From an optimization exercise on the open Yosys and OpenROAD flow, aimed at small area, a short achievable clock period and few clock cycles; shortcuts taken in it are not production practice. Where RTL was checked, it was by simulation tests only, not by an equivalence proof against the original. The series may have gaps, and a smaller design here may also do less where the tests do not look. Function not checked in runs 2, 4 and 11: the RTL went through the layout flow alone.

### run.sh
#!/bin/bash
# synth_recipe.tcl (not shown) runs the flow's synth.tcl, then flattens the netlist and writes it again
# the make line also repeats each setting of config.mk as NAME=value (left out here)
make -C /OpenROAD-flow-scripts/flow DESIGN_CONFIG=/design/flow/config.mk WORK_HOME=/design/flow/orfs CLKGATE_MAP_FILE= SYNTH_SCRIPT=/design/flow/synth_recipe.tcl finish
### config.mk
export PLATFORM = sky130hd
export DESIGN_NAME = Mips_Top
export DESIGN_NICKNAME = Mips_Top
export VERILOG_FILES = /design/flow/design.v
export SDC_FILE = /design/flow/constraint.sdc
export NUM_CORES = 8
export LEC_CHECK = 0
export CAP_MARGIN = 20
export CORE_MARGIN = 2
export CORE_UTILIZATION = 40
export SLEW_MARGIN = 20
### constraint.sdc
create_clock -name core_clock -period 24.0 [get_ports {CLK}]
set_input_delay 4.8000 -clock core_clock [delete_from_list [all_inputs] [get_ports {CLK}]]
set_output_delay 4.8000 -clock core_clock [all_outputs]
set_load 0.01 [all_outputs]
### design.v
module MUX #(parameter WIDTH = 32) (
  input    wire    [WIDTH-1:0]    MUX_IN1,
  input    wire    [WIDTH-1:0]    MUX_IN2,
  input    wire                   MUX_SelectionBit,
  output   reg     [WIDTH-1:0]    MUX_OUT);
  always@(*)
  begin
    case(MUX_SelectionBit)
      1'b0    : begin
                 MUX_OUT = MUX_IN1;
                end
      1'b1    : begin
                 MUX_OUT = MUX_IN2;
                end
      default : begin
                 MUX_OUT = MUX_IN1;
                end
    endcase
  end
endmodule
module Adder #( parameter WIDTH = 32) (
  input    wire    [WIDTH-1:0]    Adder_IN1,
  input    wire    [WIDTH-1:0]    Adder_IN2,
  output   wire    [WIDTH-1:0]    Adder_OUT);
  assign Adder_OUT = Adder_IN1 + Adder_IN2;
endmodule
module Shift_LeftTwice #(parameter WIDTH =25)(
  input      wire     [WIDTH-1:0]                           SLT_in,
  output     wire     [((WIDTH+2)>32?32:(WIDTH+2))-1:0]     SLT_out);
  assign SLT_out = SLT_in<<2;
endmodule
module Sign_Extend (
  input      wire     [15:0]     SignExtend_in,
  output     wire     [31:0]     SignExtend_out);
  assign SignExtend_out = { {16{SignExtend_in[15]}} , SignExtend_in };
endmodule
module ProgramCounter (
  input    wire    [31:0]    PC_IN,
  input    wire              PC_RST,
  input    wire              PC_CLK,
  output   reg     [31:0]    PC_OUT);
  always@(posedge PC_CLK or negedge PC_RST)
  begin
    if(!PC_RST)
      begin
        PC_OUT <= 32'b0 ;
      end
    else
      begin
        PC_OUT <= PC_IN ;
      end
  end
endmodule
module Register_File #( parameter ADDR_Nbits =5 , parameter DEPTH = 100  ) (
  input    wire    [ADDR_Nbits-1:0]          RegisterFile_A1,
  input    wire    [ADDR_Nbits-1:0]          RegisterFile_A2,
  input    wire    [ADDR_Nbits-1:0]          RegisterFile_A3,
  input    wire    [2**(ADDR_Nbits)-1:0]     RegisterFile_WD3,
  input    wire                              RegisterFile_WE3,
  input    wire                              RegisterFile_CLK,
  input    wire                              RegisterFile_RST,
  output   wire    [2**(ADDR_Nbits)-1:0]     RegisterFile_RD1,
  output   wire    [2**(ADDR_Nbits)-1:0]     RegisterFile_RD2);
  reg    [2**(ADDR_Nbits)-1:0]    Rmem    [DEPTH-1:0];
  integer                       i;
  always@(posedge RegisterFile_CLK or negedge RegisterFile_RST)
  begin
    if(!RegisterFile_RST)
      begin
        for(i=0;i<DEPTH;i=i+1)
        begin
          Rmem[i] <= 'b0;
        end
      end
    else if(RegisterFile_WE3)
      Rmem[RegisterFile_A3] <= RegisterFile_WD3;
  end
  assign RegisterFile_RD1 = Rmem[RegisterFile_A1];
  assign RegisterFile_RD2 = Rmem[RegisterFile_A2];
endmodule
module ALU #( parameter WIDTH = 32)(
  input    wire    [WIDTH-1:0]    ALU_srca,
  input    wire    [WIDTH-1:0]    ALU_srcb,
  input    wire    [2:0]          Control,
  output   reg     [WIDTH-1:0]    ALU_out,
  output   wire                   ALU_Zero);
  always@(*)
  begin
    case(Control)
        3'b000: begin
                 ALU_out = ALU_srca & ALU_srcb;
                end
        3'b001: begin
                 ALU_out = ALU_srca | ALU_srcb;
                end
        3'b010: begin
                 ALU_out = ALU_srca + ALU_srcb;
                end
        3'b100: begin
                 ALU_out = ALU_srca - ALU_srcb;
                end
        3'b101: begin
                 ALU_out = ALU_srca * ALU_srcb;
                end
        3'b110: begin
                 if(ALU_srca < ALU_srcb)
                   begin
                     ALU_out = 'b1;
                   end
                 else
                     ALU_out = 'b0;
                end
        default: begin
                  ALU_out = 'b0;
                end
      endcase
  end
assign ALU_Zero = ~(|ALU_out);
endmodule
module Main_Decoder (
  input     wire     [5:0]     MainDecoder_Opcode,
  output    reg                MainDecoder_MemtoReg,
  output    reg                MainDecoder_MemWrite,
  output    reg                MainDecoder_Branch,
  output    reg                MainDecoder_ALUSrc,
  output    reg                MainDecoder_RegDst,
  output    reg                MainDecoder_RegWrite,
  output    reg                MainDecoder_Jump,
  output    reg      [1:0]     MainDecoder_ALUOp);
  always@(*)
  begin
    case(MainDecoder_Opcode)
      6'b100011 : begin 
                  MainDecoder_MemtoReg = 1'b1;
                  MainDecoder_MemWrite = 1'b0;
                  MainDecoder_Branch   = 1'b0;
                  MainDecoder_ALUSrc   = 1'b1;
                  MainDecoder_RegDst   = 1'b0;
                  MainDecoder_RegWrite = 1'b1;
                  MainDecoder_Jump     = 1'b0;
                  MainDecoder_ALUOp    = 2'b00;
                  end
      6'b101011 : begin 
                  MainDecoder_MemtoReg = 1'b1;
                  MainDecoder_MemWrite = 1'b1;
                  MainDecoder_Branch   = 1'b0;
                  MainDecoder_ALUSrc   = 1'b1;
                  MainDecoder_RegDst   = 1'b0;
                  MainDecoder_RegWrite = 1'b0;
                  MainDecoder_Jump     = 1'b0;
                  MainDecoder_ALUOp    = 2'b00;
                  end
      6'b000000 : begin 
                  MainDecoder_MemtoReg = 1'b0;
                  MainDecoder_MemWrite = 1'b0;
                  MainDecoder_Branch   = 1'b0;
                  MainDecoder_ALUSrc   = 1'b0;
                  MainDecoder_RegDst   = 1'b1;
                  MainDecoder_RegWrite = 1'b1;
                  MainDecoder_Jump     = 1'b0;
                  MainDecoder_ALUOp    = 2'b10;
                  end
      6'b001000 : begin 
                  MainDecoder_MemtoReg = 1'b0;
                  MainDecoder_MemWrite = 1'b0;
                  MainDecoder_Branch   = 1'b0;
                  MainDecoder_ALUSrc   = 1'b1;
                  MainDecoder_RegDst   = 1'b0;
                  MainDecoder_RegWrite = 1'b1;
                  MainDecoder_Jump     = 1'b0;
                  MainDecoder_ALUOp    = 2'b00;
                  end
      6'b000100 : begin 
                  MainDecoder_MemtoReg = 1'b0;
                  MainDecoder_MemWrite = 1'b0;
                  MainDecoder_Branch   = 1'b1;
                  MainDecoder_ALUSrc   = 1'b0;
                  MainDecoder_RegDst   = 1'b0;
                  MainDecoder_RegWrite = 1'b0;
                  MainDecoder_Jump     = 1'b0;
                  MainDecoder_ALUOp    = 2'b01;
                  end
      6'b000010 : begin 
                  MainDecoder_MemtoReg = 1'b0;
                  MainDecoder_MemWrite = 1'b0;
                  MainDecoder_Branch   = 1'b0;
                  MainDecoder_ALUSrc   = 1'b0;
                  MainDecoder_RegDst   = 1'b0;
                  MainDecoder_RegWrite = 1'b0;
                  MainDecoder_Jump     = 1'b1;
                  MainDecoder_ALUOp    = 2'b00;
                  end
      default   : begin
                  MainDecoder_MemtoReg = 1'b0;
                  MainDecoder_MemWrite = 1'b0;
                  MainDecoder_Branch   = 1'b0;
                  MainDecoder_ALUSrc   = 1'b0;
                  MainDecoder_RegDst   = 1'b0;
                  MainDecoder_RegWrite = 1'b0;
                  MainDecoder_Jump     = 1'b0;
                  MainDecoder_ALUOp    = 2'b00;
                  end
    endcase
  end
endmodule
module ALU_Decoder (
  input     wire     [1:0]     Decoder_ALUOp,
  input     wire     [5:0]     Decoder_Funct,
  output    reg      [2:0]     Decoder_Control);
  always@(*)
  begin
    case(Decoder_ALUOp)
      2'b00            : begin
                          Decoder_Control = 3'b010;
                         end
      2'b01            : begin
                          Decoder_Control = 3'b100;
                         end
      2'b10            : begin
                          case(Decoder_Funct)
                            6'b100000 : begin
                                         Decoder_Control = 3'b010;
                                        end
                            6'b100010 : begin
                                         Decoder_Control = 3'b100;
                                        end
                            6'b100100 : begin
                                         Decoder_Control = 3'b000;
                                        end
                            6'b100101 : begin
                                         Decoder_Control = 3'b001;
                                        end
                            6'b101010 : begin
                                         Decoder_Control = 3'b110;
                                        end
                            6'b011100 : begin
                                         Decoder_Control = 3'b101;
                                        end
                            default   : begin
                                         Decoder_Control = 3'b010;
                                        end
                          endcase
                         end
      default          : begin
                          Decoder_Control = 3'b010;
                         end
    endcase
  end
endmodule
module Control_Unit (
  input     wire     [5:0]      ControlUnit_Opcode,
  input     wire     [5:0]      ControlUnit_Funct,
  output    wire                ControlUnit_MemtoReg,
  output    wire                ControlUnit_MemWrite,
  output    wire                ControlUnit_Branch,
  output    wire                ControlUnit_ALUSrc,
  output    wire                ControlUnit_RegDst,
  output    wire                ControlUnit_RegWrite,
  output    wire                ControlUnit_Jump,
  output    wire     [2:0]      ControlUnit_ALUControl);
  wire    [1:0]    ALUOp;
  Main_Decoder U_Main_Decoder (
  .MainDecoder_Opcode(ControlUnit_Opcode),
  .MainDecoder_MemtoReg(ControlUnit_MemtoReg),
  .MainDecoder_MemWrite(ControlUnit_MemWrite),
  .MainDecoder_Branch(ControlUnit_Branch),
  .MainDecoder_ALUSrc(ControlUnit_ALUSrc),
  .MainDecoder_RegDst(ControlUnit_RegDst),
  .MainDecoder_RegWrite(ControlUnit_RegWrite),
  .MainDecoder_Jump(ControlUnit_Jump),
  .MainDecoder_ALUOp(ALUOp));
  ALU_Decoder U_ALU_Decoder (
  .Decoder_ALUOp(ALUOp),
  .Decoder_Funct(ControlUnit_Funct),
  .Decoder_Control(ControlUnit_ALUControl));
endmodule
module Data_Path (
  input    wire    [31:0]    DataPath_Instr,
  input    wire    [31:0]    DataPath_ReadData,
  input    wire    [2:0]     DataPath_ALUControl,
  input    wire              DataPath_MemtoReg,
  input    wire              DataPath_MemWrite,
  input    wire              DataPath_PCSrc,
  input    wire              DataPath_ALUSrc,
  input    wire              DataPath_RegDst,
  input    wire              DataPath_RegWrite,
  input    wire              DataPath_Jump,
  input    wire              DataPath_CLK,
  input    wire              DataPath_RST,
  output   wire    [31:0]    DataPath_ALUOUT,
  output   wire    [31:0]    DataPath_WriteData,
  output   wire              DataPath_Zero,
  output   wire    [31:0]    DataPath_PC);
  wire    [31:0]    srca;
  wire    [31:0]    srcb;
  wire    [31:0]    SignImm;
  wire    [31:0]    RESULT;
  wire    [31:0]    PCDASH;
  wire    [31:0]    PCDASH2;
  wire    [31:0]    PCPLUS4;
  wire    [31:0]    PCBRANCH;
  wire    [31:0]    SignImmSLT;
  wire    [27:0]    InstrSLT;
  wire    [4:0]     WriteReg;
  Register_File #(.ADDR_Nbits(5) , .DEPTH(32)) U0_Register_File ( 
  .RegisterFile_A1(DataPath_Instr[25:21]),
  .RegisterFile_A2(DataPath_Instr[20:16]),
  .RegisterFile_A3(WriteReg),
  .RegisterFile_WD3(RESULT),
  .RegisterFile_WE3(DataPath_RegWrite),
  .RegisterFile_CLK(DataPath_CLK),
  .RegisterFile_RST(DataPath_RST),
  .RegisterFile_RD1(srca),
  .RegisterFile_RD2(DataPath_WriteData));
  Sign_Extend U0_Sign_Extend (
  .SignExtend_in(DataPath_Instr[15:0]),
  .SignExtend_out(SignImm));
  ALU #(.WIDTH(32)) U0_ALU (
  .ALU_srca(srca),
  .ALU_srcb(srcb),
  .Control(DataPath_ALUControl),
  .ALU_out(DataPath_ALUOUT),
  .ALU_Zero(DataPath_Zero));
  ProgramCounter U0_ProgramCounter (
  .PC_IN(PCDASH),
  .PC_RST(DataPath_RST),
  .PC_CLK(DataPath_CLK),
  .PC_OUT(DataPath_PC));
  Adder #(.WIDTH(32)) U0_ADDER (
  .Adder_IN1(DataPath_PC),
  .Adder_IN2(32'd4),
  .Adder_OUT(PCPLUS4));
  Adder #(.WIDTH(32)) U1_ADDER (
  .Adder_IN1(SignImmSLT),
  .Adder_IN2(PCPLUS4),
  .Adder_OUT(PCBRANCH));
  MUX #(.WIDTH(32)) U0_MUX ( 
  .MUX_IN1(DataPath_WriteData),
  .MUX_IN2(SignImm),
  .MUX_SelectionBit(DataPath_ALUSrc),
  .MUX_OUT(srcb));
  MUX #(.WIDTH(5)) U1_MUX ( 
  .MUX_IN1(DataPath_Instr[20:16]),
  .MUX_IN2(DataPath_Instr[15:11]),
  .MUX_SelectionBit(DataPath_RegDst),
  .MUX_OUT(WriteReg));
  MUX #(.WIDTH(32)) U2_MUX ( 
  .MUX_IN1(DataPath_ALUOUT),
  .MUX_IN2(DataPath_ReadData),
  .MUX_SelectionBit(DataPath_MemtoReg),
  .MUX_OUT(RESULT));
  MUX #(.WIDTH(32)) U3_MUX ( 
  .MUX_IN1(PCPLUS4),
  .MUX_IN2(PCBRANCH),
  .MUX_SelectionBit(DataPath_PCSrc),
  .MUX_OUT(PCDASH2));
  MUX #(.WIDTH(32)) U4_MUX ( 
  .MUX_IN1(PCDASH2),
  .MUX_IN2({ PCPLUS4[31:28] , InstrSLT }),
  .MUX_SelectionBit(DataPath_Jump),
  .MUX_OUT(PCDASH));
  Shift_LeftTwice #(.WIDTH(32)) U0_Shift_LeftTwice (
  .SLT_in(SignImm),
  .SLT_out(SignImmSLT));
  Shift_LeftTwice #(.WIDTH(26)) U1_Shift_LeftTwice (
  .SLT_in(DataPath_Instr[25:0]),
  .SLT_out(InstrSLT));
endmodule
module Mips_Top (
  input     wire              CLK,
  input     wire              RST,
  output    wire    [31:0]    PC,
  input     wire    [31:0]    Instr,
  output    wire    [31:0]    DataAddr,
  output    wire    [31:0]    WriteData,
  output    wire              MemWrite,
  input     wire    [31:0]    ReadData);
  wire    [31:0]    ALUOUT;
  wire    [2:0]     ALUControl;
  wire              MemtoReg;
  wire              Branch;
  wire              ALUSrc;
  wire              RegDst;
  wire              RegWrite;
  wire              Jump;
  wire              Zero;
  Data_Path U0_Data_Path (
  .DataPath_Instr(Instr),
  .DataPath_ReadData(ReadData),
  .DataPath_ALUControl(ALUControl),
  .DataPath_MemtoReg(MemtoReg),
  .DataPath_MemWrite(MemWrite),
  .DataPath_PCSrc(Zero & Branch),
  .DataPath_ALUSrc(ALUSrc),
  .DataPath_RegDst(RegDst),
  .DataPath_RegWrite(RegWrite),
  .DataPath_Jump(Jump),
  .DataPath_CLK(CLK),
  .DataPath_RST(RST),
  .DataPath_ALUOUT(ALUOUT),
  .DataPath_WriteData(WriteData),
  .DataPath_Zero(Zero),
  .DataPath_PC(PC));
  Control_Unit U0_Control_Unit (
  .ControlUnit_Opcode(Instr[31:26]),
  .ControlUnit_Funct(Instr[5:0]),
  .ControlUnit_MemtoReg(MemtoReg),
  .ControlUnit_MemWrite(MemWrite),
  .ControlUnit_Branch(Branch),
  .ControlUnit_ALUSrc(ALUSrc),
  .ControlUnit_RegDst(RegDst),
  .ControlUnit_RegWrite(RegWrite),
  .ControlUnit_Jump(Jump),
  .ControlUnit_ALUControl(ALUControl));
  assign DataAddr = ALUOUT;
endmodule
==> run_1/m3.png <==
Bar = 100 um.
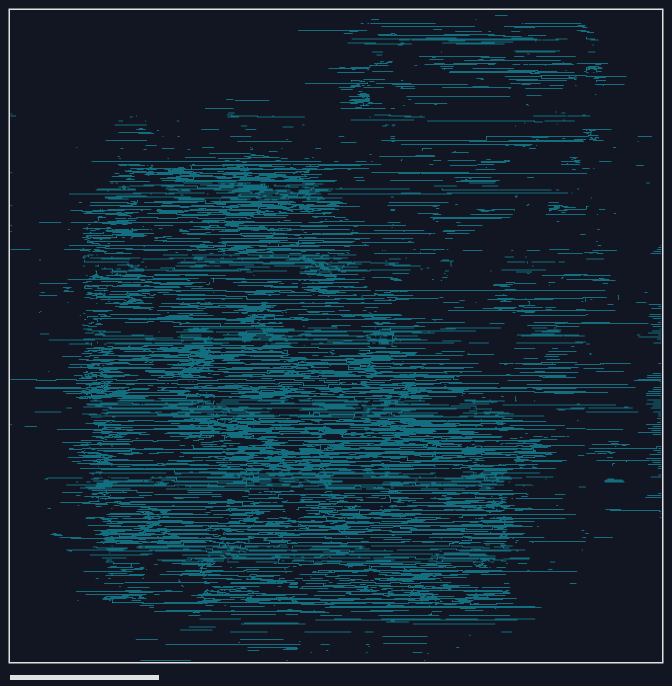
longest straight run: 334 um
main direction: horizontal
nets with wire on the layer: 1295
wire length on this layer: 57.3 mm

==> run_1/port_trees.png <==
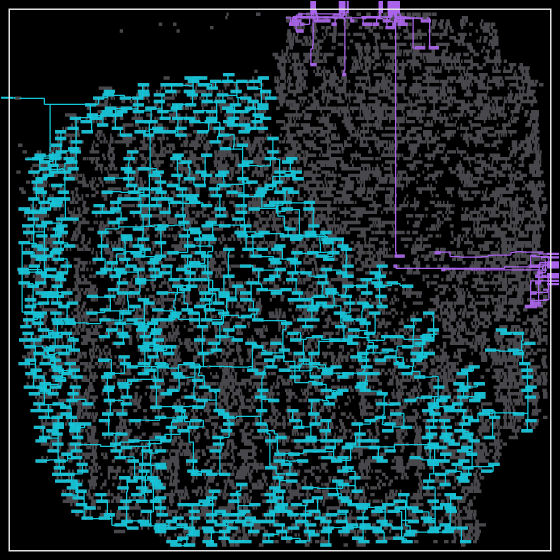
| port | colour | direction | end cells | buffers | wire |
|---|---|---|---|---|---|
| RST | cyan | input | 1054 | 16 | 9650 um |
| ReadData | purple | input | 32 | 32 | 1400 um |
IO Port Bufs: 160
num ports: 163

==> summary.txt, run 1 <==
* Outcome: no timing/DRC/antenna violations
* Die width at 437 um
* Clock Buffer Count at 163
* Min-delay src: U0_Data_Path.U0_Register_File.Rmem[25][9]
* Layout cells sized above 1 at 0.0864
* Gate Count Post-Synth at 8859
* Top_reg_cell synth: dfrtp_1
* CTS root buffer: clkbuf_16
* Endpoints failing hold at 0
* Worst Path Arrival at 17960 ps
* CTS tree: yes
* Clock Skew at 115 ps
* Largest area contributor in the netlist: dfrtp_1
* Final instance area at 0.0841 mm^2
* Met2 routed wirelength at 163 mm
* # hold bufs at CTS at 0
* Mux contribution to synthesized area at 0.0146
* Sequential cell count at 1054
* Worst Hold Path EP: U0_Data_Path.U0_Register_File.Rmem[25][9]
* Starting density of the core at 0.401
* Reg with most FFs: U0_Data_Path.U0_Register_File.Rmem
* Hold depth at 2
* Main combinational cell family by area after synthesis: simple AND/OR/NAND/NOR gates
* RSZ-0062 raised after global routing: false
* Top cell category: multi-input combinational cells
Testbench counts for the RTL of run 1, summed over its fixed seeds: cycles 33,680.
==> run_1/critical_path.png <==
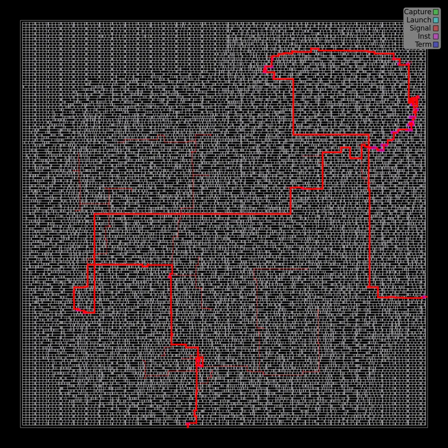
TNS Setup: 0 ps
Setup WS post-layout: 1240 ps
post-layout minimum cycle time: 22760 ps
Layout Utilization: 0.449
Non-Filler Instances: 11350

==> run_1/route_heat.png <==
22 x 22 tiles, from black (low) to pale yellow (high), scaled to the fullest tile. Values are wire area over tile area, all layers added.
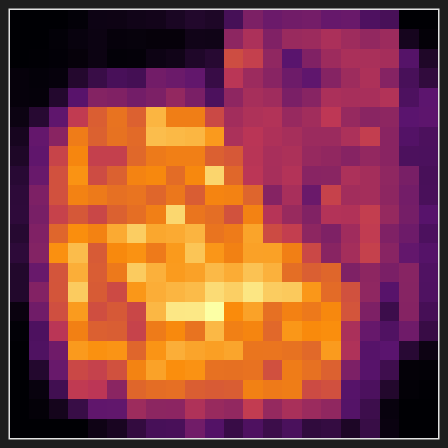
fullest tile: 0.92
mean over tiles: 0.39
densest ninth of the die: middle

==> run_1/layers.png <==
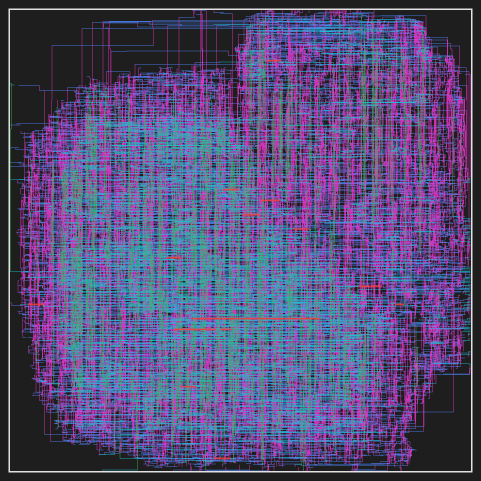

## Run 2: what changed since run 1
--- a/design.v
+++ b/design.v
@@ -375,42 +375,147 @@
   output    wire    [31:0]    WriteData,
   output    wire              MemWrite,
   input     wire    [31:0]    ReadData);
-  wire    [31:0]    ALUOUT;
-  wire    [2:0]     ALUControl;
-  wire              MemtoReg;
-  wire              Branch;
-  wire              ALUSrc;
-  wire              RegDst;
-  wire              RegWrite;
-  wire              Jump;
-  wire              Zero;
-  Data_Path U0_Data_Path (
-  .DataPath_Instr(Instr),
-  .DataPath_ReadData(ReadData),
-  .DataPath_ALUControl(ALUControl),
-  .DataPath_MemtoReg(MemtoReg),
-  .DataPath_MemWrite(MemWrite),
-  .DataPath_PCSrc(Zero & Branch),
-  .DataPath_ALUSrc(ALUSrc),
-  .DataPath_RegDst(RegDst),
-  .DataPath_RegWrite(RegWrite),
-  .DataPath_Jump(Jump),
-  .DataPath_CLK(CLK),
-  .DataPath_RST(RST),
-  .DataPath_ALUOUT(ALUOUT),
-  .DataPath_WriteData(WriteData),
-  .DataPath_Zero(Zero),
-  .DataPath_PC(PC));
-  Control_Unit U0_Control_Unit (
-  .ControlUnit_Opcode(Instr[31:26]),
-  .ControlUnit_Funct(Instr[5:0]),
-  .ControlUnit_MemtoReg(MemtoReg),
-  .ControlUnit_MemWrite(MemWrite),
-  .ControlUnit_Branch(Branch),
-  .ControlUnit_ALUSrc(ALUSrc),
-  .ControlUnit_RegDst(RegDst),
-  .ControlUnit_RegWrite(RegWrite),
-  .ControlUnit_Jump(Jump),
-  .ControlUnit_ALUControl(ALUControl));
-  assign DataAddr = ALUOUT;
+  localparam [5:0] OP_R    = 6'b000000;
+  localparam [5:0] OP_ADDI = 6'b001000;
+  localparam [5:0] OP_LW   = 6'b100011;
+  localparam [5:0] OP_SW   = 6'b101011;
+  localparam [5:0] OP_BEQ  = 6'b000100;
+  localparam [5:0] OP_J    = 6'b000010;
+  localparam [2:0] ALU_ADD = 3'd0;
+  localparam [2:0] ALU_SUB = 3'd1;
+  localparam [2:0] ALU_AND = 3'd2;
+  localparam [2:0] ALU_OR  = 3'd3;
+  localparam [2:0] ALU_SLT = 3'd4;
+  localparam [2:0] ALU_MUL = 3'd5;
+  reg  [31:0] pc_q;
+  reg         e_valid;
+  reg         e_we, e_lw, e_sw, e_beq, e_mul, e_imm;
+  reg  [2:0]  e_op;
+  reg  [4:0]  e_rs, e_rt, e_dst;
+  reg  [15:0] e_immv;
+  reg  [29:0] e_pc;
+  reg  [31:0] e_A, e_B;
+  reg         e_av, e_bv;
+  reg         m_valid;
+  reg         m_we, m_lw, m_sw, m_mul;
+  reg  [4:0]  m_dst;
+  reg  [31:0] m_alu, m_B;
+  reg  [15:0] m_a16;
+  reg         w_valid;
+  reg  [4:0]  w_dst;
+  reg  [31:0] w_data;
+  reg  [31:0] rf [0:31];
+  reg  [31:0] rfv;
+  wire [5:0]  f_op  = Instr[31:26];
+  wire [4:0]  f_rs  = Instr[25:21];
+  wire [4:0]  f_rt  = Instr[20:16];
+  wire [4:0]  f_rd  = Instr[15:11];
+  wire [5:0]  f_fn  = Instr[5:0];
+  wire f_isr    = (f_op == OP_R);
+  wire f_isaddi = (f_op == OP_ADDI);
+  wire f_islw   = (f_op == OP_LW);
+  wire f_issw   = (f_op == OP_SW);
+  wire f_isbeq  = (f_op == OP_BEQ);
+  wire f_isj    = (f_op == OP_J);
+  wire f_use_rs = f_isr | f_isaddi | f_islw | f_issw | f_isbeq;
+  wire f_use_rt = f_isr | f_issw | f_isbeq;
+  reg  [2:0] f_aluop;
+  always @(*) begin
+    f_aluop = ALU_ADD;
+    if (f_isr) begin
+      case (f_fn)
+        6'b100010: f_aluop = ALU_SUB;
+        6'b100100: f_aluop = ALU_AND;
+        6'b100101: f_aluop = ALU_OR;
+        6'b101010: f_aluop = ALU_SLT;
+        6'b011100: f_aluop = ALU_MUL;
+        default:   f_aluop = ALU_ADD;
+      endcase
+    end
+  end
+  wire e_late  = e_valid & (e_lw | e_mul);
+  wire f_stall = e_late & ((f_use_rs & (f_rs == e_dst)) | (f_use_rt & (f_rt == e_dst)));
+  wire        m_fwd_ok = m_valid & m_we & ~m_lw & ~m_mul;
+  wire [31:0] e_Ar = e_av ? e_A : 32'd0;
+  wire [31:0] e_Br = e_bv ? e_B : 32'd0;
+  wire [31:0] srcA = (m_fwd_ok & (m_dst == e_rs)) ? m_alu :
+                     (w_valid  & (w_dst == e_rs)) ? w_data : e_Ar;
+  wire [31:0] rtv  = (m_fwd_ok & (m_dst == e_rt)) ? m_alu :
+                     (w_valid  & (w_dst == e_rt)) ? w_data : e_Br;
+  wire [31:0] sext = {{16{e_immv[15]}}, e_immv};
+  wire [31:0] srcB = e_imm ? sext : rtv;
+  wire        is_sub = (e_op == ALU_SUB) | (e_op == ALU_SLT);
+  wire [32:0] sum    = {1'b0, srcA} + {1'b0, is_sub ? ~srcB : srcB} + {32'd0, is_sub};
+  wire        ltu    = ~sum[32];
+  wire [31:0] p_lo   = srcA * {16'd0, srcB[15:0]};
+  reg  [31:0] alu;
+  always @(*) begin
+    case (e_op)
+      ALU_AND: alu = srcA & srcB;
+      ALU_OR:  alu = srcA | srcB;
+      ALU_SLT: alu = {31'd0, ltu};
+      ALU_MUL: alu = p_lo;
+      default: alu = sum[31:0];
+    endcase
+  end
+  wire        e_taken = e_valid & e_beq & (srcA == rtv);
+  wire [29:0] e_tgt   = e_pc + {{14{e_immv[15]}}, e_immv} + 30'd1;
+  wire [15:0] mul_hi = m_a16 * m_B[31:16];
+  wire [31:0] mulres = {m_alu[31:16] + mul_hi, m_alu[15:0]};
+  wire [31:0] m_res  = m_lw ? ReadData : (m_mul ? mulres : m_alu);
+  wire        m_wen  = m_valid & m_we;
+  assign PC        = pc_q;
+  assign DataAddr  = m_alu;
+  assign WriteData = m_B;
+  assign MemWrite  = m_valid & m_sw;
+  wire [31:0] pc4  = pc_q + 32'd4;
+  wire [31:0] pc_n = e_taken ? {e_tgt, 2'b00} :
+                     f_stall ? pc_q :
+                     f_isj   ? {pc4[31:28], Instr[25:0], 2'b00} : pc4;
+  always @(posedge CLK or negedge RST) begin
+    if (!RST) pc_q <= 32'd0;
+    else      pc_q <= pc_n;
+  end
+  always @(posedge CLK or negedge RST) begin
+    if (!RST) begin
+      e_valid <= 1'b0;
+      m_valid <= 1'b0;
+      w_valid <= 1'b0;
+      rfv     <= 32'd0;
+    end else begin
+      e_valid <= ~e_taken & ~f_stall & f_use_rs;
+      m_valid <= e_valid;
+      w_valid <= m_wen;
+      if (m_wen) rfv[m_dst] <= 1'b1;
+    end
+  end
+  always @(posedge CLK) begin
+    e_we   <= f_isr | f_isaddi | f_islw;
+    e_lw   <= f_islw;
+    e_sw   <= f_issw;
+    e_beq  <= f_isbeq;
+    e_mul  <= f_isr & (f_fn == 6'b011100);
+    e_imm  <= f_isaddi | f_islw | f_issw;
+    e_op   <= f_aluop;
+    e_rs   <= f_rs;
+    e_rt   <= f_rt;
+    e_dst  <= f_isr ? f_rd : f_rt;
+    e_immv <= Instr[15:0];
+    e_pc   <= pc_q[31:2];
+    e_A    <= rf[f_rs];
+    e_B    <= rf[f_rt];
+    e_av   <= rfv[f_rs];
+    e_bv   <= rfv[f_rt];
+    m_we   <= e_we;
+    m_lw   <= e_lw;
+    m_sw   <= e_sw;
+    m_mul  <= e_mul;
+    m_dst  <= e_dst;
+    m_alu  <= alu;
+    m_B    <= rtv;
+    m_a16  <= srcA[15:0];
+    w_dst  <= m_dst;
+    w_data <= m_res;
+    if (m_wen) rf[m_dst] <= m_res;
+  end
 endmodule
==> flow/run.sh (new file) <==
#!/bin/bash
# Standard ORFS layout, run through standard.sh.
cd "$(dirname "$0")/.."
bash standard.sh > standard.log 2>&1
==> standard.sh (new file) <==
#!/bin/bash
# synth_recipe.tcl (not shown) runs the flow's synth.tcl, then flattens the netlist and writes it again
# the make line also repeats each setting of config.mk as NAME=value (left out here)
make -C /OpenROAD-flow-scripts/flow DESIGN_CONFIG=/design/flow/config.mk WORK_HOME=/design/flow/orfs CLKGATE_MAP_FILE= SYNTH_SCRIPT=/design/flow/synth_recipe.tcl "${@:-finish}"
removed: run.sh
==> run_2/layers.png <==
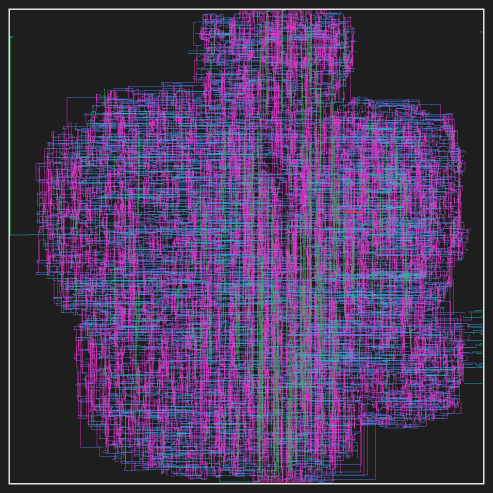
| layer | colour | wire length |
|---|---|---|
| M3 | cyan | 20.1 mm |
| M4 | green | 15400 um |
| M5 | red | 13.8 um |
| M1 | blue | 97.8 mm |
| M2 | magenta | 120 mm |
All-Layer GR Usage: 0.253
routed wire length: 253 mm
vias: 50718
wire per inst: 29.8 um

==> run_2/critical_path.png <==
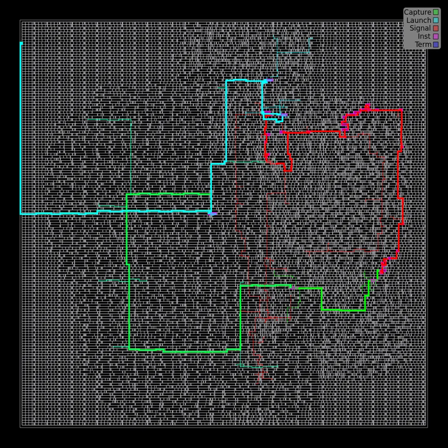
Setup WS post-layout: 14360 ps
post-layout minimum cycle time: 9640 ps
Non-Filler Instances: 8505
Layout Utilization: 0.452

==> run_2/m3.png <==
Bar = 100 um.
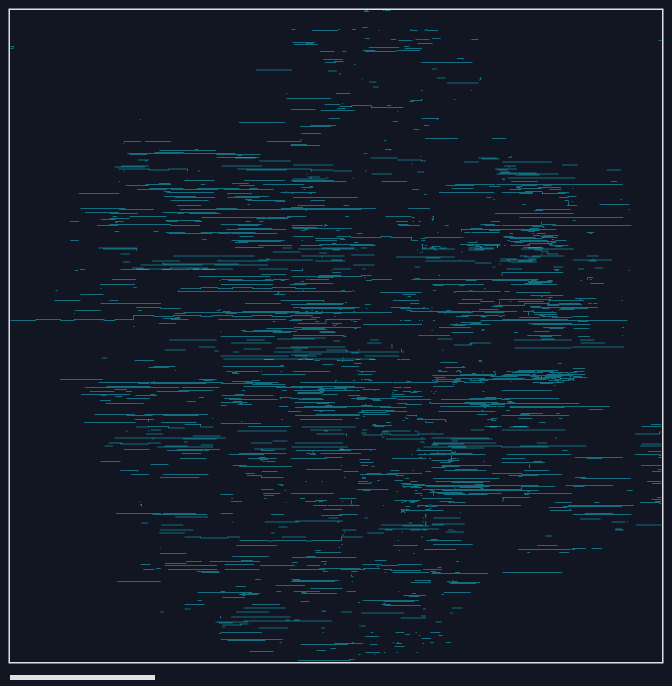
main direction: horizontal
longest straight run: 143 um
share of all routed wire: 7.9%

==> run 2 against run 1 <==
  * Synthesized cell count fell by 36%
  * Critical path type is now flip-flop to flip-flop
  * Highest routed layer unchanged
  * Clock skew fell by 84 ps
==> summary.txt, run 2 <==
* Outcome: no timing/DRC/antenna violations
* Endpoints failing hold at 0 (unchanged)
* Commonest cells after routing, fill and taps aside: edfxtp_1, mux4_2, inv_1
* F_max at 104 MHz
* Mux contribution to synthesized area at 0.205 (+0.191)
* Slew Viols, Final at 0
* Top_reg_cell synth: edfxtp_1
* Met2 routed wirelength at 120 mm (-27%)
* Largest area contributor in the netlist: edfxtp_1
* Min-delay src: e_we
* M1 wire length at 97.8 mm
* Post-Syn Area per Cell at 14.0 um^2
* Multi-input combinational area share at 0.432
* Clock Buffer Count at 195 (+20%)
* RSZ-0062 raised after global routing: false
* Met3 wire len at 20.1 mm
* CP dominant cell by count: fa_1
* CP Launch Type: flip-flop
* Antenna Violating Nets Remaining at 0
* Remaining DRCs at 0
* CTS root buffer: clkbuf_16
* CTS tree: yes
* Gate Count Post-Synth at 5632 (-36%)
* # hold bufs at CTS at 0 (unchanged)
* Starting density of the core at 0.401 (about the same)
* TNS Setup at 0 ps (unchanged)
* IO Port Bufs at 160 (unchanged)
* First-pass GRT wire length at 365 mm
* Top cell category: multi-input combinational cells
* Main combinational cell family by area after synthesis: multiplexers
* Num ports at 163 (unchanged)
* R2R Path End: m_alu[31]
* Clock-cell share at 0.0550
* Seq/Total Area, Yosys at 0.476
* Worst Path Arrival at 10340 ps (-7620 ps)
* Clock Skew at 31.1 ps (-84.4 ps)
* Worst Hold Path EP: m_we
* Sequential cell count at 1351 (+28%)
* Area of the multi-input gates at 0.0384 mm^2
* Clock Latency Late Sink at 810 ps
* Die width at 448 um (+2.5%)
* H-tree levels at 4
==> run_2/route_heat.png <==
22 x 22 tiles, from black (low) to pale yellow (high), scaled to the fullest tile. Values are wire area over tile area, all layers added.
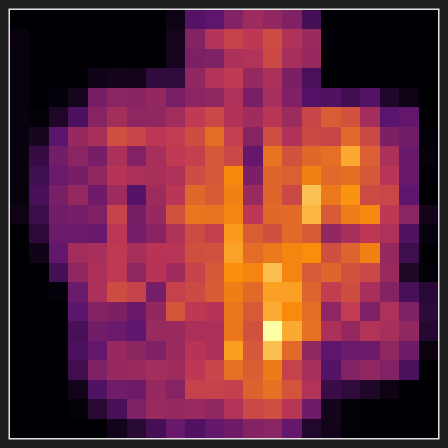

## Run 3: large edit since run 2, in outline
design.v: 521 -> 1542 lines; modules unchanged: 10
  Mul_CSA: new, 806 lines
  Mul_CSA2: new, 246 lines
  Mips_Top: edited, 153 -> 161 lines
  removed: ALU
==> module Mips_Top as of run 3 <==
module Mips_Top (
  input     wire              CLK,
  input     wire              RST,
  output    wire    [31:0]    PC,
  input     wire    [31:0]    Instr,
  output    wire    [31:0]    DataAddr,
  output    wire    [31:0]    WriteData,
  output    wire              MemWrite,
  input     wire    [31:0]    ReadData);
  localparam [5:0] OP_R    = 6'b000000;
  localparam [5:0] OP_ADDI = 6'b001000;
  localparam [5:0] OP_LW   = 6'b100011;
  localparam [5:0] OP_SW   = 6'b101011;
  localparam [5:0] OP_BEQ  = 6'b000100;
  localparam [5:0] OP_J    = 6'b000010;
  localparam [2:0] ALU_ADD = 3'd0;
  localparam [2:0] ALU_SUB = 3'd1;
  localparam [2:0] ALU_AND = 3'd2;
  localparam [2:0] ALU_OR  = 3'd3;
  localparam [2:0] ALU_SLT = 3'd4;
  localparam [2:0] ALU_MUL = 3'd5;
  reg  [31:0] pc_q;
  reg         e_valid;
  reg         e_we, e_lw, e_sw, e_beq, e_mul, e_imm;
  reg  [2:0]  e_op;
  reg  [4:0]  e_dst;
  reg  [15:0] e_immv;
  reg  [29:0] e_pc;
  reg  [31:0] e_A, e_B;
  reg         e_av, e_bv;
  reg         e_fam, e_faw, e_fbm, e_fbw;    
  reg         m_valid;
  reg         m_we, m_lw, m_mul;
  reg  [4:0]  m_dst;
  reg  [31:0] m_alu, m_c;
  reg  [12:0] m_ah, m_bh;
  reg  [31:0] da_q, wd_q;
  reg         mw_q;
  reg         w_valid;
  reg  [4:0]  w_dst;
  reg  [31:0] w_data;
  reg  [31:0] rf [0:31];
  reg  [31:0] rfv;
  wire [5:0]  f_op  = Instr[31:26];
  wire [4:0]  f_rs  = Instr[25:21];
  wire [4:0]  f_rt  = Instr[20:16];
  wire [4:0]  f_rd  = Instr[15:11];
  wire [5:0]  f_fn  = Instr[5:0];
  wire f_isr    = (f_op == OP_R);
  wire f_isaddi = (f_op == OP_ADDI);
  wire f_islw   = (f_op == OP_LW);
  wire f_issw   = (f_op == OP_SW);
  wire f_isbeq  = (f_op == OP_BEQ);
  wire f_isj    = (f_op == OP_J);
  wire f_use_rs = f_isr | f_isaddi | f_islw | f_issw | f_isbeq;
  wire f_use_rt = f_isr | f_issw | f_isbeq;
  reg  [2:0] f_aluop;
  always @(*) begin
    f_aluop = ALU_ADD;
    if (f_isr) begin
      case (f_fn)
        6'b100010: f_aluop = ALU_SUB;
        6'b100100: f_aluop = ALU_AND;
        6'b100101: f_aluop = ALU_OR;
        6'b101010: f_aluop = ALU_SLT;
        6'b011100: f_aluop = ALU_MUL;
        default:   f_aluop = ALU_ADD;
      endcase
    end
  end
  wire e_late  = e_valid & (e_lw | e_mul);
  wire f_stall = e_late & ((f_use_rs & (f_rs == e_dst)) | (f_use_rt & (f_rt == e_dst)));
  wire [31:0] e_Ar = e_av ? e_A : 32'd0;
  wire [31:0] e_Br = e_bv ? e_B : 32'd0;
  wire [31:0] srcA = e_fam ? m_alu : e_faw ? w_data : e_Ar;
  wire [31:0] rtv  = e_fbm ? m_alu : e_fbw ? w_data : e_Br;
  wire [31:0] sext = {{16{e_immv[15]}}, e_immv};
  wire [31:0] srcB = e_imm ? sext : rtv;
  wire        is_sub = (e_op == ALU_SUB) | (e_op == ALU_SLT);
  wire [32:0] sum    = {1'b0, srcA} + {1'b0, is_sub ? ~srcB : srcB} + {32'd0, is_sub};
  wire        ltu    = ~sum[32];
  wire [31:0] mul_s, mul_c;
  Mul_CSA U_Mul_CSA (.A(srcA), .B(rtv[18:0]), .S(mul_s), .C(mul_c));
  reg  [31:0] alu;
  always @(*) begin
    case (e_op)
      ALU_AND: alu = srcA & srcB;
      ALU_OR:  alu = srcA | srcB;
      ALU_SLT: alu = {31'd0, ltu};
      ALU_MUL: alu = mul_s;
      default: alu = sum[31:0];
    endcase
  end
  wire        e_taken = e_valid & e_beq & (srcA == rtv);
  wire [29:0] e_tgt   = e_pc + {{14{e_immv[15]}}, e_immv} + 30'd1;
  wire [31:0] mul_s2, mul_c2;
  Mul_CSA2 U_Mul_CSA2 (.S(m_alu), .C(m_c), .A(m_ah), .B(m_bh), .S2(mul_s2), .C2(mul_c2));
  wire [31:0] mulres = mul_s2 + mul_c2;
  wire [31:0] m_res  = m_lw ? ReadData : (m_mul ? mulres : m_alu);
  wire        m_wen  = m_valid & m_we;
  assign PC        = pc_q;
  assign DataAddr  = da_q;
  assign WriteData = wd_q;
  assign MemWrite  = mw_q;
  wire [31:0] pc4  = pc_q + 32'd4;
  wire [31:0] pc_n = e_taken ? {e_tgt, 2'b00} :
                     f_stall ? pc_q :
                     f_isj   ? {pc4[31:28], Instr[25:0], 2'b00} : pc4;
  always @(posedge CLK or negedge RST) begin
    if (!RST) pc_q <= 32'd0;
    else      pc_q <= pc_n;
  end
  always @(posedge CLK or negedge RST) begin
    if (!RST) begin
      e_valid <= 1'b0;
      m_valid <= 1'b0;
      w_valid <= 1'b0;
      mw_q    <= 1'b0;
      rfv     <= 32'd0;
    end else begin
      e_valid <= ~e_taken & ~f_stall & f_use_rs;
      m_valid <= e_valid;
      w_valid <= m_wen;
      mw_q    <= e_valid & e_sw;
      if (m_wen) rfv[m_dst] <= 1'b1;
    end
  end
  always @(posedge CLK) begin
    e_we   <= f_isr | f_isaddi | f_islw;
    e_lw   <= f_islw;
    e_sw   <= f_issw;
    e_beq  <= f_isbeq;
    e_mul  <= f_isr & (f_fn == 6'b011100);
    e_imm  <= f_isaddi | f_islw | f_issw;
    e_op   <= f_aluop;
    e_dst  <= f_isr ? f_rd : f_rt;
    e_immv <= Instr[15:0];
    e_pc   <= pc_q[31:2];
    e_A    <= rf[f_rs];
    e_B    <= rf[f_rt];
    e_av   <= rfv[f_rs];
    e_bv   <= rfv[f_rt];
    e_fam  <= e_valid & e_we & ~e_lw & ~e_mul & (f_rs == e_dst);
    e_fbm  <= e_valid & e_we & ~e_lw & ~e_mul & (f_rt == e_dst);
    e_faw  <= m_wen & (f_rs == m_dst);
    e_fbw  <= m_wen & (f_rt == m_dst);
    m_we   <= e_we;
    m_lw   <= e_lw;
    m_mul  <= e_mul;
    m_dst  <= e_dst;
    m_alu  <= alu;
    m_c    <= mul_c;
    m_ah   <= srcA[12:0];
    m_bh   <= rtv[31:19];
    da_q   <= sum[31:0];
    wd_q   <= rtv;
    w_dst  <= m_dst;
    w_data <= m_res;
    if (m_wen) rf[m_dst] <= m_res;
  end
endmodule
==> run.sh (new file) <==
#!/bin/bash
# synth_recipe.tcl (not shown) runs the flow's synth.tcl, then flattens the netlist and writes it again
# the make line also repeats each setting of config.mk as NAME=value (left out here)
make -C /OpenROAD-flow-scripts/flow DESIGN_CONFIG=/design/flow/config.mk WORK_HOME=/design/flow/orfs CLKGATE_MAP_FILE= SYNTH_SCRIPT=/design/flow/synth_recipe.tcl finish
removed: flow/run.sh
removed: standard.sh
==> run_3/route_heat.png <==
22 x 22 tiles, from black (low) to pale yellow (high), scaled to the fullest tile. Values are wire area over tile area, all layers added.
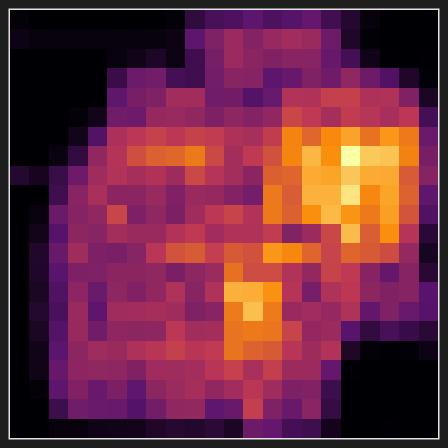
nearly empty tiles: 18%
emptiest ninth of the die: top left
mean over tiles: 0.23
densest ninth of the die: right middle
tiles over half the peak: 20%

==> run_3/critical_path.png <==
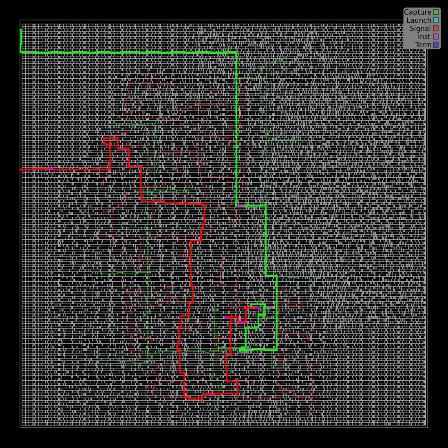
Setup WS post-layout: 15790 ps
post-layout minimum cycle time: 8210 ps
Layout Utilization: 0.458
Non-Filler Instances: 8387

==> run_3/m3.png <==
Bar = 100 um.
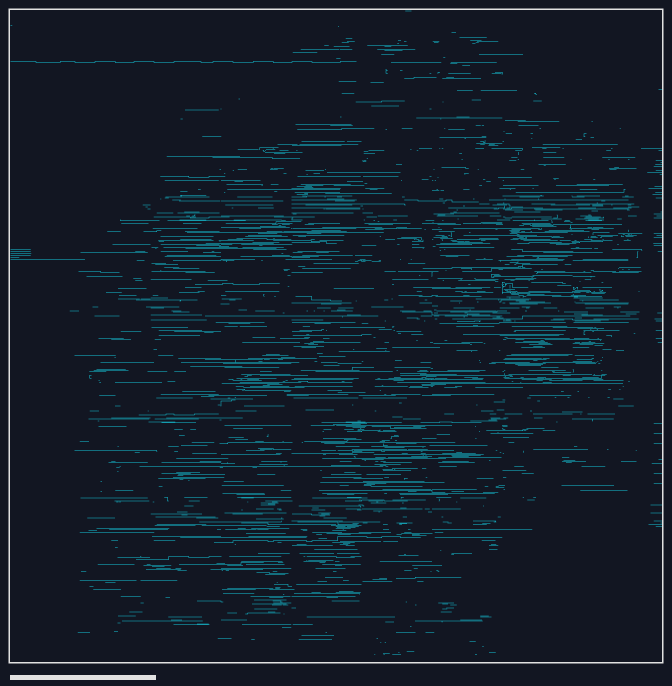
wire length on this layer: 23.9 mm
share of all routed wire: 8.9%
main direction: horizontal
nets with wire on the layer: 675

==> run 3 against run 2 <==
  * Largest cell class is now registers
  * Highest routed layer is now met4
  * Count of clock-buffer cells in the layout rose by 1
  * Sequential share of layout area rose by 0.78 points
==> summary.txt, run 3 <==
* Outcome: no timing/DRC/antenna violations
* Die width at 448 um (-0.12%)
* Clock Latency Late Sink at 830 ps (+20 ps)
* Post-CTS setup buffers at 0
* First-pass GRT wire length at 383 mm (+4.9%)
* CP dominant cell by count: buf_4
* RSZ-0062 raised after global routing: false
* CTS root buffer: clkbuf_16
* Met1 Usage GRT at 0.348
* Worst Hold Path EP: m_lw
* Gate Count Post-Synth at 5479 (-2.7%)
* Clock Buffer Count at 196 (+0.51%)
* R2R Path End: m_alu[26]
* Antenna Violating Nets Remaining at 0 (unchanged)
* All-Layer GR Usage at 0.270 (+0.0175)
* Seq/Total Area, Yosys at 0.490 (+0.0134)
* Remaining DRCs at 0 (unchanged)
* Placed instance area at 0.0839 mm^2
* Commonest cells after routing, fill and taps aside: edfxtp_1, mux4_2, inv_1
* CTS tree: yes
* CP Launch Type: primary input
* Starting density of the core at 0.403 (+0.00190)
* Area of the multi-input gates at 0.0377 mm^2 (-2.0%)
* M1 wire length at 101 mm (+2.9%)
* Vias in the first global route at 51381
* Sequential cell count at 1399 (+3.6%)
* Min-delay src: e_lw
* Top_reg_cell synth: edfxtp_1
* Post-Syn Area per Cell at 14.4 um^2 (+2.5%)
* Multi-input combinational area share at 0.421 (-0.0116)
* Slew Viols, Final at 0 (unchanged)
* Largest area contributor in the netlist: edfxtp_1
* EDFF count, synth at 1024
* H-tree levels at 4 (unchanged)
* Clock-cell share at 0.0614 (+0.00632)
* Crit. End Element: flip-flop
* Routed wire length at 270 mm (+6.7%)
* Inverters at 457
* TNS Setup at 0 ps (unchanged)
* Clock Skew at 43.8 ps (+12.7 ps)
* Nonclk buf count at 308
* Wire per inst at 32.2 um (+8.2%)
* CTS Buffer Depth at 3
* Worst Path Arrival at 8920 ps (-1420 ps)
* Top cell category: registers
* Main combinational cell family by area after synthesis: multiplexers
* Post-Synth Simple-Gate Area at 0.0594
* Mux contribution to synthesized area at 0.203 (-0.00262)
* Met3 wire len at 23.9 mm (+19%)
* Nets@finish at 6231
* F_max at 122 MHz (+18%)
* Vias at 51089 (+0.73%)
* Met2 routed wirelength at 126 mm (+5.0%)
* IO Port Bufs at 160 (unchanged)
* Num ports at 163 (unchanged)
Testbench counts for the RTL of run 3, summed over its fixed seeds: cycles 36,835.
==> run_3/port_trees.png <==
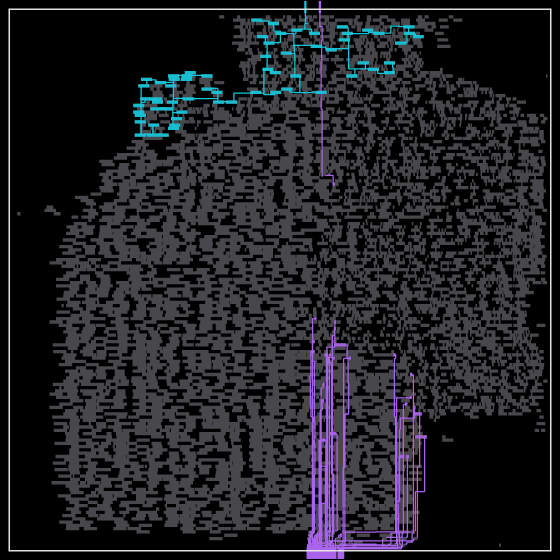

## Run 4: what changed since run 3
--- a/design.v
+++ b/design.v
@@ -1,82 +1,45 @@
-module MUX #(parameter WIDTH = 32) (
-  input    wire    [WIDTH-1:0]    MUX_IN1,
-  input    wire    [WIDTH-1:0]    MUX_IN2,
-  input    wire                   MUX_SelectionBit,
-  output   reg     [WIDTH-1:0]    MUX_OUT);
-  always@(*)
-  begin
-    case(MUX_SelectionBit)
-      1'b0    : begin
-                 MUX_OUT = MUX_IN1;
-                end
-      1'b1    : begin
-                 MUX_OUT = MUX_IN2;
-                end
-      default : begin
-                 MUX_OUT = MUX_IN1;
-                end
-    endcase
-  end
-endmodule
-module Adder #( parameter WIDTH = 32) (
-  input    wire    [WIDTH-1:0]    Adder_IN1,
-  input    wire    [WIDTH-1:0]    Adder_IN2,
-  output   wire    [WIDTH-1:0]    Adder_OUT);
-  assign Adder_OUT = Adder_IN1 + Adder_IN2;
-endmodule
-module Shift_LeftTwice #(parameter WIDTH =25)(
-  input      wire     [WIDTH-1:0]                           SLT_in,
-  output     wire     [((WIDTH+2)>32?32:(WIDTH+2))-1:0]     SLT_out);
-  assign SLT_out = SLT_in<<2;
-endmodule
-module Sign_Extend (
-  input      wire     [15:0]     SignExtend_in,
-  output     wire     [31:0]     SignExtend_out);
-  assign SignExtend_out = { {16{SignExtend_in[15]}} , SignExtend_in };
-endmodule
-module ProgramCounter (
-  input    wire    [31:0]    PC_IN,
-  input    wire              PC_RST,
-  input    wire              PC_CLK,
-  output   reg     [31:0]    PC_OUT);
-  always@(posedge PC_CLK or negedge PC_RST)
-  begin
-    if(!PC_RST)
-      begin
-        PC_OUT <= 32'b0 ;
-      end
-    else
-      begin
-        PC_OUT <= PC_IN ;
-      end
+module Register_File (
+  input  wire        CLK,
+  input  wire        RST,
+  input  wire [4:0]  RA1,
+  input  wire [4:0]  RA2,
+  input  wire        WE,
+  input  wire [4:0]  WA,
+  input  wire [31:0] WD,
+  output wire [31:0] RD1,
+  output wire [31:0] RD2,
+  output wire        V1,
+  output wire        V2);
+  reg  [31:0] rf [0:31];
+  reg  [31:0] rfv;
+  wire [31:0] wsel;
+  wire [31:0] sel1, sel2;
+  reg  [31:0] rd1, rd2;
+  integer k;
+  genvar i;
+  generate for (i = 0; i < 32; i = i + 1) begin : g_r
+    assign wsel[i] = WE & (WA == i);
+    assign sel1[i] = (RA1 == i);
+    assign sel2[i] = (RA2 == i);
+    always @(posedge CLK)
+      rf[i] <= (rf[i] & ~{32{wsel[i]}}) | (WD & {32{wsel[i]}});
+  end endgenerate
+  always @(posedge CLK or negedge RST) begin
+    if (!RST) rfv <= 32'd0;
+    else      rfv <= rfv | wsel;
   end
-endmodule
-module Register_File #( parameter ADDR_Nbits =5 , parameter DEPTH = 100  ) (
-  input    wire    [ADDR_Nbits-1:0]          RegisterFile_A1,
-  input    wire    [ADDR_Nbits-1:0]          RegisterFile_A2,
-  input    wire    [ADDR_Nbits-1:0]          RegisterFile_A3,
-  input    wire    [2**(ADDR_Nbits)-1:0]     RegisterFile_WD3,
-  input    wire                              RegisterFile_WE3,
-  input    wire                              RegisterFile_CLK,
-  input    wire                              RegisterFile_RST,
-  output   wire    [2**(ADDR_Nbits)-1:0]     RegisterFile_RD1,
-  output   wire    [2**(ADDR_Nbits)-1:0]     RegisterFile_RD2);
-  reg    [2**(ADDR_Nbits)-1:0]    Rmem    [DEPTH-1:0];
-  integer                       i;
-  always@(posedge RegisterFile_CLK or negedge RegisterFile_RST)
-  begin
-    if(!RegisterFile_RST)
-      begin
-        for(i=0;i<DEPTH;i=i+1)
-        begin
-          Rmem[i] <= 'b0;
-        end
-      end
-    else if(RegisterFile_WE3)
-      Rmem[RegisterFile_A3] <= RegisterFile_WD3;
+  always @(*) begin
+    rd1 = 32'd0;
+    rd2 = 32'd0;
+    for (k = 0; k < 32; k = k + 1) begin
+      rd1 = rd1 | (rf[k] & {32{sel1[k]}});
+      rd2 = rd2 | (rf[k] & {32{sel2[k]}});
+    end
   end
-  assign RegisterFile_RD1 = Rmem[RegisterFile_A1];
-  assign RegisterFile_RD2 = Rmem[RegisterFile_A2];
+  assign RD1 = rd1;
+  assign RD2 = rd2;
+  assign V1  = |(rfv & sel1);
+  assign V2  = |(rfv & sel2);
 endmodule
 module Mul_CSA (
   input  wire [31:0] A,
@@ -1130,255 +1093,6 @@
   assign S2[31] = yc168;
   assign C2[31] = ys169;
 endmodule
-module Main_Decoder (
-  input     wire     [5:0]     MainDecoder_Opcode,
-  output    reg                MainDecoder_MemtoReg,
-  output    reg                MainDecoder_MemWrite,
-  output    reg                MainDecoder_Branch,
-  output    reg                MainDecoder_ALUSrc,
-  output    reg                MainDecoder_RegDst,
-  output    reg                MainDecoder_RegWrite,
-  output    reg                MainDecoder_Jump,
-  output    reg      [1:0]     MainDecoder_ALUOp);
-  always@(*)
-  begin
-    case(MainDecoder_Opcode)
-      6'b100011 : begin 
-                  MainDecoder_MemtoReg = 1'b1;
-                  MainDecoder_MemWrite = 1'b0;
-                  MainDecoder_Branch   = 1'b0;
-                  MainDecoder_ALUSrc   = 1'b1;
-                  MainDecoder_RegDst   = 1'b0;
-                  MainDecoder_RegWrite = 1'b1;
-                  MainDecoder_Jump     = 1'b0;
-                  MainDecoder_ALUOp    = 2'b00;
-                  end
-      6'b101011 : begin 
-                  MainDecoder_MemtoReg = 1'b1;
-                  MainDecoder_MemWrite = 1'b1;
-                  MainDecoder_Branch   = 1'b0;
-                  MainDecoder_ALUSrc   = 1'b1;
-                  MainDecoder_RegDst   = 1'b0;
-                  MainDecoder_RegWrite = 1'b0;
-                  MainDecoder_Jump     = 1'b0;
-                  MainDecoder_ALUOp    = 2'b00;
-                  end
-      6'b000000 : begin 
-                  MainDecoder_MemtoReg = 1'b0;
-                  MainDecoder_MemWrite = 1'b0;
-                  MainDecoder_Branch   = 1'b0;
-                  MainDecoder_ALUSrc   = 1'b0;
-                  MainDecoder_RegDst   = 1'b1;
-                  MainDecoder_RegWrite = 1'b1;
-                  MainDecoder_Jump     = 1'b0;
-                  MainDecoder_ALUOp    = 2'b10;
-                  end
-      6'b001000 : begin 
-                  MainDecoder_MemtoReg = 1'b0;
-                  MainDecoder_MemWrite = 1'b0;
-                  MainDecoder_Branch   = 1'b0;
-                  MainDecoder_ALUSrc   = 1'b1;
-                  MainDecoder_RegDst   = 1'b0;
-                  MainDecoder_RegWrite = 1'b1;
-                  MainDecoder_Jump     = 1'b0;
-                  MainDecoder_ALUOp    = 2'b00;
-                  end
-      6'b000100 : begin 
-                  MainDecoder_MemtoReg = 1'b0;
-                  MainDecoder_MemWrite = 1'b0;
-                  MainDecoder_Branch   = 1'b1;
-                  MainDecoder_ALUSrc   = 1'b0;
-                  MainDecoder_RegDst   = 1'b0;
-                  MainDecoder_RegWrite = 1'b0;
-                  MainDecoder_Jump     = 1'b0;
-                  MainDecoder_ALUOp    = 2'b01;
-                  end
-      6'b000010 : begin 
-                  MainDecoder_MemtoReg = 1'b0;
-                  MainDecoder_MemWrite = 1'b0;
-                  MainDecoder_Branch   = 1'b0;
-                  MainDecoder_ALUSrc   = 1'b0;
-                  MainDecoder_RegDst   = 1'b0;
-                  MainDecoder_RegWrite = 1'b0;
-                  MainDecoder_Jump     = 1'b1;
-                  MainDecoder_ALUOp    = 2'b00;
-                  end
-      default   : begin
-                  MainDecoder_MemtoReg = 1'b0;
-                  MainDecoder_MemWrite = 1'b0;
-                  MainDecoder_Branch   = 1'b0;
-                  MainDecoder_ALUSrc   = 1'b0;
-                  MainDecoder_RegDst   = 1'b0;
-                  MainDecoder_RegWrite = 1'b0;
-                  MainDecoder_Jump     = 1'b0;
-                  MainDecoder_ALUOp    = 2'b00;
-                  end
-    endcase
-  end
-endmodule
-module ALU_Decoder (
-  input     wire     [1:0]     Decoder_ALUOp,
-  input     wire     [5:0]     Decoder_Funct,
-  output    reg      [2:0]     Decoder_Control);
-  always@(*)
-  begin
-    case(Decoder_ALUOp)
-      2'b00            : begin
-                          Decoder_Control = 3'b010;
-                         end
-      2'b01            : begin
-                          Decoder_Control = 3'b100;
-                         end
-      2'b10            : begin
-                          case(Decoder_Funct)
-                            6'b100000 : begin
-                                         Decoder_Control = 3'b010;
-                                        end
-                            6'b100010 : begin
-                                         Decoder_Control = 3'b100;
-                                        end
-                            6'b100100 : begin
-                                         Decoder_Control = 3'b000;
-                                        end
-                            6'b100101 : begin
-                                         Decoder_Control = 3'b001;
-                                        end
-                            6'b101010 : begin
-                                         Decoder_Control = 3'b110;
-                                        end
-                            6'b011100 : begin
-                                         Decoder_Control = 3'b101;
-                                        end
-                            default   : begin
-                                         Decoder_Control = 3'b010;
-                                        end
-                          endcase
-                         end
-      default          : begin
-                          Decoder_Control = 3'b010;
-                         end
-    endcase
-  end
-endmodule
-module Control_Unit (
-  input     wire     [5:0]      ControlUnit_Opcode,
-  input     wire     [5:0]      ControlUnit_Funct,
-  output    wire                ControlUnit_MemtoReg,
-  output    wire                ControlUnit_MemWrite,
-  output    wire                ControlUnit_Branch,
-  output    wire                ControlUnit_ALUSrc,
-  output    wire                ControlUnit_RegDst,
-  output    wire                ControlUnit_RegWrite,
-  output    wire                ControlUnit_Jump,
-  output    wire     [2:0]      ControlUnit_ALUControl);
-  wire    [1:0]    ALUOp;
-  Main_Decoder U_Main_Decoder (
-  .MainDecoder_Opcode(ControlUnit_Opcode),
-  .MainDecoder_MemtoReg(ControlUnit_MemtoReg),
-  .MainDecoder_MemWrite(ControlUnit_MemWrite),
-  .MainDecoder_Branch(ControlUnit_Branch),
-  .MainDecoder_ALUSrc(ControlUnit_ALUSrc),
-  .MainDecoder_RegDst(ControlUnit_RegDst),
-  .MainDecoder_RegWrite(ControlUnit_RegWrite),
-  .MainDecoder_Jump(ControlUnit_Jump),
-  .MainDecoder_ALUOp(ALUOp));
-  ALU_Decoder U_ALU_Decoder (
-  .Decoder_ALUOp(ALUOp),
-  .Decoder_Funct(ControlUnit_Funct),
-  .Decoder_Control(ControlUnit_ALUControl));
-endmodule
-module Data_Path (
-  input    wire    [31:0]    DataPath_Instr,
-  input    wire    [31:0]    DataPath_ReadData,
-  input    wire    [2:0]     DataPath_ALUControl,
-  input    wire              DataPath_MemtoReg,
-  input    wire              DataPath_MemWrite,
-  input    wire              DataPath_PCSrc,
-  input    wire              DataPath_ALUSrc,
-  input    wire              DataPath_RegDst,
-  input    wire              DataPath_RegWrite,
-  input    wire              DataPath_Jump,
-  input    wire              DataPath_CLK,
-  input    wire              DataPath_RST,
-  output   wire    [31:0]    DataPath_ALUOUT,
-  output   wire    [31:0]    DataPath_WriteData,
-  output   wire              DataPath_Zero,
-  output   wire    [31:0]    DataPath_PC);
-  wire    [31:0]    srca;
-  wire    [31:0]    srcb;
-  wire    [31:0]    SignImm;
-  wire    [31:0]    RESULT;
-  wire    [31:0]    PCDASH;
-  wire    [31:0]    PCDASH2;
-  wire    [31:0]    PCPLUS4;
-  wire    [31:0]    PCBRANCH;
-  wire    [31:0]    SignImmSLT;
-  wire    [27:0]    InstrSLT;
-  wire    [4:0]     WriteReg;
-  Register_File #(.ADDR_Nbits(5) , .DEPTH(32)) U0_Register_File ( 
-  .RegisterFile_A1(DataPath_Instr[25:21]),
-  .RegisterFile_A2(DataPath_Instr[20:16]),
-  .RegisterFile_A3(WriteReg),
-  .RegisterFile_WD3(RESULT),
-  .RegisterFile_WE3(DataPath_RegWrite),
-  .RegisterFile_CLK(DataPath_CLK),
-  .RegisterFile_RST(DataPath_RST),
-  .RegisterFile_RD1(srca),
-  .RegisterFile_RD2(DataPath_WriteData));
-  Sign_Extend U0_Sign_Extend (
-  .SignExtend_in(DataPath_Instr[15:0]),
-  .SignExtend_out(SignImm));
-  ALU #(.WIDTH(32)) U0_ALU (
-  .ALU_srca(srca),
-  .ALU_srcb(srcb),
-  .Control(DataPath_ALUControl),
-  .ALU_out(DataPath_ALUOUT),
-  .ALU_Zero(DataPath_Zero));
-  ProgramCounter U0_ProgramCounter (
-  .PC_IN(PCDASH),
-  .PC_RST(DataPath_RST),
-  .PC_CLK(DataPath_CLK),
-  .PC_OUT(DataPath_PC));
-  Adder #(.WIDTH(32)) U0_ADDER (
-  .Adder_IN1(DataPath_PC),
-  .Adder_IN2(32'd4),
-  .Adder_OUT(PCPLUS4));
-  Adder #(.WIDTH(32)) U1_ADDER (
-  .Adder_IN1(SignImmSLT),
-  .Adder_IN2(PCPLUS4),
-  .Adder_OUT(PCBRANCH));
-  MUX #(.WIDTH(32)) U0_MUX ( 
-  .MUX_IN1(DataPath_WriteData),
-  .MUX_IN2(SignImm),
-  .MUX_SelectionBit(DataPath_ALUSrc),
-  .MUX_OUT(srcb));
-  MUX #(.WIDTH(5)) U1_MUX ( 
-  .MUX_IN1(DataPath_Instr[20:16]),
-  .MUX_IN2(DataPath_Instr[15:11]),
-  .MUX_SelectionBit(DataPath_RegDst),
-  .MUX_OUT(WriteReg));
-  MUX #(.WIDTH(32)) U2_MUX ( 
-  .MUX_IN1(DataPath_ALUOUT),
-  .MUX_IN2(DataPath_ReadData),
-  .MUX_SelectionBit(DataPath_MemtoReg),
-  .MUX_OUT(RESULT));
-  MUX #(.WIDTH(32)) U3_MUX ( 
-  .MUX_IN1(PCPLUS4),
-  .MUX_IN2(PCBRANCH),
-  .MUX_SelectionBit(DataPath_PCSrc),
-  .MUX_OUT(PCDASH2));
-  MUX #(.WIDTH(32)) U4_MUX ( 
-  .MUX_IN1(PCDASH2),
-  .MUX_IN2({ PCPLUS4[31:28] , InstrSLT }),
-  .MUX_SelectionBit(DataPath_Jump),
-  .MUX_OUT(PCDASH));
-  Shift_LeftTwice #(.WIDTH(32)) U0_Shift_LeftTwice (
-  .SLT_in(SignImm),
-  .SLT_out(SignImmSLT));
-  Shift_LeftTwice #(.WIDTH(26)) U1_Shift_LeftTwice (
-  .SLT_in(DataPath_Instr[25:0]),
-  .SLT_out(InstrSLT));
-endmodule
 module Mips_Top (
   input     wire              CLK,
   input     wire              RST,
@@ -1406,7 +1120,6 @@
   reg  [2:0]  e_op;
   reg  [4:0]  e_dst;
   reg  [15:0] e_immv;
-  reg  [29:0] e_pc;
   reg  [31:0] e_A, e_B;
   reg         e_av, e_bv;
   reg         e_fam, e_faw, e_fbm, e_fbw;    
@@ -1420,8 +1133,13 @@
   reg         w_valid;
   reg  [4:0]  w_dst;
   reg  [31:0] w_data;
-  reg  [31:0] rf [0:31];
-  reg  [31:0] rfv;
+  wire [31:0] rf_rd1, rf_rd2;
+  wire        rf_v1, rf_v2;
+  Register_File U_Register_File (
+    .CLK(CLK), .RST(RST),
+    .RA1(Instr[25:21]), .RA2(Instr[20:16]),
+    .WE(m_wen), .WA(m_dst), .WD(m_res),
+    .RD1(rf_rd1), .RD2(rf_rd2), .V1(rf_v1), .V2(rf_v2));
   wire [5:0]  f_op  = Instr[31:26];
   wire [4:0]  f_rs  = Instr[25:21];
   wire [4:0]  f_rt  = Instr[20:16];
@@ -1473,7 +1191,7 @@
     endcase
   end
   wire        e_taken = e_valid & e_beq & (srcA == rtv);
-  wire [29:0] e_tgt   = e_pc + {{14{e_immv[15]}}, e_immv} + 30'd1;
+  wire [29:0] e_tgt   = pc_q[31:2] + {{14{e_immv[15]}}, e_immv};
   wire [31:0] mul_s2, mul_c2;
   Mul_CSA2 U_Mul_CSA2 (.S(m_alu), .C(m_c), .A(m_ah), .B(m_bh), .S2(mul_s2), .C2(mul_c2));
   wire [31:0] mulres = mul_s2 + mul_c2;
@@ -1497,13 +1215,11 @@
       m_valid <= 1'b0;
       w_valid <= 1'b0;
       mw_q    <= 1'b0;
-      rfv     <= 32'd0;
     end else begin
       e_valid <= ~e_taken & ~f_stall & f_use_rs;
       m_valid <= e_valid;
       w_valid <= m_wen;
       mw_q    <= e_valid & e_sw;
-      if (m_wen) rfv[m_dst] <= 1'b1;
     end
   end
   always @(posedge CLK) begin
@@ -1516,11 +1232,10 @@
     e_op   <= f_aluop;
     e_dst  <= f_isr ? f_rd : f_rt;
     e_immv <= Instr[15:0];
-    e_pc   <= pc_q[31:2];
-    e_A    <= rf[f_rs];
-    e_B    <= rf[f_rt];
-    e_av   <= rfv[f_rs];
-    e_bv   <= rfv[f_rt];
+    e_A    <= rf_rd1;
+    e_B    <= rf_rd2;
+    e_av   <= rf_v1;
+    e_bv   <= rf_v2;
     e_fam  <= e_valid & e_we & ~e_lw & ~e_mul & (f_rs == e_dst);
     e_fbm  <= e_valid & e_we & ~e_lw & ~e_mul & (f_rt == e_dst);
     e_faw  <= m_wen & (f_rs == m_dst);
@@ -1537,6 +1252,5 @@
     wd_q   <= rtv;
     w_dst  <= m_dst;
     w_data <= m_res;
-    if (m_wen) rf[m_dst] <= m_res;
   end
 endmodule
==> flow/run.sh (new file) <==
#!/bin/bash
# The standard ORFS layout, with repair_timing asked for setup slack
# margin: the design is laid out and signed off at the design's clock and
# constraints, and the repair steps aim at a shorter achieved period.
set -euo pipefail
bash standard.sh SETUP_SLACK_MARGIN=17.7 finish > standard.log 2>&1
==> standard.sh (new file) <==
#!/bin/bash
# synth_recipe.tcl (not shown) runs the flow's synth.tcl, then flattens the netlist and writes it again
# the make line also repeats each setting of config.mk as NAME=value (left out here)
make -C /OpenROAD-flow-scripts/flow DESIGN_CONFIG=/design/flow/config.mk WORK_HOME=/design/flow/orfs CLKGATE_MAP_FILE= SYNTH_SCRIPT=/design/flow/synth_recipe.tcl "${@:-finish}"
removed: run.sh
==> run_4/port_trees.png <==
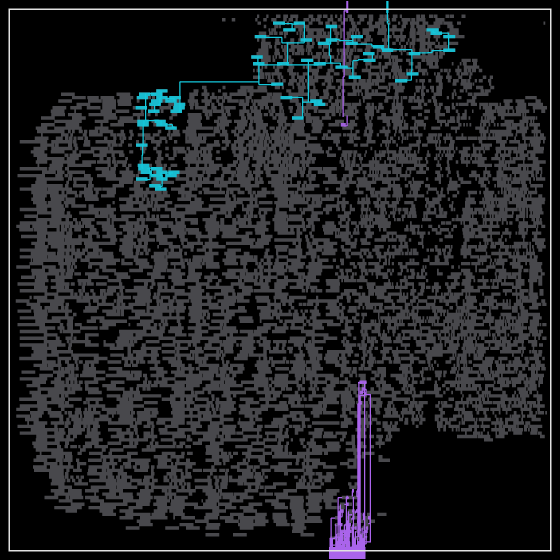
| port | colour | direction | end cells | buffers | wire |
|---|---|---|---|---|---|
| RST | cyan | input | 65 | 2 | 789 um |
| ReadData | purple | input | 32 | 32 | 1440 um |

==> run_4/route_heat.png <==
22 x 22 tiles, from black (low) to pale yellow (high), scaled to the fullest tile. Values are wire area over tile area, all layers added.
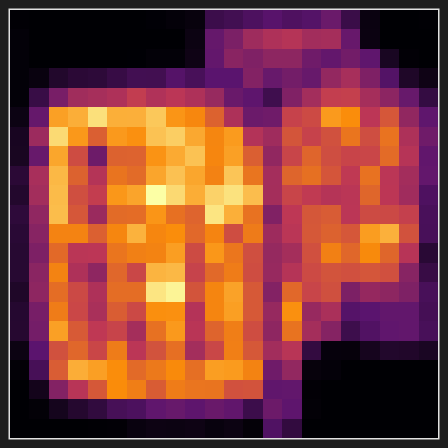
emptiest ninth of the die: bottom right
densest ninth of the die: middle
fullest tile: 0.86
nearly empty tiles: 16%
mean over tiles: 0.35
tiles over half the peak: 42%
wire per inst: 38.7 um
All-Layer GR Usage: 0.371
routed wire length: 354 mm

==> run 4 against run 3 <==
  * Wire length increased by 31%
  * Critical endpoint is now e_A[26]
  * Die area decreased by 6.3%
  * Still clean
  * Largest cell class unchanged
  * Global-route usage increased by 10 points
  * Critical path type unchanged
  * Synthesized cell count increased by 16%
  * Setup slack improved by 1800 ps
  * Critical path depth increased by 1
==> summary.txt, run 4 <==
* CTS tree: yes
* CP Launch Type: primary input
* Main combinational cell family by area after synthesis: compound AO/OA/AOI/OAI gates
* First-pass GRT wire length at 483 mm (+26%)
* Inverters at 557 (+22%)
* Gate Count Post-Synth at 6336 (+16%)
* RSZ-0062 raised after global routing: true
* Min-delay src: e_we
* CTS Buffer Depth at 3 (unchanged)
* Commonest cells after routing, fill and taps aside: edfxtp_1, a22oi_1, inv_1
* Largest area contributor in the netlist: edfxtp_1
* Met2 routed wirelength at 147 mm (+17%)
* R2R Path End: m_alu[28]
* IO Port Bufs at 160 (unchanged)
* H-tree levels at 4 (unchanged)
* Post-Syn Area per Cell at 11.6 um^2 (-19%)
* Vias in the first global route at 60266 (+17%)
* Num ports at 163 (unchanged)
* Top_reg_cell synth: edfxtp_1
* Slew Viols, Final at 0 (unchanged)
* Seq/Total Area, Yosys at 0.515 (+0.0250)
* Remaining DRCs at 0 (unchanged)
* Clock-cell share at 0.0593 (-0.00211)
* Met3 wire len at 52.2 mm (+120%)
* F_max at 157 MHz (+29%)
* Outcome: no timing/DRC/antenna violations
* Nets@finish at 7168 (+15%)
* TNS Setup at 0 ps (unchanged)
* Sequential cell count at 1369 (-2.1%)
* Worst Hold Path EP: m_we
* Starting density of the core at 0.403 (about the same)
* Worst Path Arrival at 7150 ps (-1770 ps)
* Placed instance area at 0.0807 mm^2 (-3.9%)
* Crit. End Element: flip-flop
* Multi-input combinational area share at 0.397 (-0.0236)
* Die width at 433 um (-3.2%)
==> run_4/critical_path.png <==
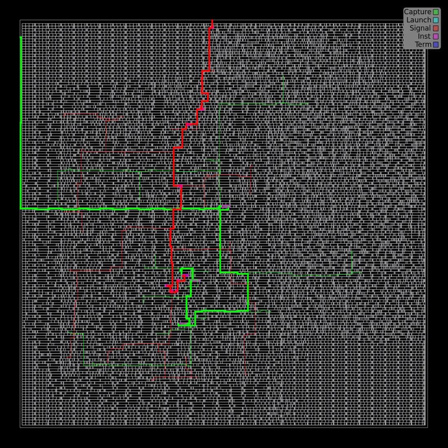
Setup WS post-layout: 17640 ps
Non-Filler Instances: 9153
Layout Utilization: 0.475
post-layout minimum cycle time: 6360 ps

==> run_4/m3.png <==
Bar = 100 um.
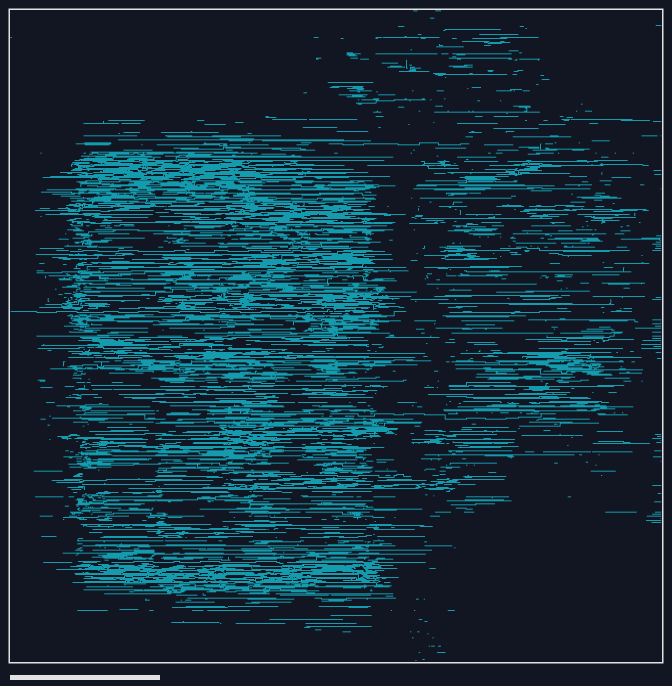

## Run 5: what changed since run 4
--- a/design.v
+++ b/design.v
@@ -1151,8 +1151,10 @@
   wire f_issw   = (f_op == OP_SW);
   wire f_isbeq  = (f_op == OP_BEQ);
   wire f_isj    = (f_op == OP_J);
-  wire f_use_rs = f_isr | f_isaddi | f_islw | f_issw | f_isbeq;
-  wire f_use_rt = f_isr | f_issw | f_isbeq;
+  wire f_isbu   = f_isbeq & (f_rs == f_rt);
+  wire f_isbc   = f_isbeq & ~(f_rs == f_rt);
+  wire f_use_rs = f_isr | f_isaddi | f_islw | f_issw | f_isbc;
+  wire f_use_rt = f_isr | f_issw | f_isbc;
   reg  [2:0] f_aluop;
   always @(*) begin
     f_aluop = ALU_ADD;
@@ -1201,10 +1203,12 @@
   assign DataAddr  = da_q;
   assign WriteData = wd_q;
   assign MemWrite  = mw_q;
-  wire [31:0] pc4  = pc_q + 32'd4;
-  wire [31:0] pc_n = e_taken ? {e_tgt, 2'b00} :
-                     f_stall ? pc_q :
-                     f_isj   ? {pc4[31:28], Instr[25:0], 2'b00} : pc4;
+  wire [31:0] pc4   = pc_q + 32'd4;
+  wire [29:0] f_btg = pc4[31:2] + {{14{Instr[15]}}, Instr[15:0]};
+  wire [31:0] pc_n  = e_taken ? {e_tgt, 2'b00} :
+                      f_stall ? pc_q :
+                      f_isj   ? {pc4[31:28], Instr[25:0], 2'b00} :
+                      f_isbu  ? {f_btg, 2'b00} : pc4;
   always @(posedge CLK or negedge RST) begin
     if (!RST) pc_q <= 32'd0;
     else      pc_q <= pc_n;
@@ -1226,7 +1230,7 @@
     e_we   <= f_isr | f_isaddi | f_islw;
     e_lw   <= f_islw;
     e_sw   <= f_issw;
-    e_beq  <= f_isbeq;
+    e_beq  <= f_isbc;
     e_mul  <= f_isr & (f_fn == 6'b011100);
     e_imm  <= f_isaddi | f_islw | f_issw;
     e_op   <= f_aluop;
==> run_5/m3.png <==
Bar = 100 um.
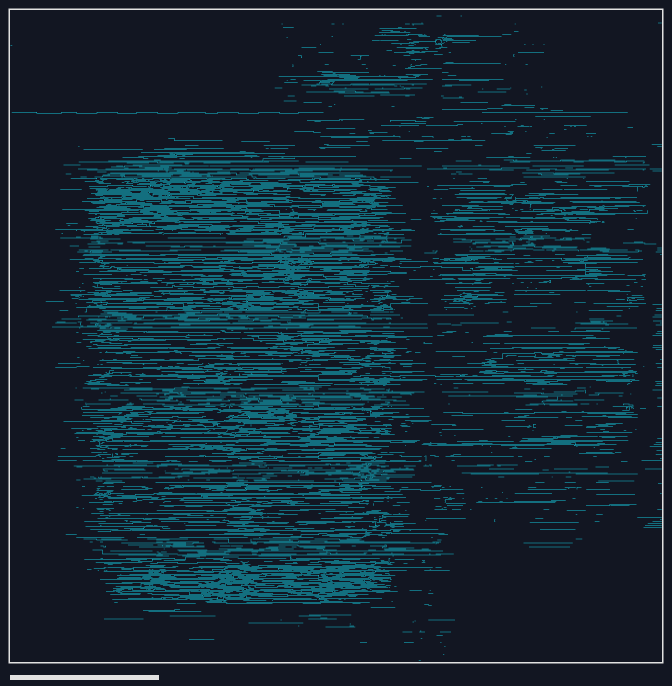
share of all routed wire: 15%
main direction: horizontal
wire length on this layer: 56.1 mm

==> run_5/route_heat.png <==
22 x 22 tiles, from black (low) to pale yellow (high), scaled to the fullest tile. Values are wire area over tile area, all layers added.
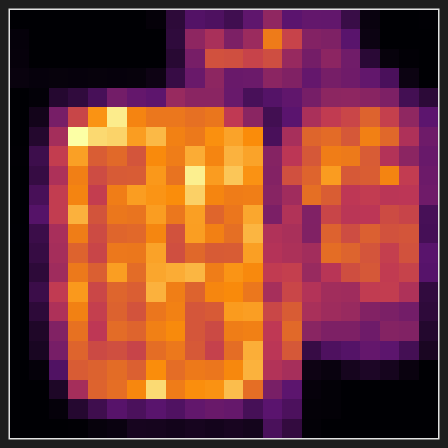
densest ninth of the die: middle
tiles over half the peak: 43%
fullest tile: 0.90

==> run 5 against run 4 <==
  * Still clean on timing, DRC and antenna
  * Clock skew is 16 ps higher
  * Maximum frequency fell by 5.5%
  * First-iteration DRC count is 2.5% lower
  * Via count rose by 4.3%
  * Global-route usage about the same
  * Synthesized cell count is 3.4% higher
  * Critical path depth rose by 6
  * Synthesized area rose by 1.9%
  * Final cell count rose by 3.7%
==> summary.txt, run 5 <==
* Outcome: no timing/DRC/antenna violations
* Met3 wire len at 56.1 mm (+7.4%)
* All-Layer GR Usage at 0.371 (-0.000500)
* RSZ-0062 raised after global routing: true
* Worst Tran Pin Value at 1240 ps
* H-tree levels at 4 (unchanged)
* Worst Hold Slack at 358 ps
* Worst Path Arrival at 7410 ps (+260 ps)
* IO Port Bufs at 160 (unchanged)
* Multi-input combinational area share at 0.407 (+0.0104)
* Most common cell after layout, fill and taps aside: edfxtp_1
* Nets@finish at 7505 (+4.7%)
* CTS tree: yes
* Seq/total area at 0.423
* CTS Buffer Depth at 3 (unchanged)
* Die width at 438 um (+0.94%)
* Clock-cell share at 0.0565 (-0.00275)
* WP depth at 14
* Area Growth Syn to Fin at 19.8%
* Routed wire length at 363 mm (+2.7%)
* Inverters at 571 (+2.5%)
* Num ports at 163 (unchanged)
* F_max at 149 MHz (-5.5%)
* Non-Filler Instances at 9491 (+3.7%)
* Slew Viols, Final at 0 (unchanged)
* Gate Count Post-Synth at 6554 (+3.4%)
* Worst Hold Path EP: m_lw
* Synth Area in Compound Gates at 0.175
* TNS Setup at 0 ps (unchanged)
* Slowest-stage cell, CP: fa_2
* Sequential cell count at 1369 (unchanged)
* Antenna violations before repair at 19
* Crit path cell chain: buf_12 > ha_4 > fa_2 > a21oi_2 > nor2b_1 > a311o_1 > a31oi_4 > o21ai_2 > a41o_1 > a21o_1 > a211o_1 > a311o_1 > nand3_1 > o21ai_1
* Starting density of the core at 0.402 (-0.00140)
* R2R Path End: m_alu[24]
* Seq/Total Area, Yosys at 0.505 (-0.00959)
* Post-layout minimum cycle time at 6730 ps (+372 ps)
* Min-delay src: e_lw
* Setup WS post-layout at 17270 ps (-372 ps)
* Met2 routed wirelength at 149 mm (+1.3%)
* CP Launch Type: primary input
* First-pass GRT wire length at 497 mm (+2.9%)
* Largest area contributor in the netlist: edfxtp_1
* Remaining DRCs at 0 (unchanged)
* Vias in the first global route at 63166 (+4.8%)
* Top_reg_cell synth: edfxtp_1
* Main combinational cell family by area after synthesis: compound AO/OA/AOI/OAI gates
* Commonest cells after routing, fill and taps aside: edfxtp_1, a22oi_1, inv_1
* Crit. End Element: flip-flop
* Wire per inst at 38.3 um (-0.99%)
* Post-Syn Area per Cell at 11.5 um^2 (-1.5%)
* Chip height at 438 um
* Layout Utilization at 0.481 (+0.00632)
* CTS root buffer: clkbuf_16
* Placed instance area at 0.0823 mm^2 (+2.0%)
Testbench counts for the RTL of run 5, summed over its fixed seeds: cycles 35,865.
==> run_5/layers.png <==
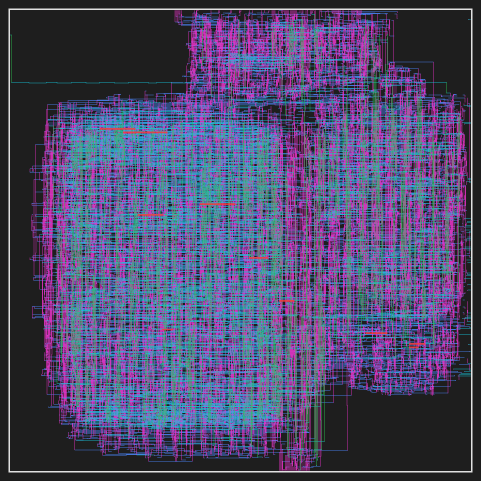
| layer | colour | wire length |
|---|---|---|
| M3 | cyan | 56.1 mm |
| M2 | magenta | 149 mm |
| M1 | blue | 121 mm |
| M4 | green | 37.0 mm |
| M5 | red | 207 um |

==> run_5/critical_path.png <==
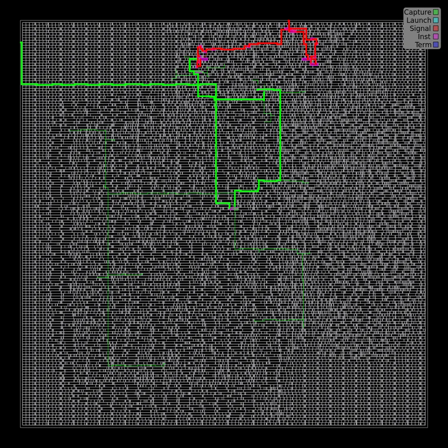

## Run 6: what changed since run 5
--- a/design.v
+++ b/design.v
@@ -1151,8 +1151,9 @@
   wire f_issw   = (f_op == OP_SW);
   wire f_isbeq  = (f_op == OP_BEQ);
   wire f_isj    = (f_op == OP_J);
-  wire f_isbu   = f_isbeq & (f_rs == f_rt);
-  wire f_isbc   = f_isbeq & ~(f_rs == f_rt);
+  wire [5:0] f_blo = {1'b0, pc_q[6:2]} + 6'd1 + {1'b0, Instr[4:0]};
+  wire f_isbu   = f_isbeq & (f_rs == f_rt) & (Instr[15:5] == 11'd0) & ~f_blo[5];
+  wire f_isbc   = f_isbeq & ~f_isbu;
   wire f_use_rs = f_isr | f_isaddi | f_islw | f_issw | f_isbc;
   wire f_use_rt = f_isr | f_issw | f_isbc;
   reg  [2:0] f_aluop;
@@ -1170,7 +1171,8 @@
     end
   end
   wire e_late  = e_valid & (e_lw | e_mul);
-  wire f_stall = e_late & ((f_use_rs & (f_rs == e_dst)) | (f_use_rt & (f_rt == e_dst)));
+  wire f_may_rt = (f_op[5] & f_op[3]) | (~f_op[5] & ~f_op[3] & ~f_op[1]);
+  wire f_stall  = e_late & ((f_rs == e_dst) | (f_may_rt & (f_rt == e_dst)));
   wire [31:0] e_Ar = e_av ? e_A : 32'd0;
   wire [31:0] e_Br = e_bv ? e_B : 32'd0;
   wire [31:0] srcA = e_fam ? m_alu : e_faw ? w_data : e_Ar;
@@ -1204,11 +1206,17 @@
   assign WriteData = wd_q;
   assign MemWrite  = mw_q;
   wire [31:0] pc4   = pc_q + 32'd4;
-  wire [29:0] f_btg = pc4[31:2] + {{14{Instr[15]}}, Instr[15:0]};
-  wire [31:0] pc_n  = e_taken ? {e_tgt, 2'b00} :
-                      f_stall ? pc_q :
-                      f_isj   ? {pc4[31:28], Instr[25:0], 2'b00} :
-                      f_isbu  ? {f_btg, 2'b00} : pc4;
+  wire [29:0] f_btg   = {pc4[31:7], f_blo[4:0]};
+  wire        s_e  = e_taken;
+  wire        s_h  = ~e_taken & f_stall;
+  wire        s_j  = ~e_taken & ~f_stall & f_isj;
+  wire        s_b  = ~e_taken & ~f_stall & f_isbu;
+  wire        s_s  = ~e_taken & ~f_stall & ~f_isj & ~f_isbu;
+  wire [31:0] pc_n = ({32{s_e}} & {e_tgt, 2'b00}) |
+                     ({32{s_h}} & pc_q) |
+                     ({32{s_j}} & {pc4[31:28], Instr[25:0], 2'b00}) |
+                     ({32{s_b}} & {f_btg, 2'b00}) |
+                     ({32{s_s}} & pc4);
   always @(posedge CLK or negedge RST) begin
     if (!RST) pc_q <= 32'd0;
     else      pc_q <= pc_n;
--- a/config.mk
+++ b/config.mk
@@ -8,4 +8,6 @@
 export CAP_MARGIN = 20
 export CORE_MARGIN = 2
 export CORE_UTILIZATION = 40
+export CTS_CLUSTER_DIAMETER = 100
+export CTS_CLUSTER_SIZE = 25
 export SLEW_MARGIN = 20
==> run_6/critical_path.png <==
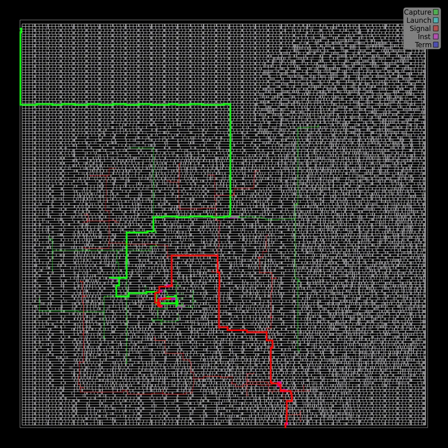
Setup WS post-layout: 17620 ps
post-layout minimum cycle time: 6380 ps
Layout Utilization: 0.459
Non-Filler Instances: 9095

==> run_6/m3.png <==
Bar = 100 um.
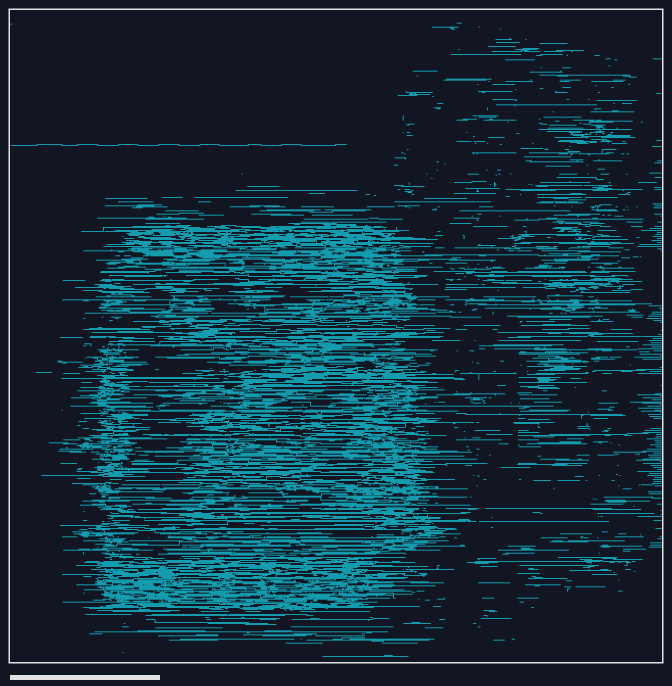
nets with wire on the layer: 1104
wire length on this layer: 56.1 mm

==> run 6 against run 5 <==
  * Core utilization shrank 2.2 points
  * Register-to-register slack barely moved
  * Sequential cell count increased by 2
  * Clock skew shrank 10 ps
  * Count of clock-buffer cells in the layout down 76
  * Synthesized cell count decreased by 2.6%
  * Cell area shrank 6.5%
  * Maximum frequency is 5.6% higher
  * Critical path type unchanged
  * Largest cell class unchanged
  * Highest routed layer unchanged
==> summary.txt, run 6 <==
* Outcome: no timing/DRC/antenna violations
* Nets@finish at 7175 (-4.4%)
* Sequential cell count at 1371 (+0.15%)
* Chip height at 434 um (-0.80%)
* Placed instance area at 0.0803 mm^2 (-2.5%)
* Gate Count Post-Synth at 6383 (-2.6%)
* Wire per inst at 38.5 um (+0.51%)
* Seq/total area at 0.453 (+0.0301)
* H-tree levels at 3 (-1)
* Starting density of the core at 0.403 (+0.00156)
* Num ports at 163 (unchanged)
* Crit. End Element: flip-flop
* Worst Hold Path EP: m_mul
* Remaining DRCs at 0 (unchanged)
* Worst Path Arrival at 7030 ps (-380 ps)
* Multi-input combinational area share at 0.406 (-0.00179)
* Worst Hold Slack at 368 ps (+10.7 ps)
* Met3 wire len at 56.1 mm (about the same)
* Die width at 434 um (-0.80%)
* Inverters at 569 (-0.35%)
* Largest area contributor in the netlist: edfxtp_1
* Antenna violations before repair at 29 (+10)
* Vias in the first global route at 59802 (-5.3%)
* Min-delay src: e_mul
* IO Port Bufs at 162 (+1.3%)
* All-Layer GR Usage at 0.364 (-0.00713)
* CTS tree: yes
* Slowest-stage cell, CP: or4_1
* Main combinational cell family by area after synthesis: compound AO/OA/AOI/OAI gates
* Post-Syn Area per Cell at 11.6 um^2 (+1.0%)
* Crit path cell chain: buf_4 > nand2b_4 > nor2_4 > buf_6 > a22o_1 > a221oi_1 > nand3_1 > or4_1
* Top_reg_cell synth: edfxtp_1
* RSZ-0062 raised after global routing: true
* CTS root buffer: clkbuf_16
Testbench counts for the RTL of run 6, summed over its fixed seeds: cycles 35,985.
==> run_6/route_heat.png <==
22 x 22 tiles, from black (low) to pale yellow (high), scaled to the fullest tile. Values are wire area over tile area, all layers added.
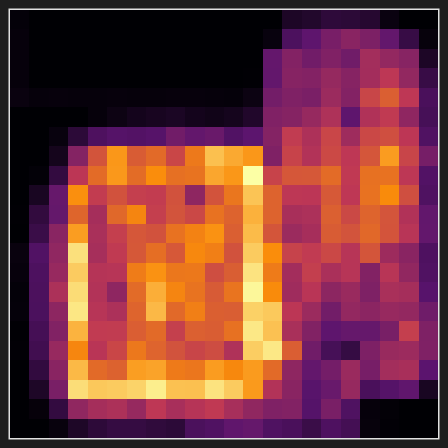
fullest tile: 0.93
densest ninth of the die: middle
mean over tiles: 0.35
tiles over half the peak: 35%
emptiest ninth of the die: top left

==> run_6/port_trees.png <==
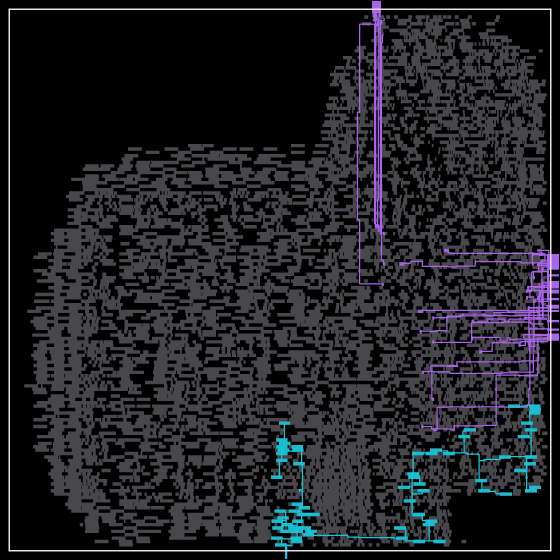

## Run 7: what changed since run 6
--- a/config.mk
+++ b/config.mk
@@ -7,7 +7,7 @@
 export LEC_CHECK = 0
 export CAP_MARGIN = 20
 export CORE_MARGIN = 2
-export CORE_UTILIZATION = 40
+export CORE_UTILIZATION = 55
 export CTS_CLUSTER_DIAMETER = 100
 export CTS_CLUSTER_SIZE = 25
 export SLEW_MARGIN = 20
==> run_7/port_trees.png <==
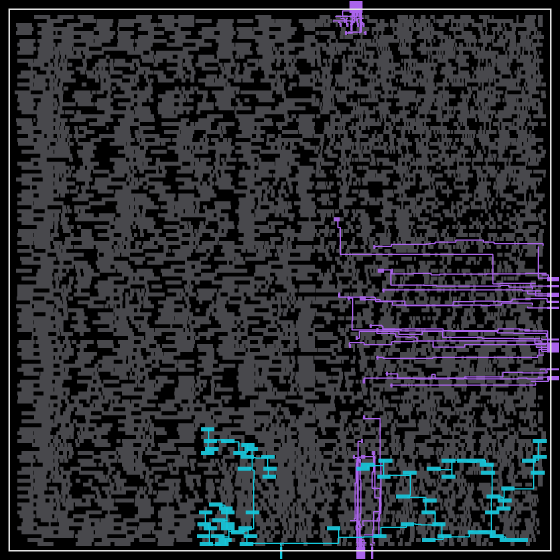
| port | colour | direction | end cells | buffers | wire |
|---|---|---|---|---|---|
| RST | cyan | input | 67 | 1 | 698 um |
| ReadData | purple | input | 32 | 32 | 3040 um |
IO Port Bufs: 162

==> run_7/layers.png <==
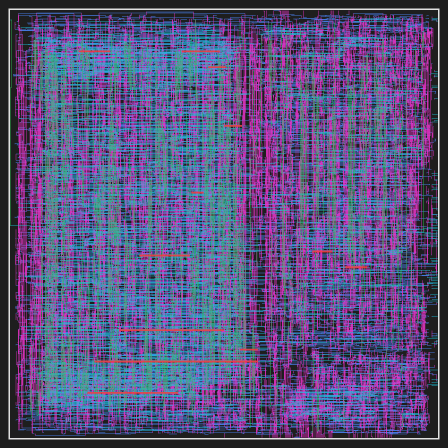
| layer | colour | wire length |
|---|---|---|
| M1 | blue | 113 mm |
| M3 | cyan | 54.3 mm |
| M4 | green | 30.7 mm |
| M5 | red | 489 um |
| M2 | magenta | 137 mm |
routed wire length: 335 mm
wire per inst: 40.0 um
All-Layer GR Usage: 0.482
vias: 62357

==> run 7 against run 6 <==
  * Global-route usage increased by 12 points
  * Critical endpoint is now e_A[10]
  * Via count decreased by 1.3%
  * Still clean on timing, DRC and antenna
  * Largest cell class unchanged
  * Critical path depth unchanged
  * Register-to-register slack got worse by 100 ps
==> summary.txt, run 7 <==
* Num ports at 163 (unchanged)
* Seq/total area at 0.459 (+0.00597)
* CTS tree: yes
* RSZ-0062 raised after global routing: true
* Non-Filler Instances at 8364 (-8.0%)
* Layout Utilization at 0.623 (+0.164)
* Top_reg_cell synth: edfxtp_1
* Pre-CTS WS at 15690 ps
* Main combinational cell family by area after synthesis: compound AO/OA/AOI/OAI gates
* Met2 usage in global routing at 0.688
* Crit path cell chain: clkbuf_4 > nand3_4 > nor2_4 > buf_4 > a22o_1 > a221oi_1 > nand4_1 > or3_1
* Post-Syn Area per Cell at 11.6 um^2 (unchanged)
* Setup crit start: Instr[24]
* Worst Hold Slack at 372 ps (+3.68 ps)
* Outcome: no timing/DRC/antenna violations
* Synth Area in Compound Gates at 0.172
* Min-delay src: e_lw
* Inverters at 569 (unchanged)
* Mux contribution to synthesized area at 0.00558
* Buf/Inv on CP at 2
* Placed instance area at 0.0793 mm^2 (-1.2%)
* Slowest-stage cell, CP: buf_4
* Starting density of the core at 0.554 (+0.151)
* Worst Hold Path EP: m_lw
* CTS root buffer: clkbuf_16
* Gate Count Post-Synth at 6383 (unchanged)
* Nonclk buf count at 455
* Setup WS post-layout at 17580 ps (-45.9 ps)
* Chip height at 371 um (-15%)
* Nets@finish at 7152 (-0.32%)
* Met3 wire len at 54.3 mm (-3.1%)
* Multi-input combinational area share at 0.411 (+0.00516)
* Remaining DRCs at 0 (unchanged)
* Sequential cell count at 1371 (unchanged)
* Die width at 371 um (-15%)
* Crit. End Element: flip-flop
* Vias in the first global route at 59288 (-0.86%)
* H-tree levels at 3 (unchanged)
* Final setup violation count at 0
==> run_7/route_heat.png <==
37 x 37 tiles, from black (low) to pale yellow (high), scaled to the fullest tile. Values are wire area over tile area, all layers added.
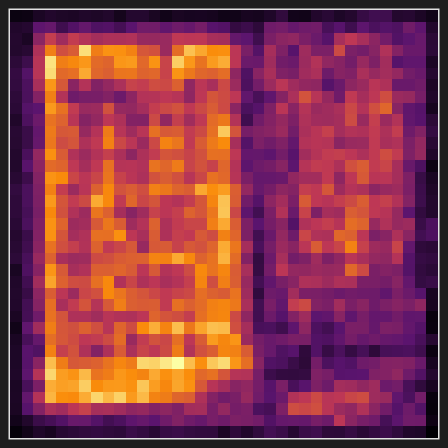
emptiest ninth of the die: bottom right
mean over tiles: 0.46
nearly empty tiles: 0.20%
fullest tile: 1.1

==> run_7/critical_path.png <==
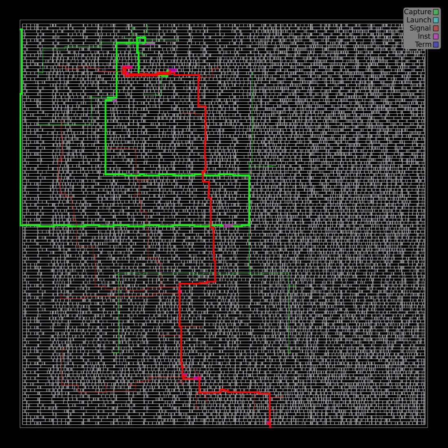

## Run 8: what changed since run 7
--- a/config.mk
+++ b/config.mk
@@ -7,7 +7,5 @@
 export LEC_CHECK = 0
 export CAP_MARGIN = 20
 export CORE_MARGIN = 2
-export CORE_UTILIZATION = 55
-export CTS_CLUSTER_DIAMETER = 100
-export CTS_CLUSTER_SIZE = 25
+export CORE_UTILIZATION = 40
 export SLEW_MARGIN = 20
==> run_8/critical_path.png <==
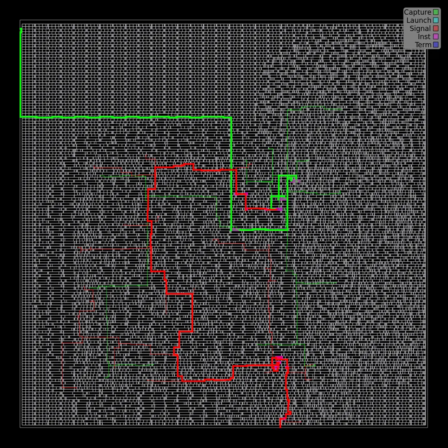
Non-Filler Instances: 9236
Layout Utilization: 0.474
post-layout minimum cycle time: 6330 ps
Setup WS post-layout: 17670 ps

==> run_8/port_trees.png <==
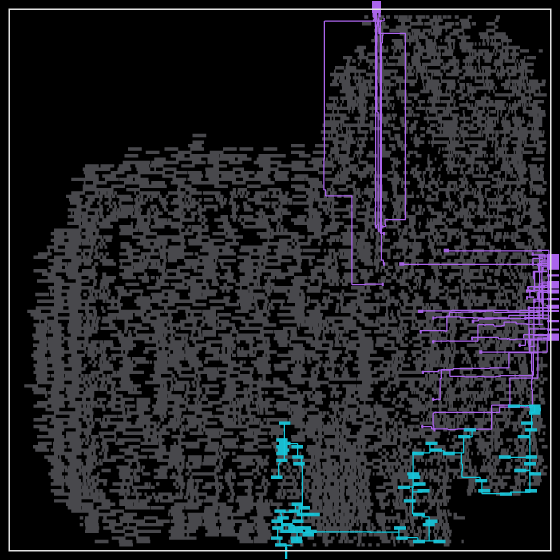
| port | colour | direction | end cells | buffers | wire |
|---|---|---|---|---|---|
| ReadData | purple | input | 32 | 32 | 3430 um |
| RST | cyan | input | 67 | 1 | 697 um |

==> run_8/route_heat.png <==
22 x 22 tiles, from black (low) to pale yellow (high), scaled to the fullest tile. Values are wire area over tile area, all layers added.
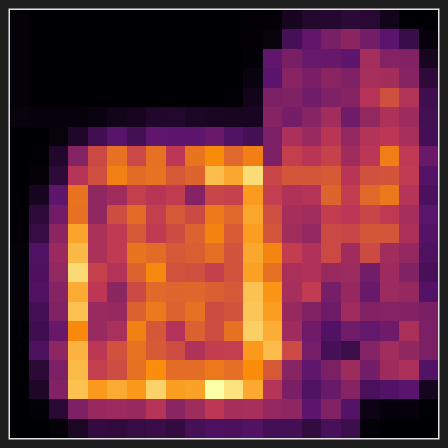
mean over tiles: 0.35
densest ninth of the die: middle
tiles over half the peak: 31%

==> run 8 against run 7 <==
  * Non-clock buffer count is 20 higher
  * Highest routed layer unchanged
  * Maximum frequency is 1.4% higher
  * Sequential share of layout area down 2.0 points
  * Critical path depth up 1
  * Clock skew grew 33 ps
  * Still clean
  * Final cell count grew 10%
==> summary.txt, run 8 <==
* CTS tree: yes
* Sequential cell count at 1371 (unchanged)
* Starting density of the core at 0.403 (-0.151)
* Top_reg_cell synth: edfxtp_1
* Required @ worst endpoint at 24670 ps
* Mux contribution to synthesized area at 0.00558 (unchanged)
* IO Port Bufs at 162 (unchanged)
* Clock-cell share at 0.0583
* Seq/total area at 0.438 (-0.0203)
* Worst Hold Slack at 360 ps (-12.3 ps)
* Setup crit start: Instr[16]
* Die width at 434 um (+17%)
* Wire per inst at 38.3 um (-4.4%)
* Placed instance area at 0.0803 mm^2 (+1.2%)
* Buf/Inv on CP at 3 (+1)
* Main combinational cell family by area after synthesis: compound AO/OA/AOI/OAI gates
* Vias in the first global route at 60662 (+2.3%)
* Crit path cell chain: clkbuf_4 > or2_4 > buf_12 > nor2_4 > buf_6 > a22o_1 > a221oi_1 > nand4_1 > or3_1
* CTS root buffer: clkbuf_16
* Met3 wire len at 58.1 mm (+6.9%)
* Nets@finish at 7248 (+1.3%)
* CP Launch Type: primary input
* Slowest-stage cell, CP: or3_1
* Worst Hold Path EP: m_lw
* Chip height at 434 um (+17%)
* Post-Syn Area per Cell at 11.6 um^2 (unchanged)
* Max layer used: met5
* Pre-CTS WS at 15800 ps (+110 ps)
* Min-delay src: e_lw
* Routed wire length at 353 mm (+5.5%)
* Vias at 63947 (+2.5%)
* Multi-input combinational area share at 0.392 (-0.0183)
* Nonclk buf count at 475 (+4.4%)
* RSZ-0062 raised after global routing: false
* Die area at 0.188 mm^2
* Met2 usage in global routing at 0.521 (-0.167)
* Outcome: no timing/DRC/antenna violations
* Remaining DRCs at 0 (unchanged)
* WP depth at 9
* Final setup violation count at 0 (unchanged)
* Crit. End Element: flip-flop
* All-Layer GR Usage at 0.367 (-0.115)
==> run_8/layers.png <==
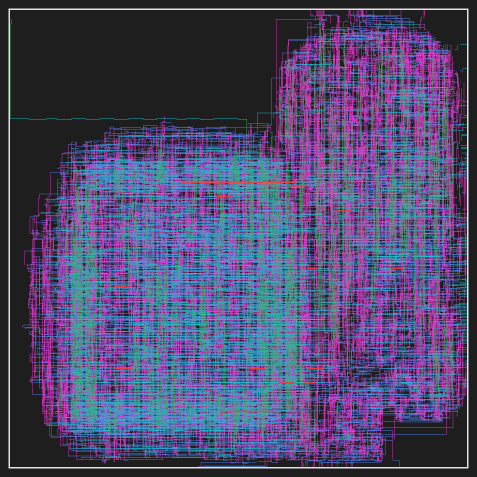

## Run 9: what changed since run 8
==> flow/run.sh (replaced) <==
#!/bin/bash
# The standard ORFS layout, with repair_timing asked for setup slack
# margin: the design is laid out and signed off at the design's clock and
# constraints, and the repair steps aim at a shorter achieved period.
set -euo pipefail
bash standard.sh SETUP_SLACK_MARGIN=17.9 finish > standard.log 2>&1
--- a/config.mk
+++ b/config.mk
@@ -8,4 +8,6 @@
 export CAP_MARGIN = 20
 export CORE_MARGIN = 2
 export CORE_UTILIZATION = 40
+export CTS_CLUSTER_DIAMETER = 100
+export CTS_CLUSTER_SIZE = 25
 export SLEW_MARGIN = 20
==> run_9/layers.png <==
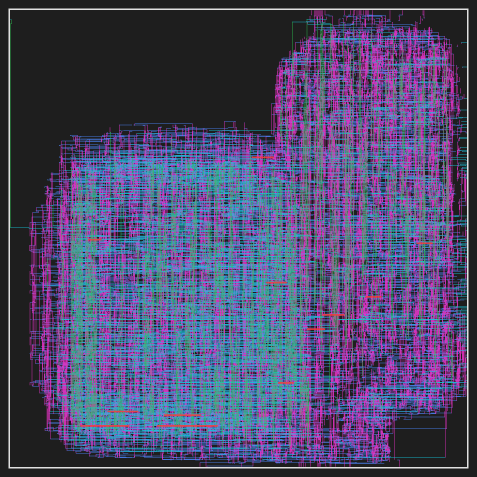
| layer | colour | wire length |
|---|---|---|
| M5 | red | 287 um |
| M1 | blue | 120 mm |
| M2 | magenta | 143 mm |
| M4 | green | 34.0 mm |
| M3 | cyan | 57.8 mm |

==> run_9/m3.png <==
Bar = 100 um.
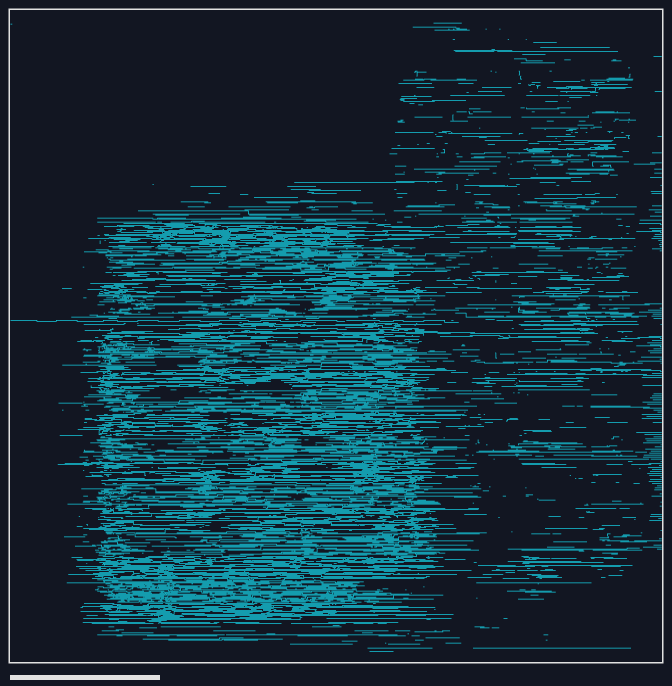
main direction: horizontal
share of all routed wire: 16%
vias: 63567
routed wire length: 355 mm
Global Route met3 Usage: 0.136

==> run_9/route_heat.png <==
22 x 22 tiles, from black (low) to pale yellow (high), scaled to the fullest tile. Values are wire area over tile area, all layers added.
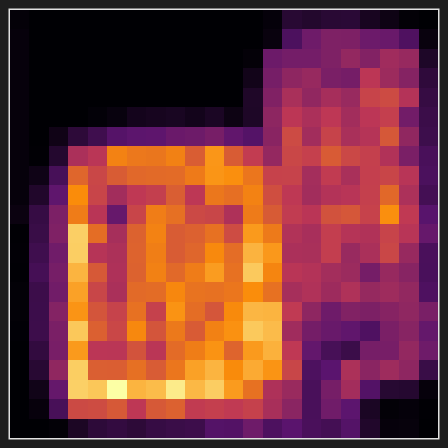
nearly empty tiles: 20%
tiles over half the peak: 35%
emptiest ninth of the die: top left
fullest tile: 0.97

==> run 9 against run 8 <==
  * Still clean on timing, DRC and antenna
  * Sequential cell count is the same
  * Via count shrank 0.59%
  * Global-route usage shrank 0.64 points
  * Critical path type unchanged
  * Cell area shrank 1.2%
  * Core utilization shrank 0.59 points
  * Critical endpoint is now e_B[9]
  * Non-clock buffer count grew 73
==> summary.txt, run 9 <==
* Outcome: no timing/DRC/antenna violations
* Seq/total area at 0.444 (+0.00573)
* Starting density of the core at 0.403 (unchanged)
* Setup WS post-layout at 17800 ps (+131 ps)
* Non-Filler Instances at 9158 (-0.84%)
* Met2 usage in global routing at 0.521 (about the same)
* Nonclk buf count at 548 (+15%)
* Required @ worst endpoint at 24620 ps (-50 ps)
* Worst Hold Path EP: m_we
* Sequential cell count at 1371 (unchanged)
* Post-Syn Area per Cell at 11.6 um^2 (unchanged)
* Crit path cell chain: buf_8 > or3b_4 > nor2_4 > buf_12 > a22o_1 > a221oi_1 > nand4_1 > or3_1
* Post-layout minimum cycle time at 6200 ps (-131 ps)
* IO Port Bufs at 162 (unchanged)
* Met3 wire len at 57.8 mm (-0.47%)
* Slowest-stage cell, CP: or3_1
* Area of the multi-input gates at 0.0344 mm^2
* Wire per inst at 38.8 um (+1.4%)
* Multi-input combinational area share at 0.401 (+0.00851)
* Buf/Inv on CP at 2 (-1)
* Min-delay src: e_we
* Crit. End Element: flip-flop
* CTS root buffer: clkbuf_16
* Final setup violation count at 0 (unchanged)
* GP Congestion at 0.976
* Vias in the first global route at 59779 (-1.5%)
* Pre-CTS WS at 15770 ps (-30.6 ps)
* Die width at 434 um (unchanged)
* Worst Hold Slack at 355 ps (-5.11 ps)
* Mux contribution to synthesized area at 0.00558 (unchanged)
* Max layer used: met5
* WP depth at 8 (-1)
* CP Launch Type: primary input
* Nets@finish at 7243 (-0.069%)
* Largest area contributor in the netlist: edfxtp_1
* Commonest cells after routing, fill and taps aside: edfxtp_1, a22oi_1, inv_1
* All-Layer GR Usage at 0.361 (-0.00639)
* Setup crit start: Instr[18]
* Clock-cell share at 0.0258 (-0.0326)
* Remaining DRCs at 0 (unchanged)
* Placed instance area at 0.0802 mm^2 (about the same)
==> run_9/critical_path.png <==
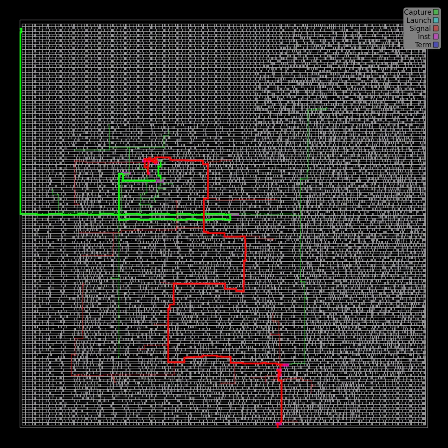

## Run 10: what changed since run 9
==> run.sh (new file) <==
#!/bin/bash
# synth_recipe.tcl (not shown) runs the flow's synth.tcl, then flattens the netlist and writes it again
# the make line also repeats each setting of config.mk as NAME=value (left out here)
make -C /OpenROAD-flow-scripts/flow DESIGN_CONFIG=/design/flow/config.mk WORK_HOME=/design/flow/orfs CLKGATE_MAP_FILE= SYNTH_SCRIPT=/design/flow/synth_recipe.tcl finish
removed: flow/run.sh
removed: standard.sh
==> run_10/critical_path.png <==
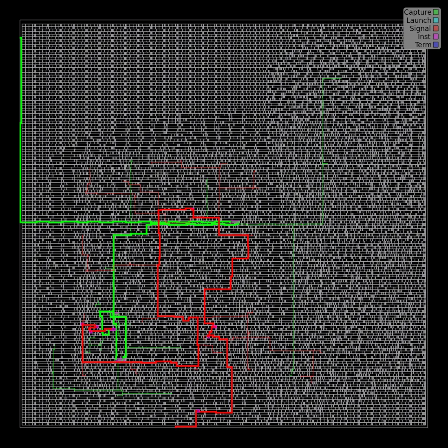
post-layout minimum cycle time: 7910 ps
Non-Filler Instances: 8969
Layout Utilization: 0.446

==> run_10/port_trees.png <==
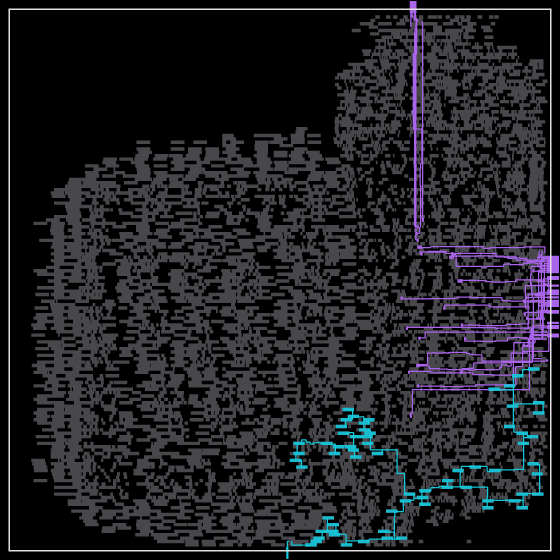
| port | colour | direction | end cells | buffers | wire |
|---|---|---|---|---|---|
| ReadData | purple | input | 32 | 32 | 3350 um |
| RST | cyan | input | 67 | 1 | 774 um |

==> run 10 against run 9 <==
  * Cell area fell by 4.6%
  * Sequential cell count did not move
  * Largest cell class unchanged
  * Synthesized area did not move
  * Final cell count fell by 2.1%
==> summary.txt, run 10 <==
* Outcome: no timing/DRC/antenna violations
* IO Port Bufs at 162 (unchanged)
* CP Launch Type: primary input
* Nonclk buf count at 356 (-35%)
* Multi-input combinational area share at 0.406 (+0.00530)
* Setup WS post-layout at 16090 ps (-1710 ps)
* Commonest cells after routing, fill and taps aside: edfxtp_1, a22oi_1, inv_1
* Min-delay src: e_we
* Worst Hold Path EP: m_we
* All-Layer GR Usage at 0.363 (+0.00190)
* WP depth at 8 (unchanged)
* Required @ worst endpoint at 24700 ps (+80 ps)
* Met2 usage in global routing at 0.524 (+0.00261)
* Vias in the first global route at 59914 (+0.23%)
* Setup crit start: Instr[23]
* Met3 wire len at 55.9 mm (-3.3%)
* Placed instance area at 0.0796 mm^2 (-0.78%)
* Wire per inst at 38.8 um (+0.12%)
* CTS root buffer: clkbuf_16
* Starting density of the core at 0.403 (unchanged)
* Clock-cell share at 0.0277 (+0.00193)
* Max layer used: met5
* Remaining DRCs at 0 (unchanged)
* Worst Hold Slack at 363 ps (+8.27 ps)
* Crit. End Element: flip-flop
* Nets@finish at 7054 (-2.6%)
* Slowest-stage cell, CP: clkdlybuf4s50_1
* Largest area contributor in the netlist: edfxtp_1
* Mux contribution to synthesized area at 0.00558 (unchanged)
==> run_10/m3.png <==
Bar = 100 um.
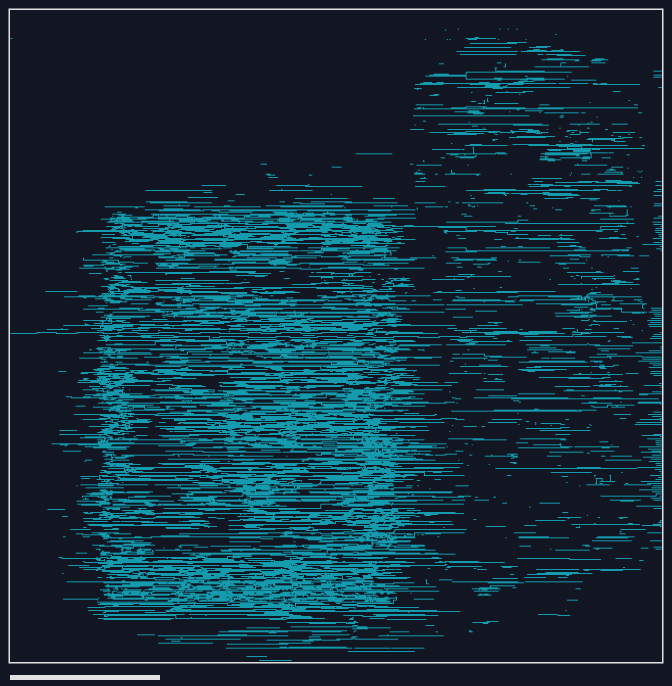
share of all routed wire: 16%
nets with wire on the layer: 1082
main direction: horizontal
vias: 62208
routed wire length: 348 mm
Global Route met3 Usage: 0.146

==> run_10/layers.png <==
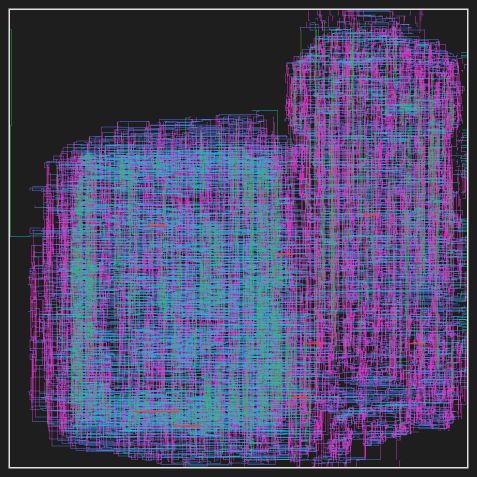

## Run 11: what changed since run 10
--- a/design.v
+++ b/design.v
@@ -7,12 +7,11 @@
   input  wire [4:0]  WA,
   input  wire [31:0] WD,
   output wire [31:0] RD1,
-  output wire [31:0] RD2,
-  output wire        V1,
-  output wire        V2);
+  output wire [31:0] RD2);
   reg  [31:0] rf [0:31];
-  reg  [31:0] rfv;
   wire [31:0] wsel;
+  wire [31:0] wen = wsel | {32{~RST}};    
+  wire [31:0] wd  = WD & {32{RST}};
   wire [31:0] sel1, sel2;
   reg  [31:0] rd1, rd2;
   integer k;
@@ -21,13 +20,10 @@
     assign wsel[i] = WE & (WA == i);
     assign sel1[i] = (RA1 == i);
     assign sel2[i] = (RA2 == i);
-    always @(posedge CLK)
-      rf[i] <= (rf[i] & ~{32{wsel[i]}}) | (WD & {32{wsel[i]}});
+    always @(posedge CLK) begin
+      if (wen[i]) rf[i] <= wd;
+    end
   end endgenerate
-  always @(posedge CLK or negedge RST) begin
-    if (!RST) rfv <= 32'd0;
-    else      rfv <= rfv | wsel;
-  end
   always @(*) begin
     rd1 = 32'd0;
     rd2 = 32'd0;
@@ -38,8 +34,6 @@
   end
   assign RD1 = rd1;
   assign RD2 = rd2;
-  assign V1  = |(rfv & sel1);
-  assign V2  = |(rfv & sel2);
 endmodule
 module Mul_CSA (
   input  wire [31:0] A,
@@ -1121,7 +1115,6 @@
   reg  [4:0]  e_dst;
   reg  [15:0] e_immv;
   reg  [31:0] e_A, e_B;
-  reg         e_av, e_bv;
   reg         e_fam, e_faw, e_fbm, e_fbw;    
   reg         m_valid;
   reg         m_we, m_lw, m_mul;
@@ -1134,12 +1127,11 @@
   reg  [4:0]  w_dst;
   reg  [31:0] w_data;
   wire [31:0] rf_rd1, rf_rd2;
-  wire        rf_v1, rf_v2;
   Register_File U_Register_File (
     .CLK(CLK), .RST(RST),
     .RA1(Instr[25:21]), .RA2(Instr[20:16]),
     .WE(m_wen), .WA(m_dst), .WD(m_res),
-    .RD1(rf_rd1), .RD2(rf_rd2), .V1(rf_v1), .V2(rf_v2));
+    .RD1(rf_rd1), .RD2(rf_rd2));
   wire [5:0]  f_op  = Instr[31:26];
   wire [4:0]  f_rs  = Instr[25:21];
   wire [4:0]  f_rt  = Instr[20:16];
@@ -1173,10 +1165,8 @@
   wire e_late  = e_valid & (e_lw | e_mul);
   wire f_may_rt = (f_op[5] & f_op[3]) | (~f_op[5] & ~f_op[3] & ~f_op[1]);
   wire f_stall  = e_late & ((f_rs == e_dst) | (f_may_rt & (f_rt == e_dst)));
-  wire [31:0] e_Ar = e_av ? e_A : 32'd0;
-  wire [31:0] e_Br = e_bv ? e_B : 32'd0;
-  wire [31:0] srcA = e_fam ? m_alu : e_faw ? w_data : e_Ar;
-  wire [31:0] rtv  = e_fbm ? m_alu : e_fbw ? w_data : e_Br;
+  wire [31:0] srcA = e_fam ? m_alu : e_faw ? w_data : e_A;
+  wire [31:0] rtv  = e_fbm ? m_alu : e_fbw ? w_data : e_B;
   wire [31:0] sext = {{16{e_immv[15]}}, e_immv};
   wire [31:0] srcB = e_imm ? sext : rtv;
   wire        is_sub = (e_op == ALU_SUB) | (e_op == ALU_SLT);
@@ -1246,8 +1236,6 @@
     e_immv <= Instr[15:0];
     e_A    <= rf_rd1;
     e_B    <= rf_rd2;
-    e_av   <= rf_v1;
-    e_bv   <= rf_v2;
     e_fam  <= e_valid & e_we & ~e_lw & ~e_mul & (f_rs == e_dst);
     e_fbm  <= e_valid & e_we & ~e_lw & ~e_mul & (f_rt == e_dst);
     e_faw  <= m_wen & (f_rs == m_dst);
==> flow/run.sh (new file) <==
#!/bin/bash
# The standard ORFS layout, with repair_timing asked for setup slack
# margin: the design is laid out and signed off at the design's clock and
# constraints, and the repair steps aim at a shorter achieved period.
set -euo pipefail
bash standard.sh SETUP_SLACK_MARGIN=17.9 finish > standard.log 2>&1
==> standard.sh (new file) <==
#!/bin/bash
# synth_recipe.tcl (not shown) runs the flow's synth.tcl, then flattens the netlist and writes it again
# the make line also repeats each setting of config.mk as NAME=value (left out here)
make -C /OpenROAD-flow-scripts/flow DESIGN_CONFIG=/design/flow/config.mk WORK_HOME=/design/flow/orfs CLKGATE_MAP_FILE= SYNTH_SCRIPT=/design/flow/synth_recipe.tcl "${@:-finish}"
removed: run.sh
==> run_11/layers.png <==
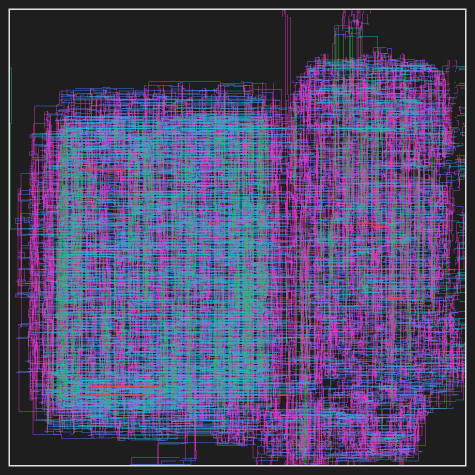
| layer | colour | wire length |
|---|---|---|
| M4 | green | 31.8 mm |
| M2 | magenta | 146 mm |
| M1 | blue | 120 mm |
| M5 | red | 238 um |
| M3 | cyan | 52.9 mm |
vias: 61390
routed wire length: 351 mm

==> run_11/m3.png <==
Bar = 100 um.
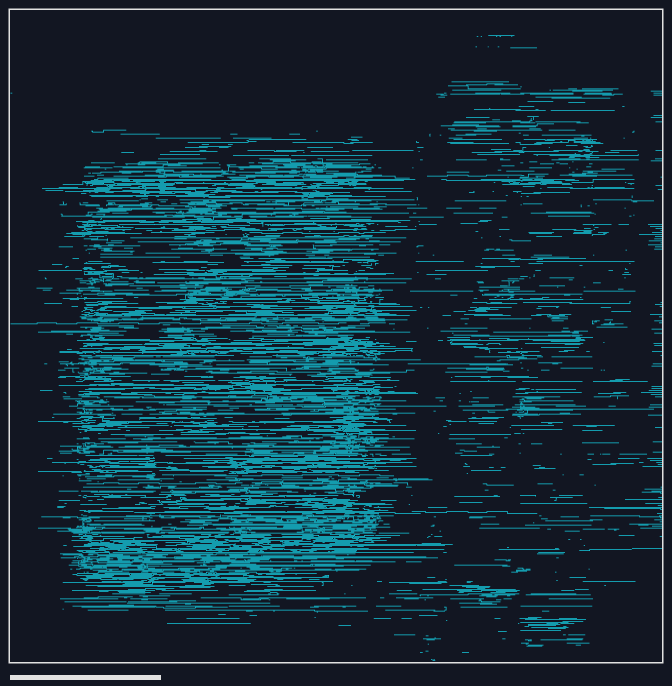
wire length on this layer: 52.9 mm
nets with wire on the layer: 1017
main direction: horizontal
share of all routed wire: 15%

==> run 11 against run 10 <==
  * Via count down 1.3%
  * Clock skew down 39 ps
  * Global-route usage rose by 0.18 points
  * Register-to-register slack improved by 1100 ps
  * Synthesized cell count fell by 1.6%
  * Wire length is 0.78% higher
  * Critical path depth shrank 7
  * First-iteration DRC count down 22%
  * Cell area grew 3.9%
  * Core utilization rose by 1.9 points
  * Non-clock buffer count grew 138
  * Critical path type is now flip-flop to primary output
==> summary.txt, run 11 <==
* Outcome: no timing/DRC/antenna violations
* Top_reg_cell synth: edfxtp_1
* Wire per inst at 39.3 um (+1.2%)
* Setup crit start: pc_q[4]
* Placed instance area at 0.0804 mm^2 (+0.92%)
* Endpoints failing hold at 0
* Min-delay src: e_we
* Max layer used: met5
* Nonclk buf count at 494 (+39%)
* Starting density of the core at 0.401 (-0.00181)
* Clock-cell share at 0.0276 (-0.000111)
* CP Launch Type: flip-flop
* All-Layer GR Usage at 0.365 (+0.00180)
* WP depth at 1 (-7)
* Multi-input combinational area share at 0.416 (+0.0102)
* Remaining DRCs at 0 (unchanged)
* Required @ worst endpoint at 19200 ps (-5500 ps)
* Violation count after the first detailed-route iteration at 10003
* Slowest-stage cell, CP: dfrtp_2
* Worst Hold Slack at 373 ps (+9.96 ps)
* Commonest cells after routing, fill and taps aside: edfxtp_1, inv_1, a22oi_1
* Mux contribution to synthesized area at 0.0176 (+0.0120)
* Layout Utilization at 0.466 (+0.0194)
* Worst Hold Path EP: m_we
* CTS root buffer: clkbuf_16
* Met3 wire len at 52.9 mm (-5.3%)
* Crit. End Element: primary output
* Top post-synthesis cells by count: edfxtp_1, a22oi_1, inv_1
* Setup WS post-layout at 17830 ps (+1740 ps)
* Post-Syn Area at 0.0733 mm^2
* Largest area contributor in the netlist: edfxtp_1
* IO Port Bufs at 162 (unchanged)
* Nets@finish at 7091 (+0.52%)
* Met2 usage in global routing at 0.534 (+0.0105)
* Vias in the first global route at 58265 (-2.8%)
* Post-Syn Area per Cell at 11.7 um^2
* Reg with most FFs: U_Register_File.rf
* Crit path cell chain: buf_6
* Global Route met3 Usage at 0.140 (-0.00652)
* Placed Cells at 8621
* Sequential cell count at 1337
==> run_11/port_trees.png <==
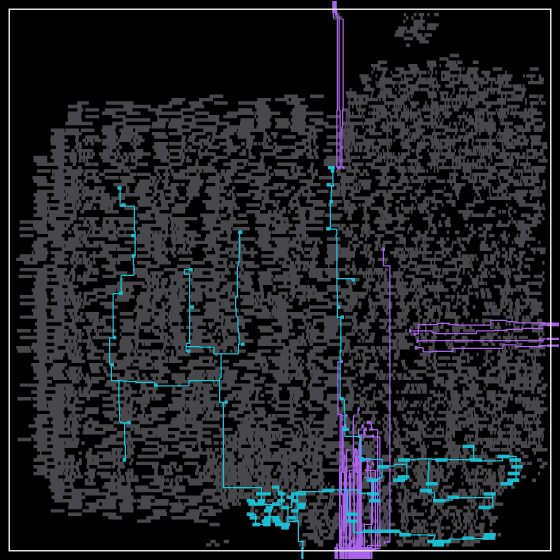
| port | colour | direction | end cells | buffers | wire |
|---|---|---|---|---|---|
| ReadData | purple | input | 32 | 32 | 3140 um |
| RST | cyan | input | 96 | 2 | 1780 um |

==> run_11/route_heat.png <==
22 x 22 tiles, from black (low) to pale yellow (high), scaled to the fullest tile. Values are wire area over tile area, all layers added.
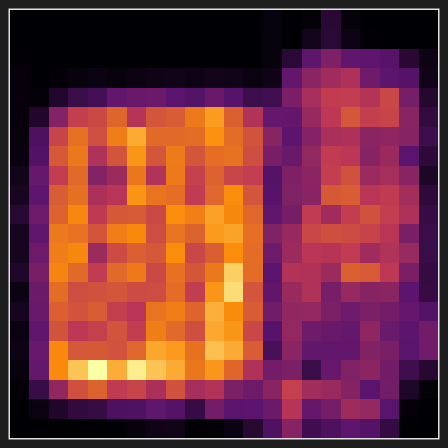

## Run 12: what changed since run 11
--- a/design.v
+++ b/design.v
@@ -11,7 +11,6 @@
   reg  [31:0] rf [0:31];
   wire [31:0] wsel;
   wire [31:0] wen = wsel | {32{~RST}};    
-  wire [31:0] wd  = WD & {32{RST}};
   wire [31:0] sel1, sel2;
   reg  [31:0] rd1, rd2;
   integer k;
@@ -21,7 +20,7 @@
     assign sel1[i] = (RA1 == i);
     assign sel2[i] = (RA2 == i);
     always @(posedge CLK) begin
-      if (wen[i]) rf[i] <= wd;
+      if (wen[i]) rf[i] <= WD;
     end
   end endgenerate
   always @(*) begin
@@ -1197,30 +1196,35 @@
   assign MemWrite  = mw_q;
   wire [31:0] pc4   = pc_q + 32'd4;
   wire [29:0] f_btg   = {pc4[31:7], f_blo[4:0]};
-  wire        s_e  = e_taken;
-  wire        s_h  = ~e_taken & f_stall;
-  wire        s_j  = ~e_taken & ~f_stall & f_isj;
-  wire        s_b  = ~e_taken & ~f_stall & f_isbu;
-  wire        s_s  = ~e_taken & ~f_stall & ~f_isj & ~f_isbu;
+  wire        s_e  = RST & e_taken;
+  wire        s_h  = RST & ~e_taken & f_stall;
+  wire        s_j  = RST & ~e_taken & ~f_stall & f_isj;
+  wire        s_b  = RST & ~e_taken & ~f_stall & f_isbu;
+  wire        s_s  = RST & ~e_taken & ~f_stall & ~f_isj & ~f_isbu;
   wire [31:0] pc_n = ({32{s_e}} & {e_tgt, 2'b00}) |
                      ({32{s_h}} & pc_q) |
                      ({32{s_j}} & {pc4[31:28], Instr[25:0], 2'b00}) |
                      ({32{s_b}} & {f_btg, 2'b00}) |
                      ({32{s_s}} & pc4);
-  always @(posedge CLK or negedge RST) begin
-    if (!RST) pc_q <= 32'd0;
-    else      pc_q <= pc_n;
+  always @(posedge CLK) begin
+    pc_q <= pc_n;
   end
   always @(posedge CLK or negedge RST) begin
     if (!RST) begin
       e_valid <= 1'b0;
       m_valid <= 1'b0;
       w_valid <= 1'b0;
+      m_lw    <= 1'b0;
+      m_mul   <= 1'b0;
+      m_alu   <= 32'd0;
       mw_q    <= 1'b0;
     end else begin
       e_valid <= ~e_taken & ~f_stall & f_use_rs;
       m_valid <= e_valid;
       w_valid <= m_wen;
+      m_lw    <= e_lw;
+      m_mul   <= e_mul;
+      m_alu   <= alu;
       mw_q    <= e_valid & e_sw;
     end
   end
@@ -1241,13 +1245,10 @@
     e_faw  <= m_wen & (f_rs == m_dst);
     e_fbw  <= m_wen & (f_rt == m_dst);
     m_we   <= e_we;
-    m_lw   <= e_lw;
-    m_mul  <= e_mul;
     m_dst  <= e_dst;
-    m_alu  <= alu;
     m_c    <= mul_c;
     m_ah   <= srcA[12:0];
-    m_bh   <= rtv[31:19];
+    m_bh   <= srcB[31:19];      
     da_q   <= sum[31:0];
     wd_q   <= rtv;
     w_dst  <= m_dst;
==> flow/run.sh (replaced) <==
#!/bin/bash
# The standard ORFS layout, with repair_timing asked for setup slack
# margin: the design is laid out and signed off at the design's clock and
# constraints, and the repair steps aim at a shorter achieved period.
set -euo pipefail
bash standard.sh SETUP_SLACK_MARGIN=17.8 finish > standard.log 2>&1
==> run_12/route_heat.png <==
22 x 22 tiles, from black (low) to pale yellow (high), scaled to the fullest tile. Values are wire area over tile area, all layers added.
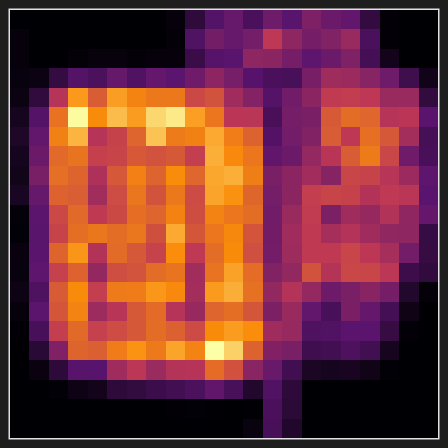
mean over tiles: 0.33
emptiest ninth of the die: bottom right
fullest tile: 0.93
routed wire length: 331 mm
All-Layer GR Usage: 0.347
wire per inst: 37.3 um
vias: 60613

==> run_12/m3.png <==
Bar = 100 um.
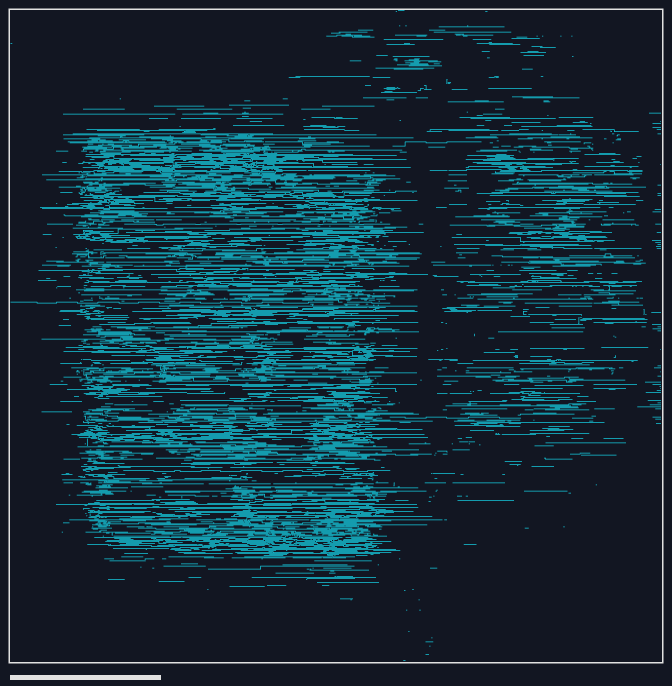
wire length on this layer: 50.5 mm
share of all routed wire: 15%
longest straight run: 197 um

==> run 12 against run 11 <==
  * Critical path depth rose by 8
  * Global-route usage down 1.8 points
  * First-iteration DRC count grew 5.2%
  * Sequential share of layout area increased by 0.91 points
  * Critical path type is now primary input to flip-flop
==> summary.txt, run 12 <==
* Endpoints failing hold at 0 (unchanged)
* IO Port Bufs at 162 (unchanged)
* Reg with most FFs: U_Register_File.rf
* Slowest-stage cell, CP: buf_6
* Worst Hold Slack at 311 ps (-61.6 ps)
* Outcome: no timing/DRC/antenna violations
* Top post-synthesis cells by count: edfxtp_1, a22oi_1, nor2_1
* Global Route met3 Usage at 0.134 (-0.00577)
* Sequential cell count at 1350 (+0.97%)
* Setup crit start: Instr[19]
* Placed instance area at 0.0804 mm^2 (about the same)
* Violation count after the first detailed-route iteration at 10524 (+5.2%)
* Required @ worst endpoint at 24690 ps (+5490 ps)
* Clock-cell share at 0.0264 (-0.00112)
* Remaining DRCs at 0 (unchanged)
* Largest area contributor in the netlist: edfxtp_1
* CP Launch Type: primary input
* Placed Cells at 8629 (+0.093%)
* CTS root buffer: clkbuf_16
* Vias in the first global route at 58251 (-0.024%)
* Met3 wire len at 50.5 mm (-4.6%)
* Top_reg_cell synth: edfxtp_1
Testbench counts for the RTL of run 12, summed over its fixed seeds: cycles 35,985.
==> run_12/layers.png <==
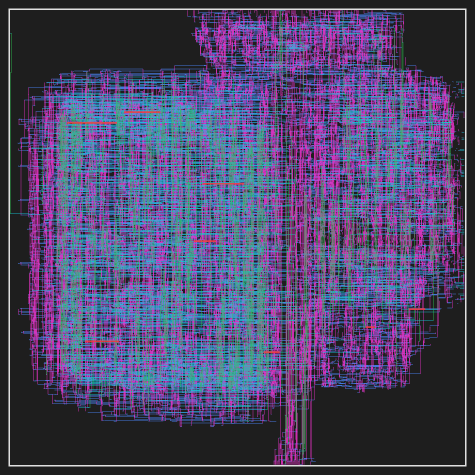
| layer | colour | wire length |
|---|---|---|
| M1 | blue | 114 mm |
| M4 | green | 29.4 mm |
| M3 | cyan | 50.5 mm |
| M2 | magenta | 137 mm |
| M5 | red | 202 um |

[static timing again, ports no longer ideal]
Ports are ideal in the flow. The routed layouts listed here were re-timed in OpenROAD.
Step 1, drivers: a clkbuf_16 drives CLK and a buf_2 each remaining input, both assumed.
Step 2 also shifts input and output timing later by t, the mid clock arrival at the registers, as if the neighbouring blocks saw the same clock.
Three values: ideal ports, drivers, drivers and shift; two values: the first two.
| run | shift t [ns] | setup WS [ns] |
|---|---|---|
| run 1 | 0.867 | 1.241 / 1.217 / 1.217 |
| run 2 | 0.875 | 14.356 / 14.356 / 14.356 |
| run 3 | 0.901 | 15.794 / 15.819 / 14.918 |
| run 4 | 0.907 | 17.638 / 17.627 / 16.779 |
| run 5 | 0.901 | 17.266 / 17.300 / 16.399 |
| run 6 | 0.815 | 17.621 / 17.643 / 16.834 |
| run 7 | 0.803 | 17.575 / 17.628 / 16.825 |
| run 8 | 0.881 | 17.666 / 17.643 / 16.839 |
| run 9 | 0.816 | 17.797 / 17.771 / 17.020 |
| run 10 | 0.814 | 16.090 / 16.131 / 15.317 |
| run 11 | 0.837 | 17.830 / 17.744 / 17.021 |
| run 12 | 0.822 | 17.707 / 17.753 / 16.947 |
After both steps every run listed still meets setup and hold.
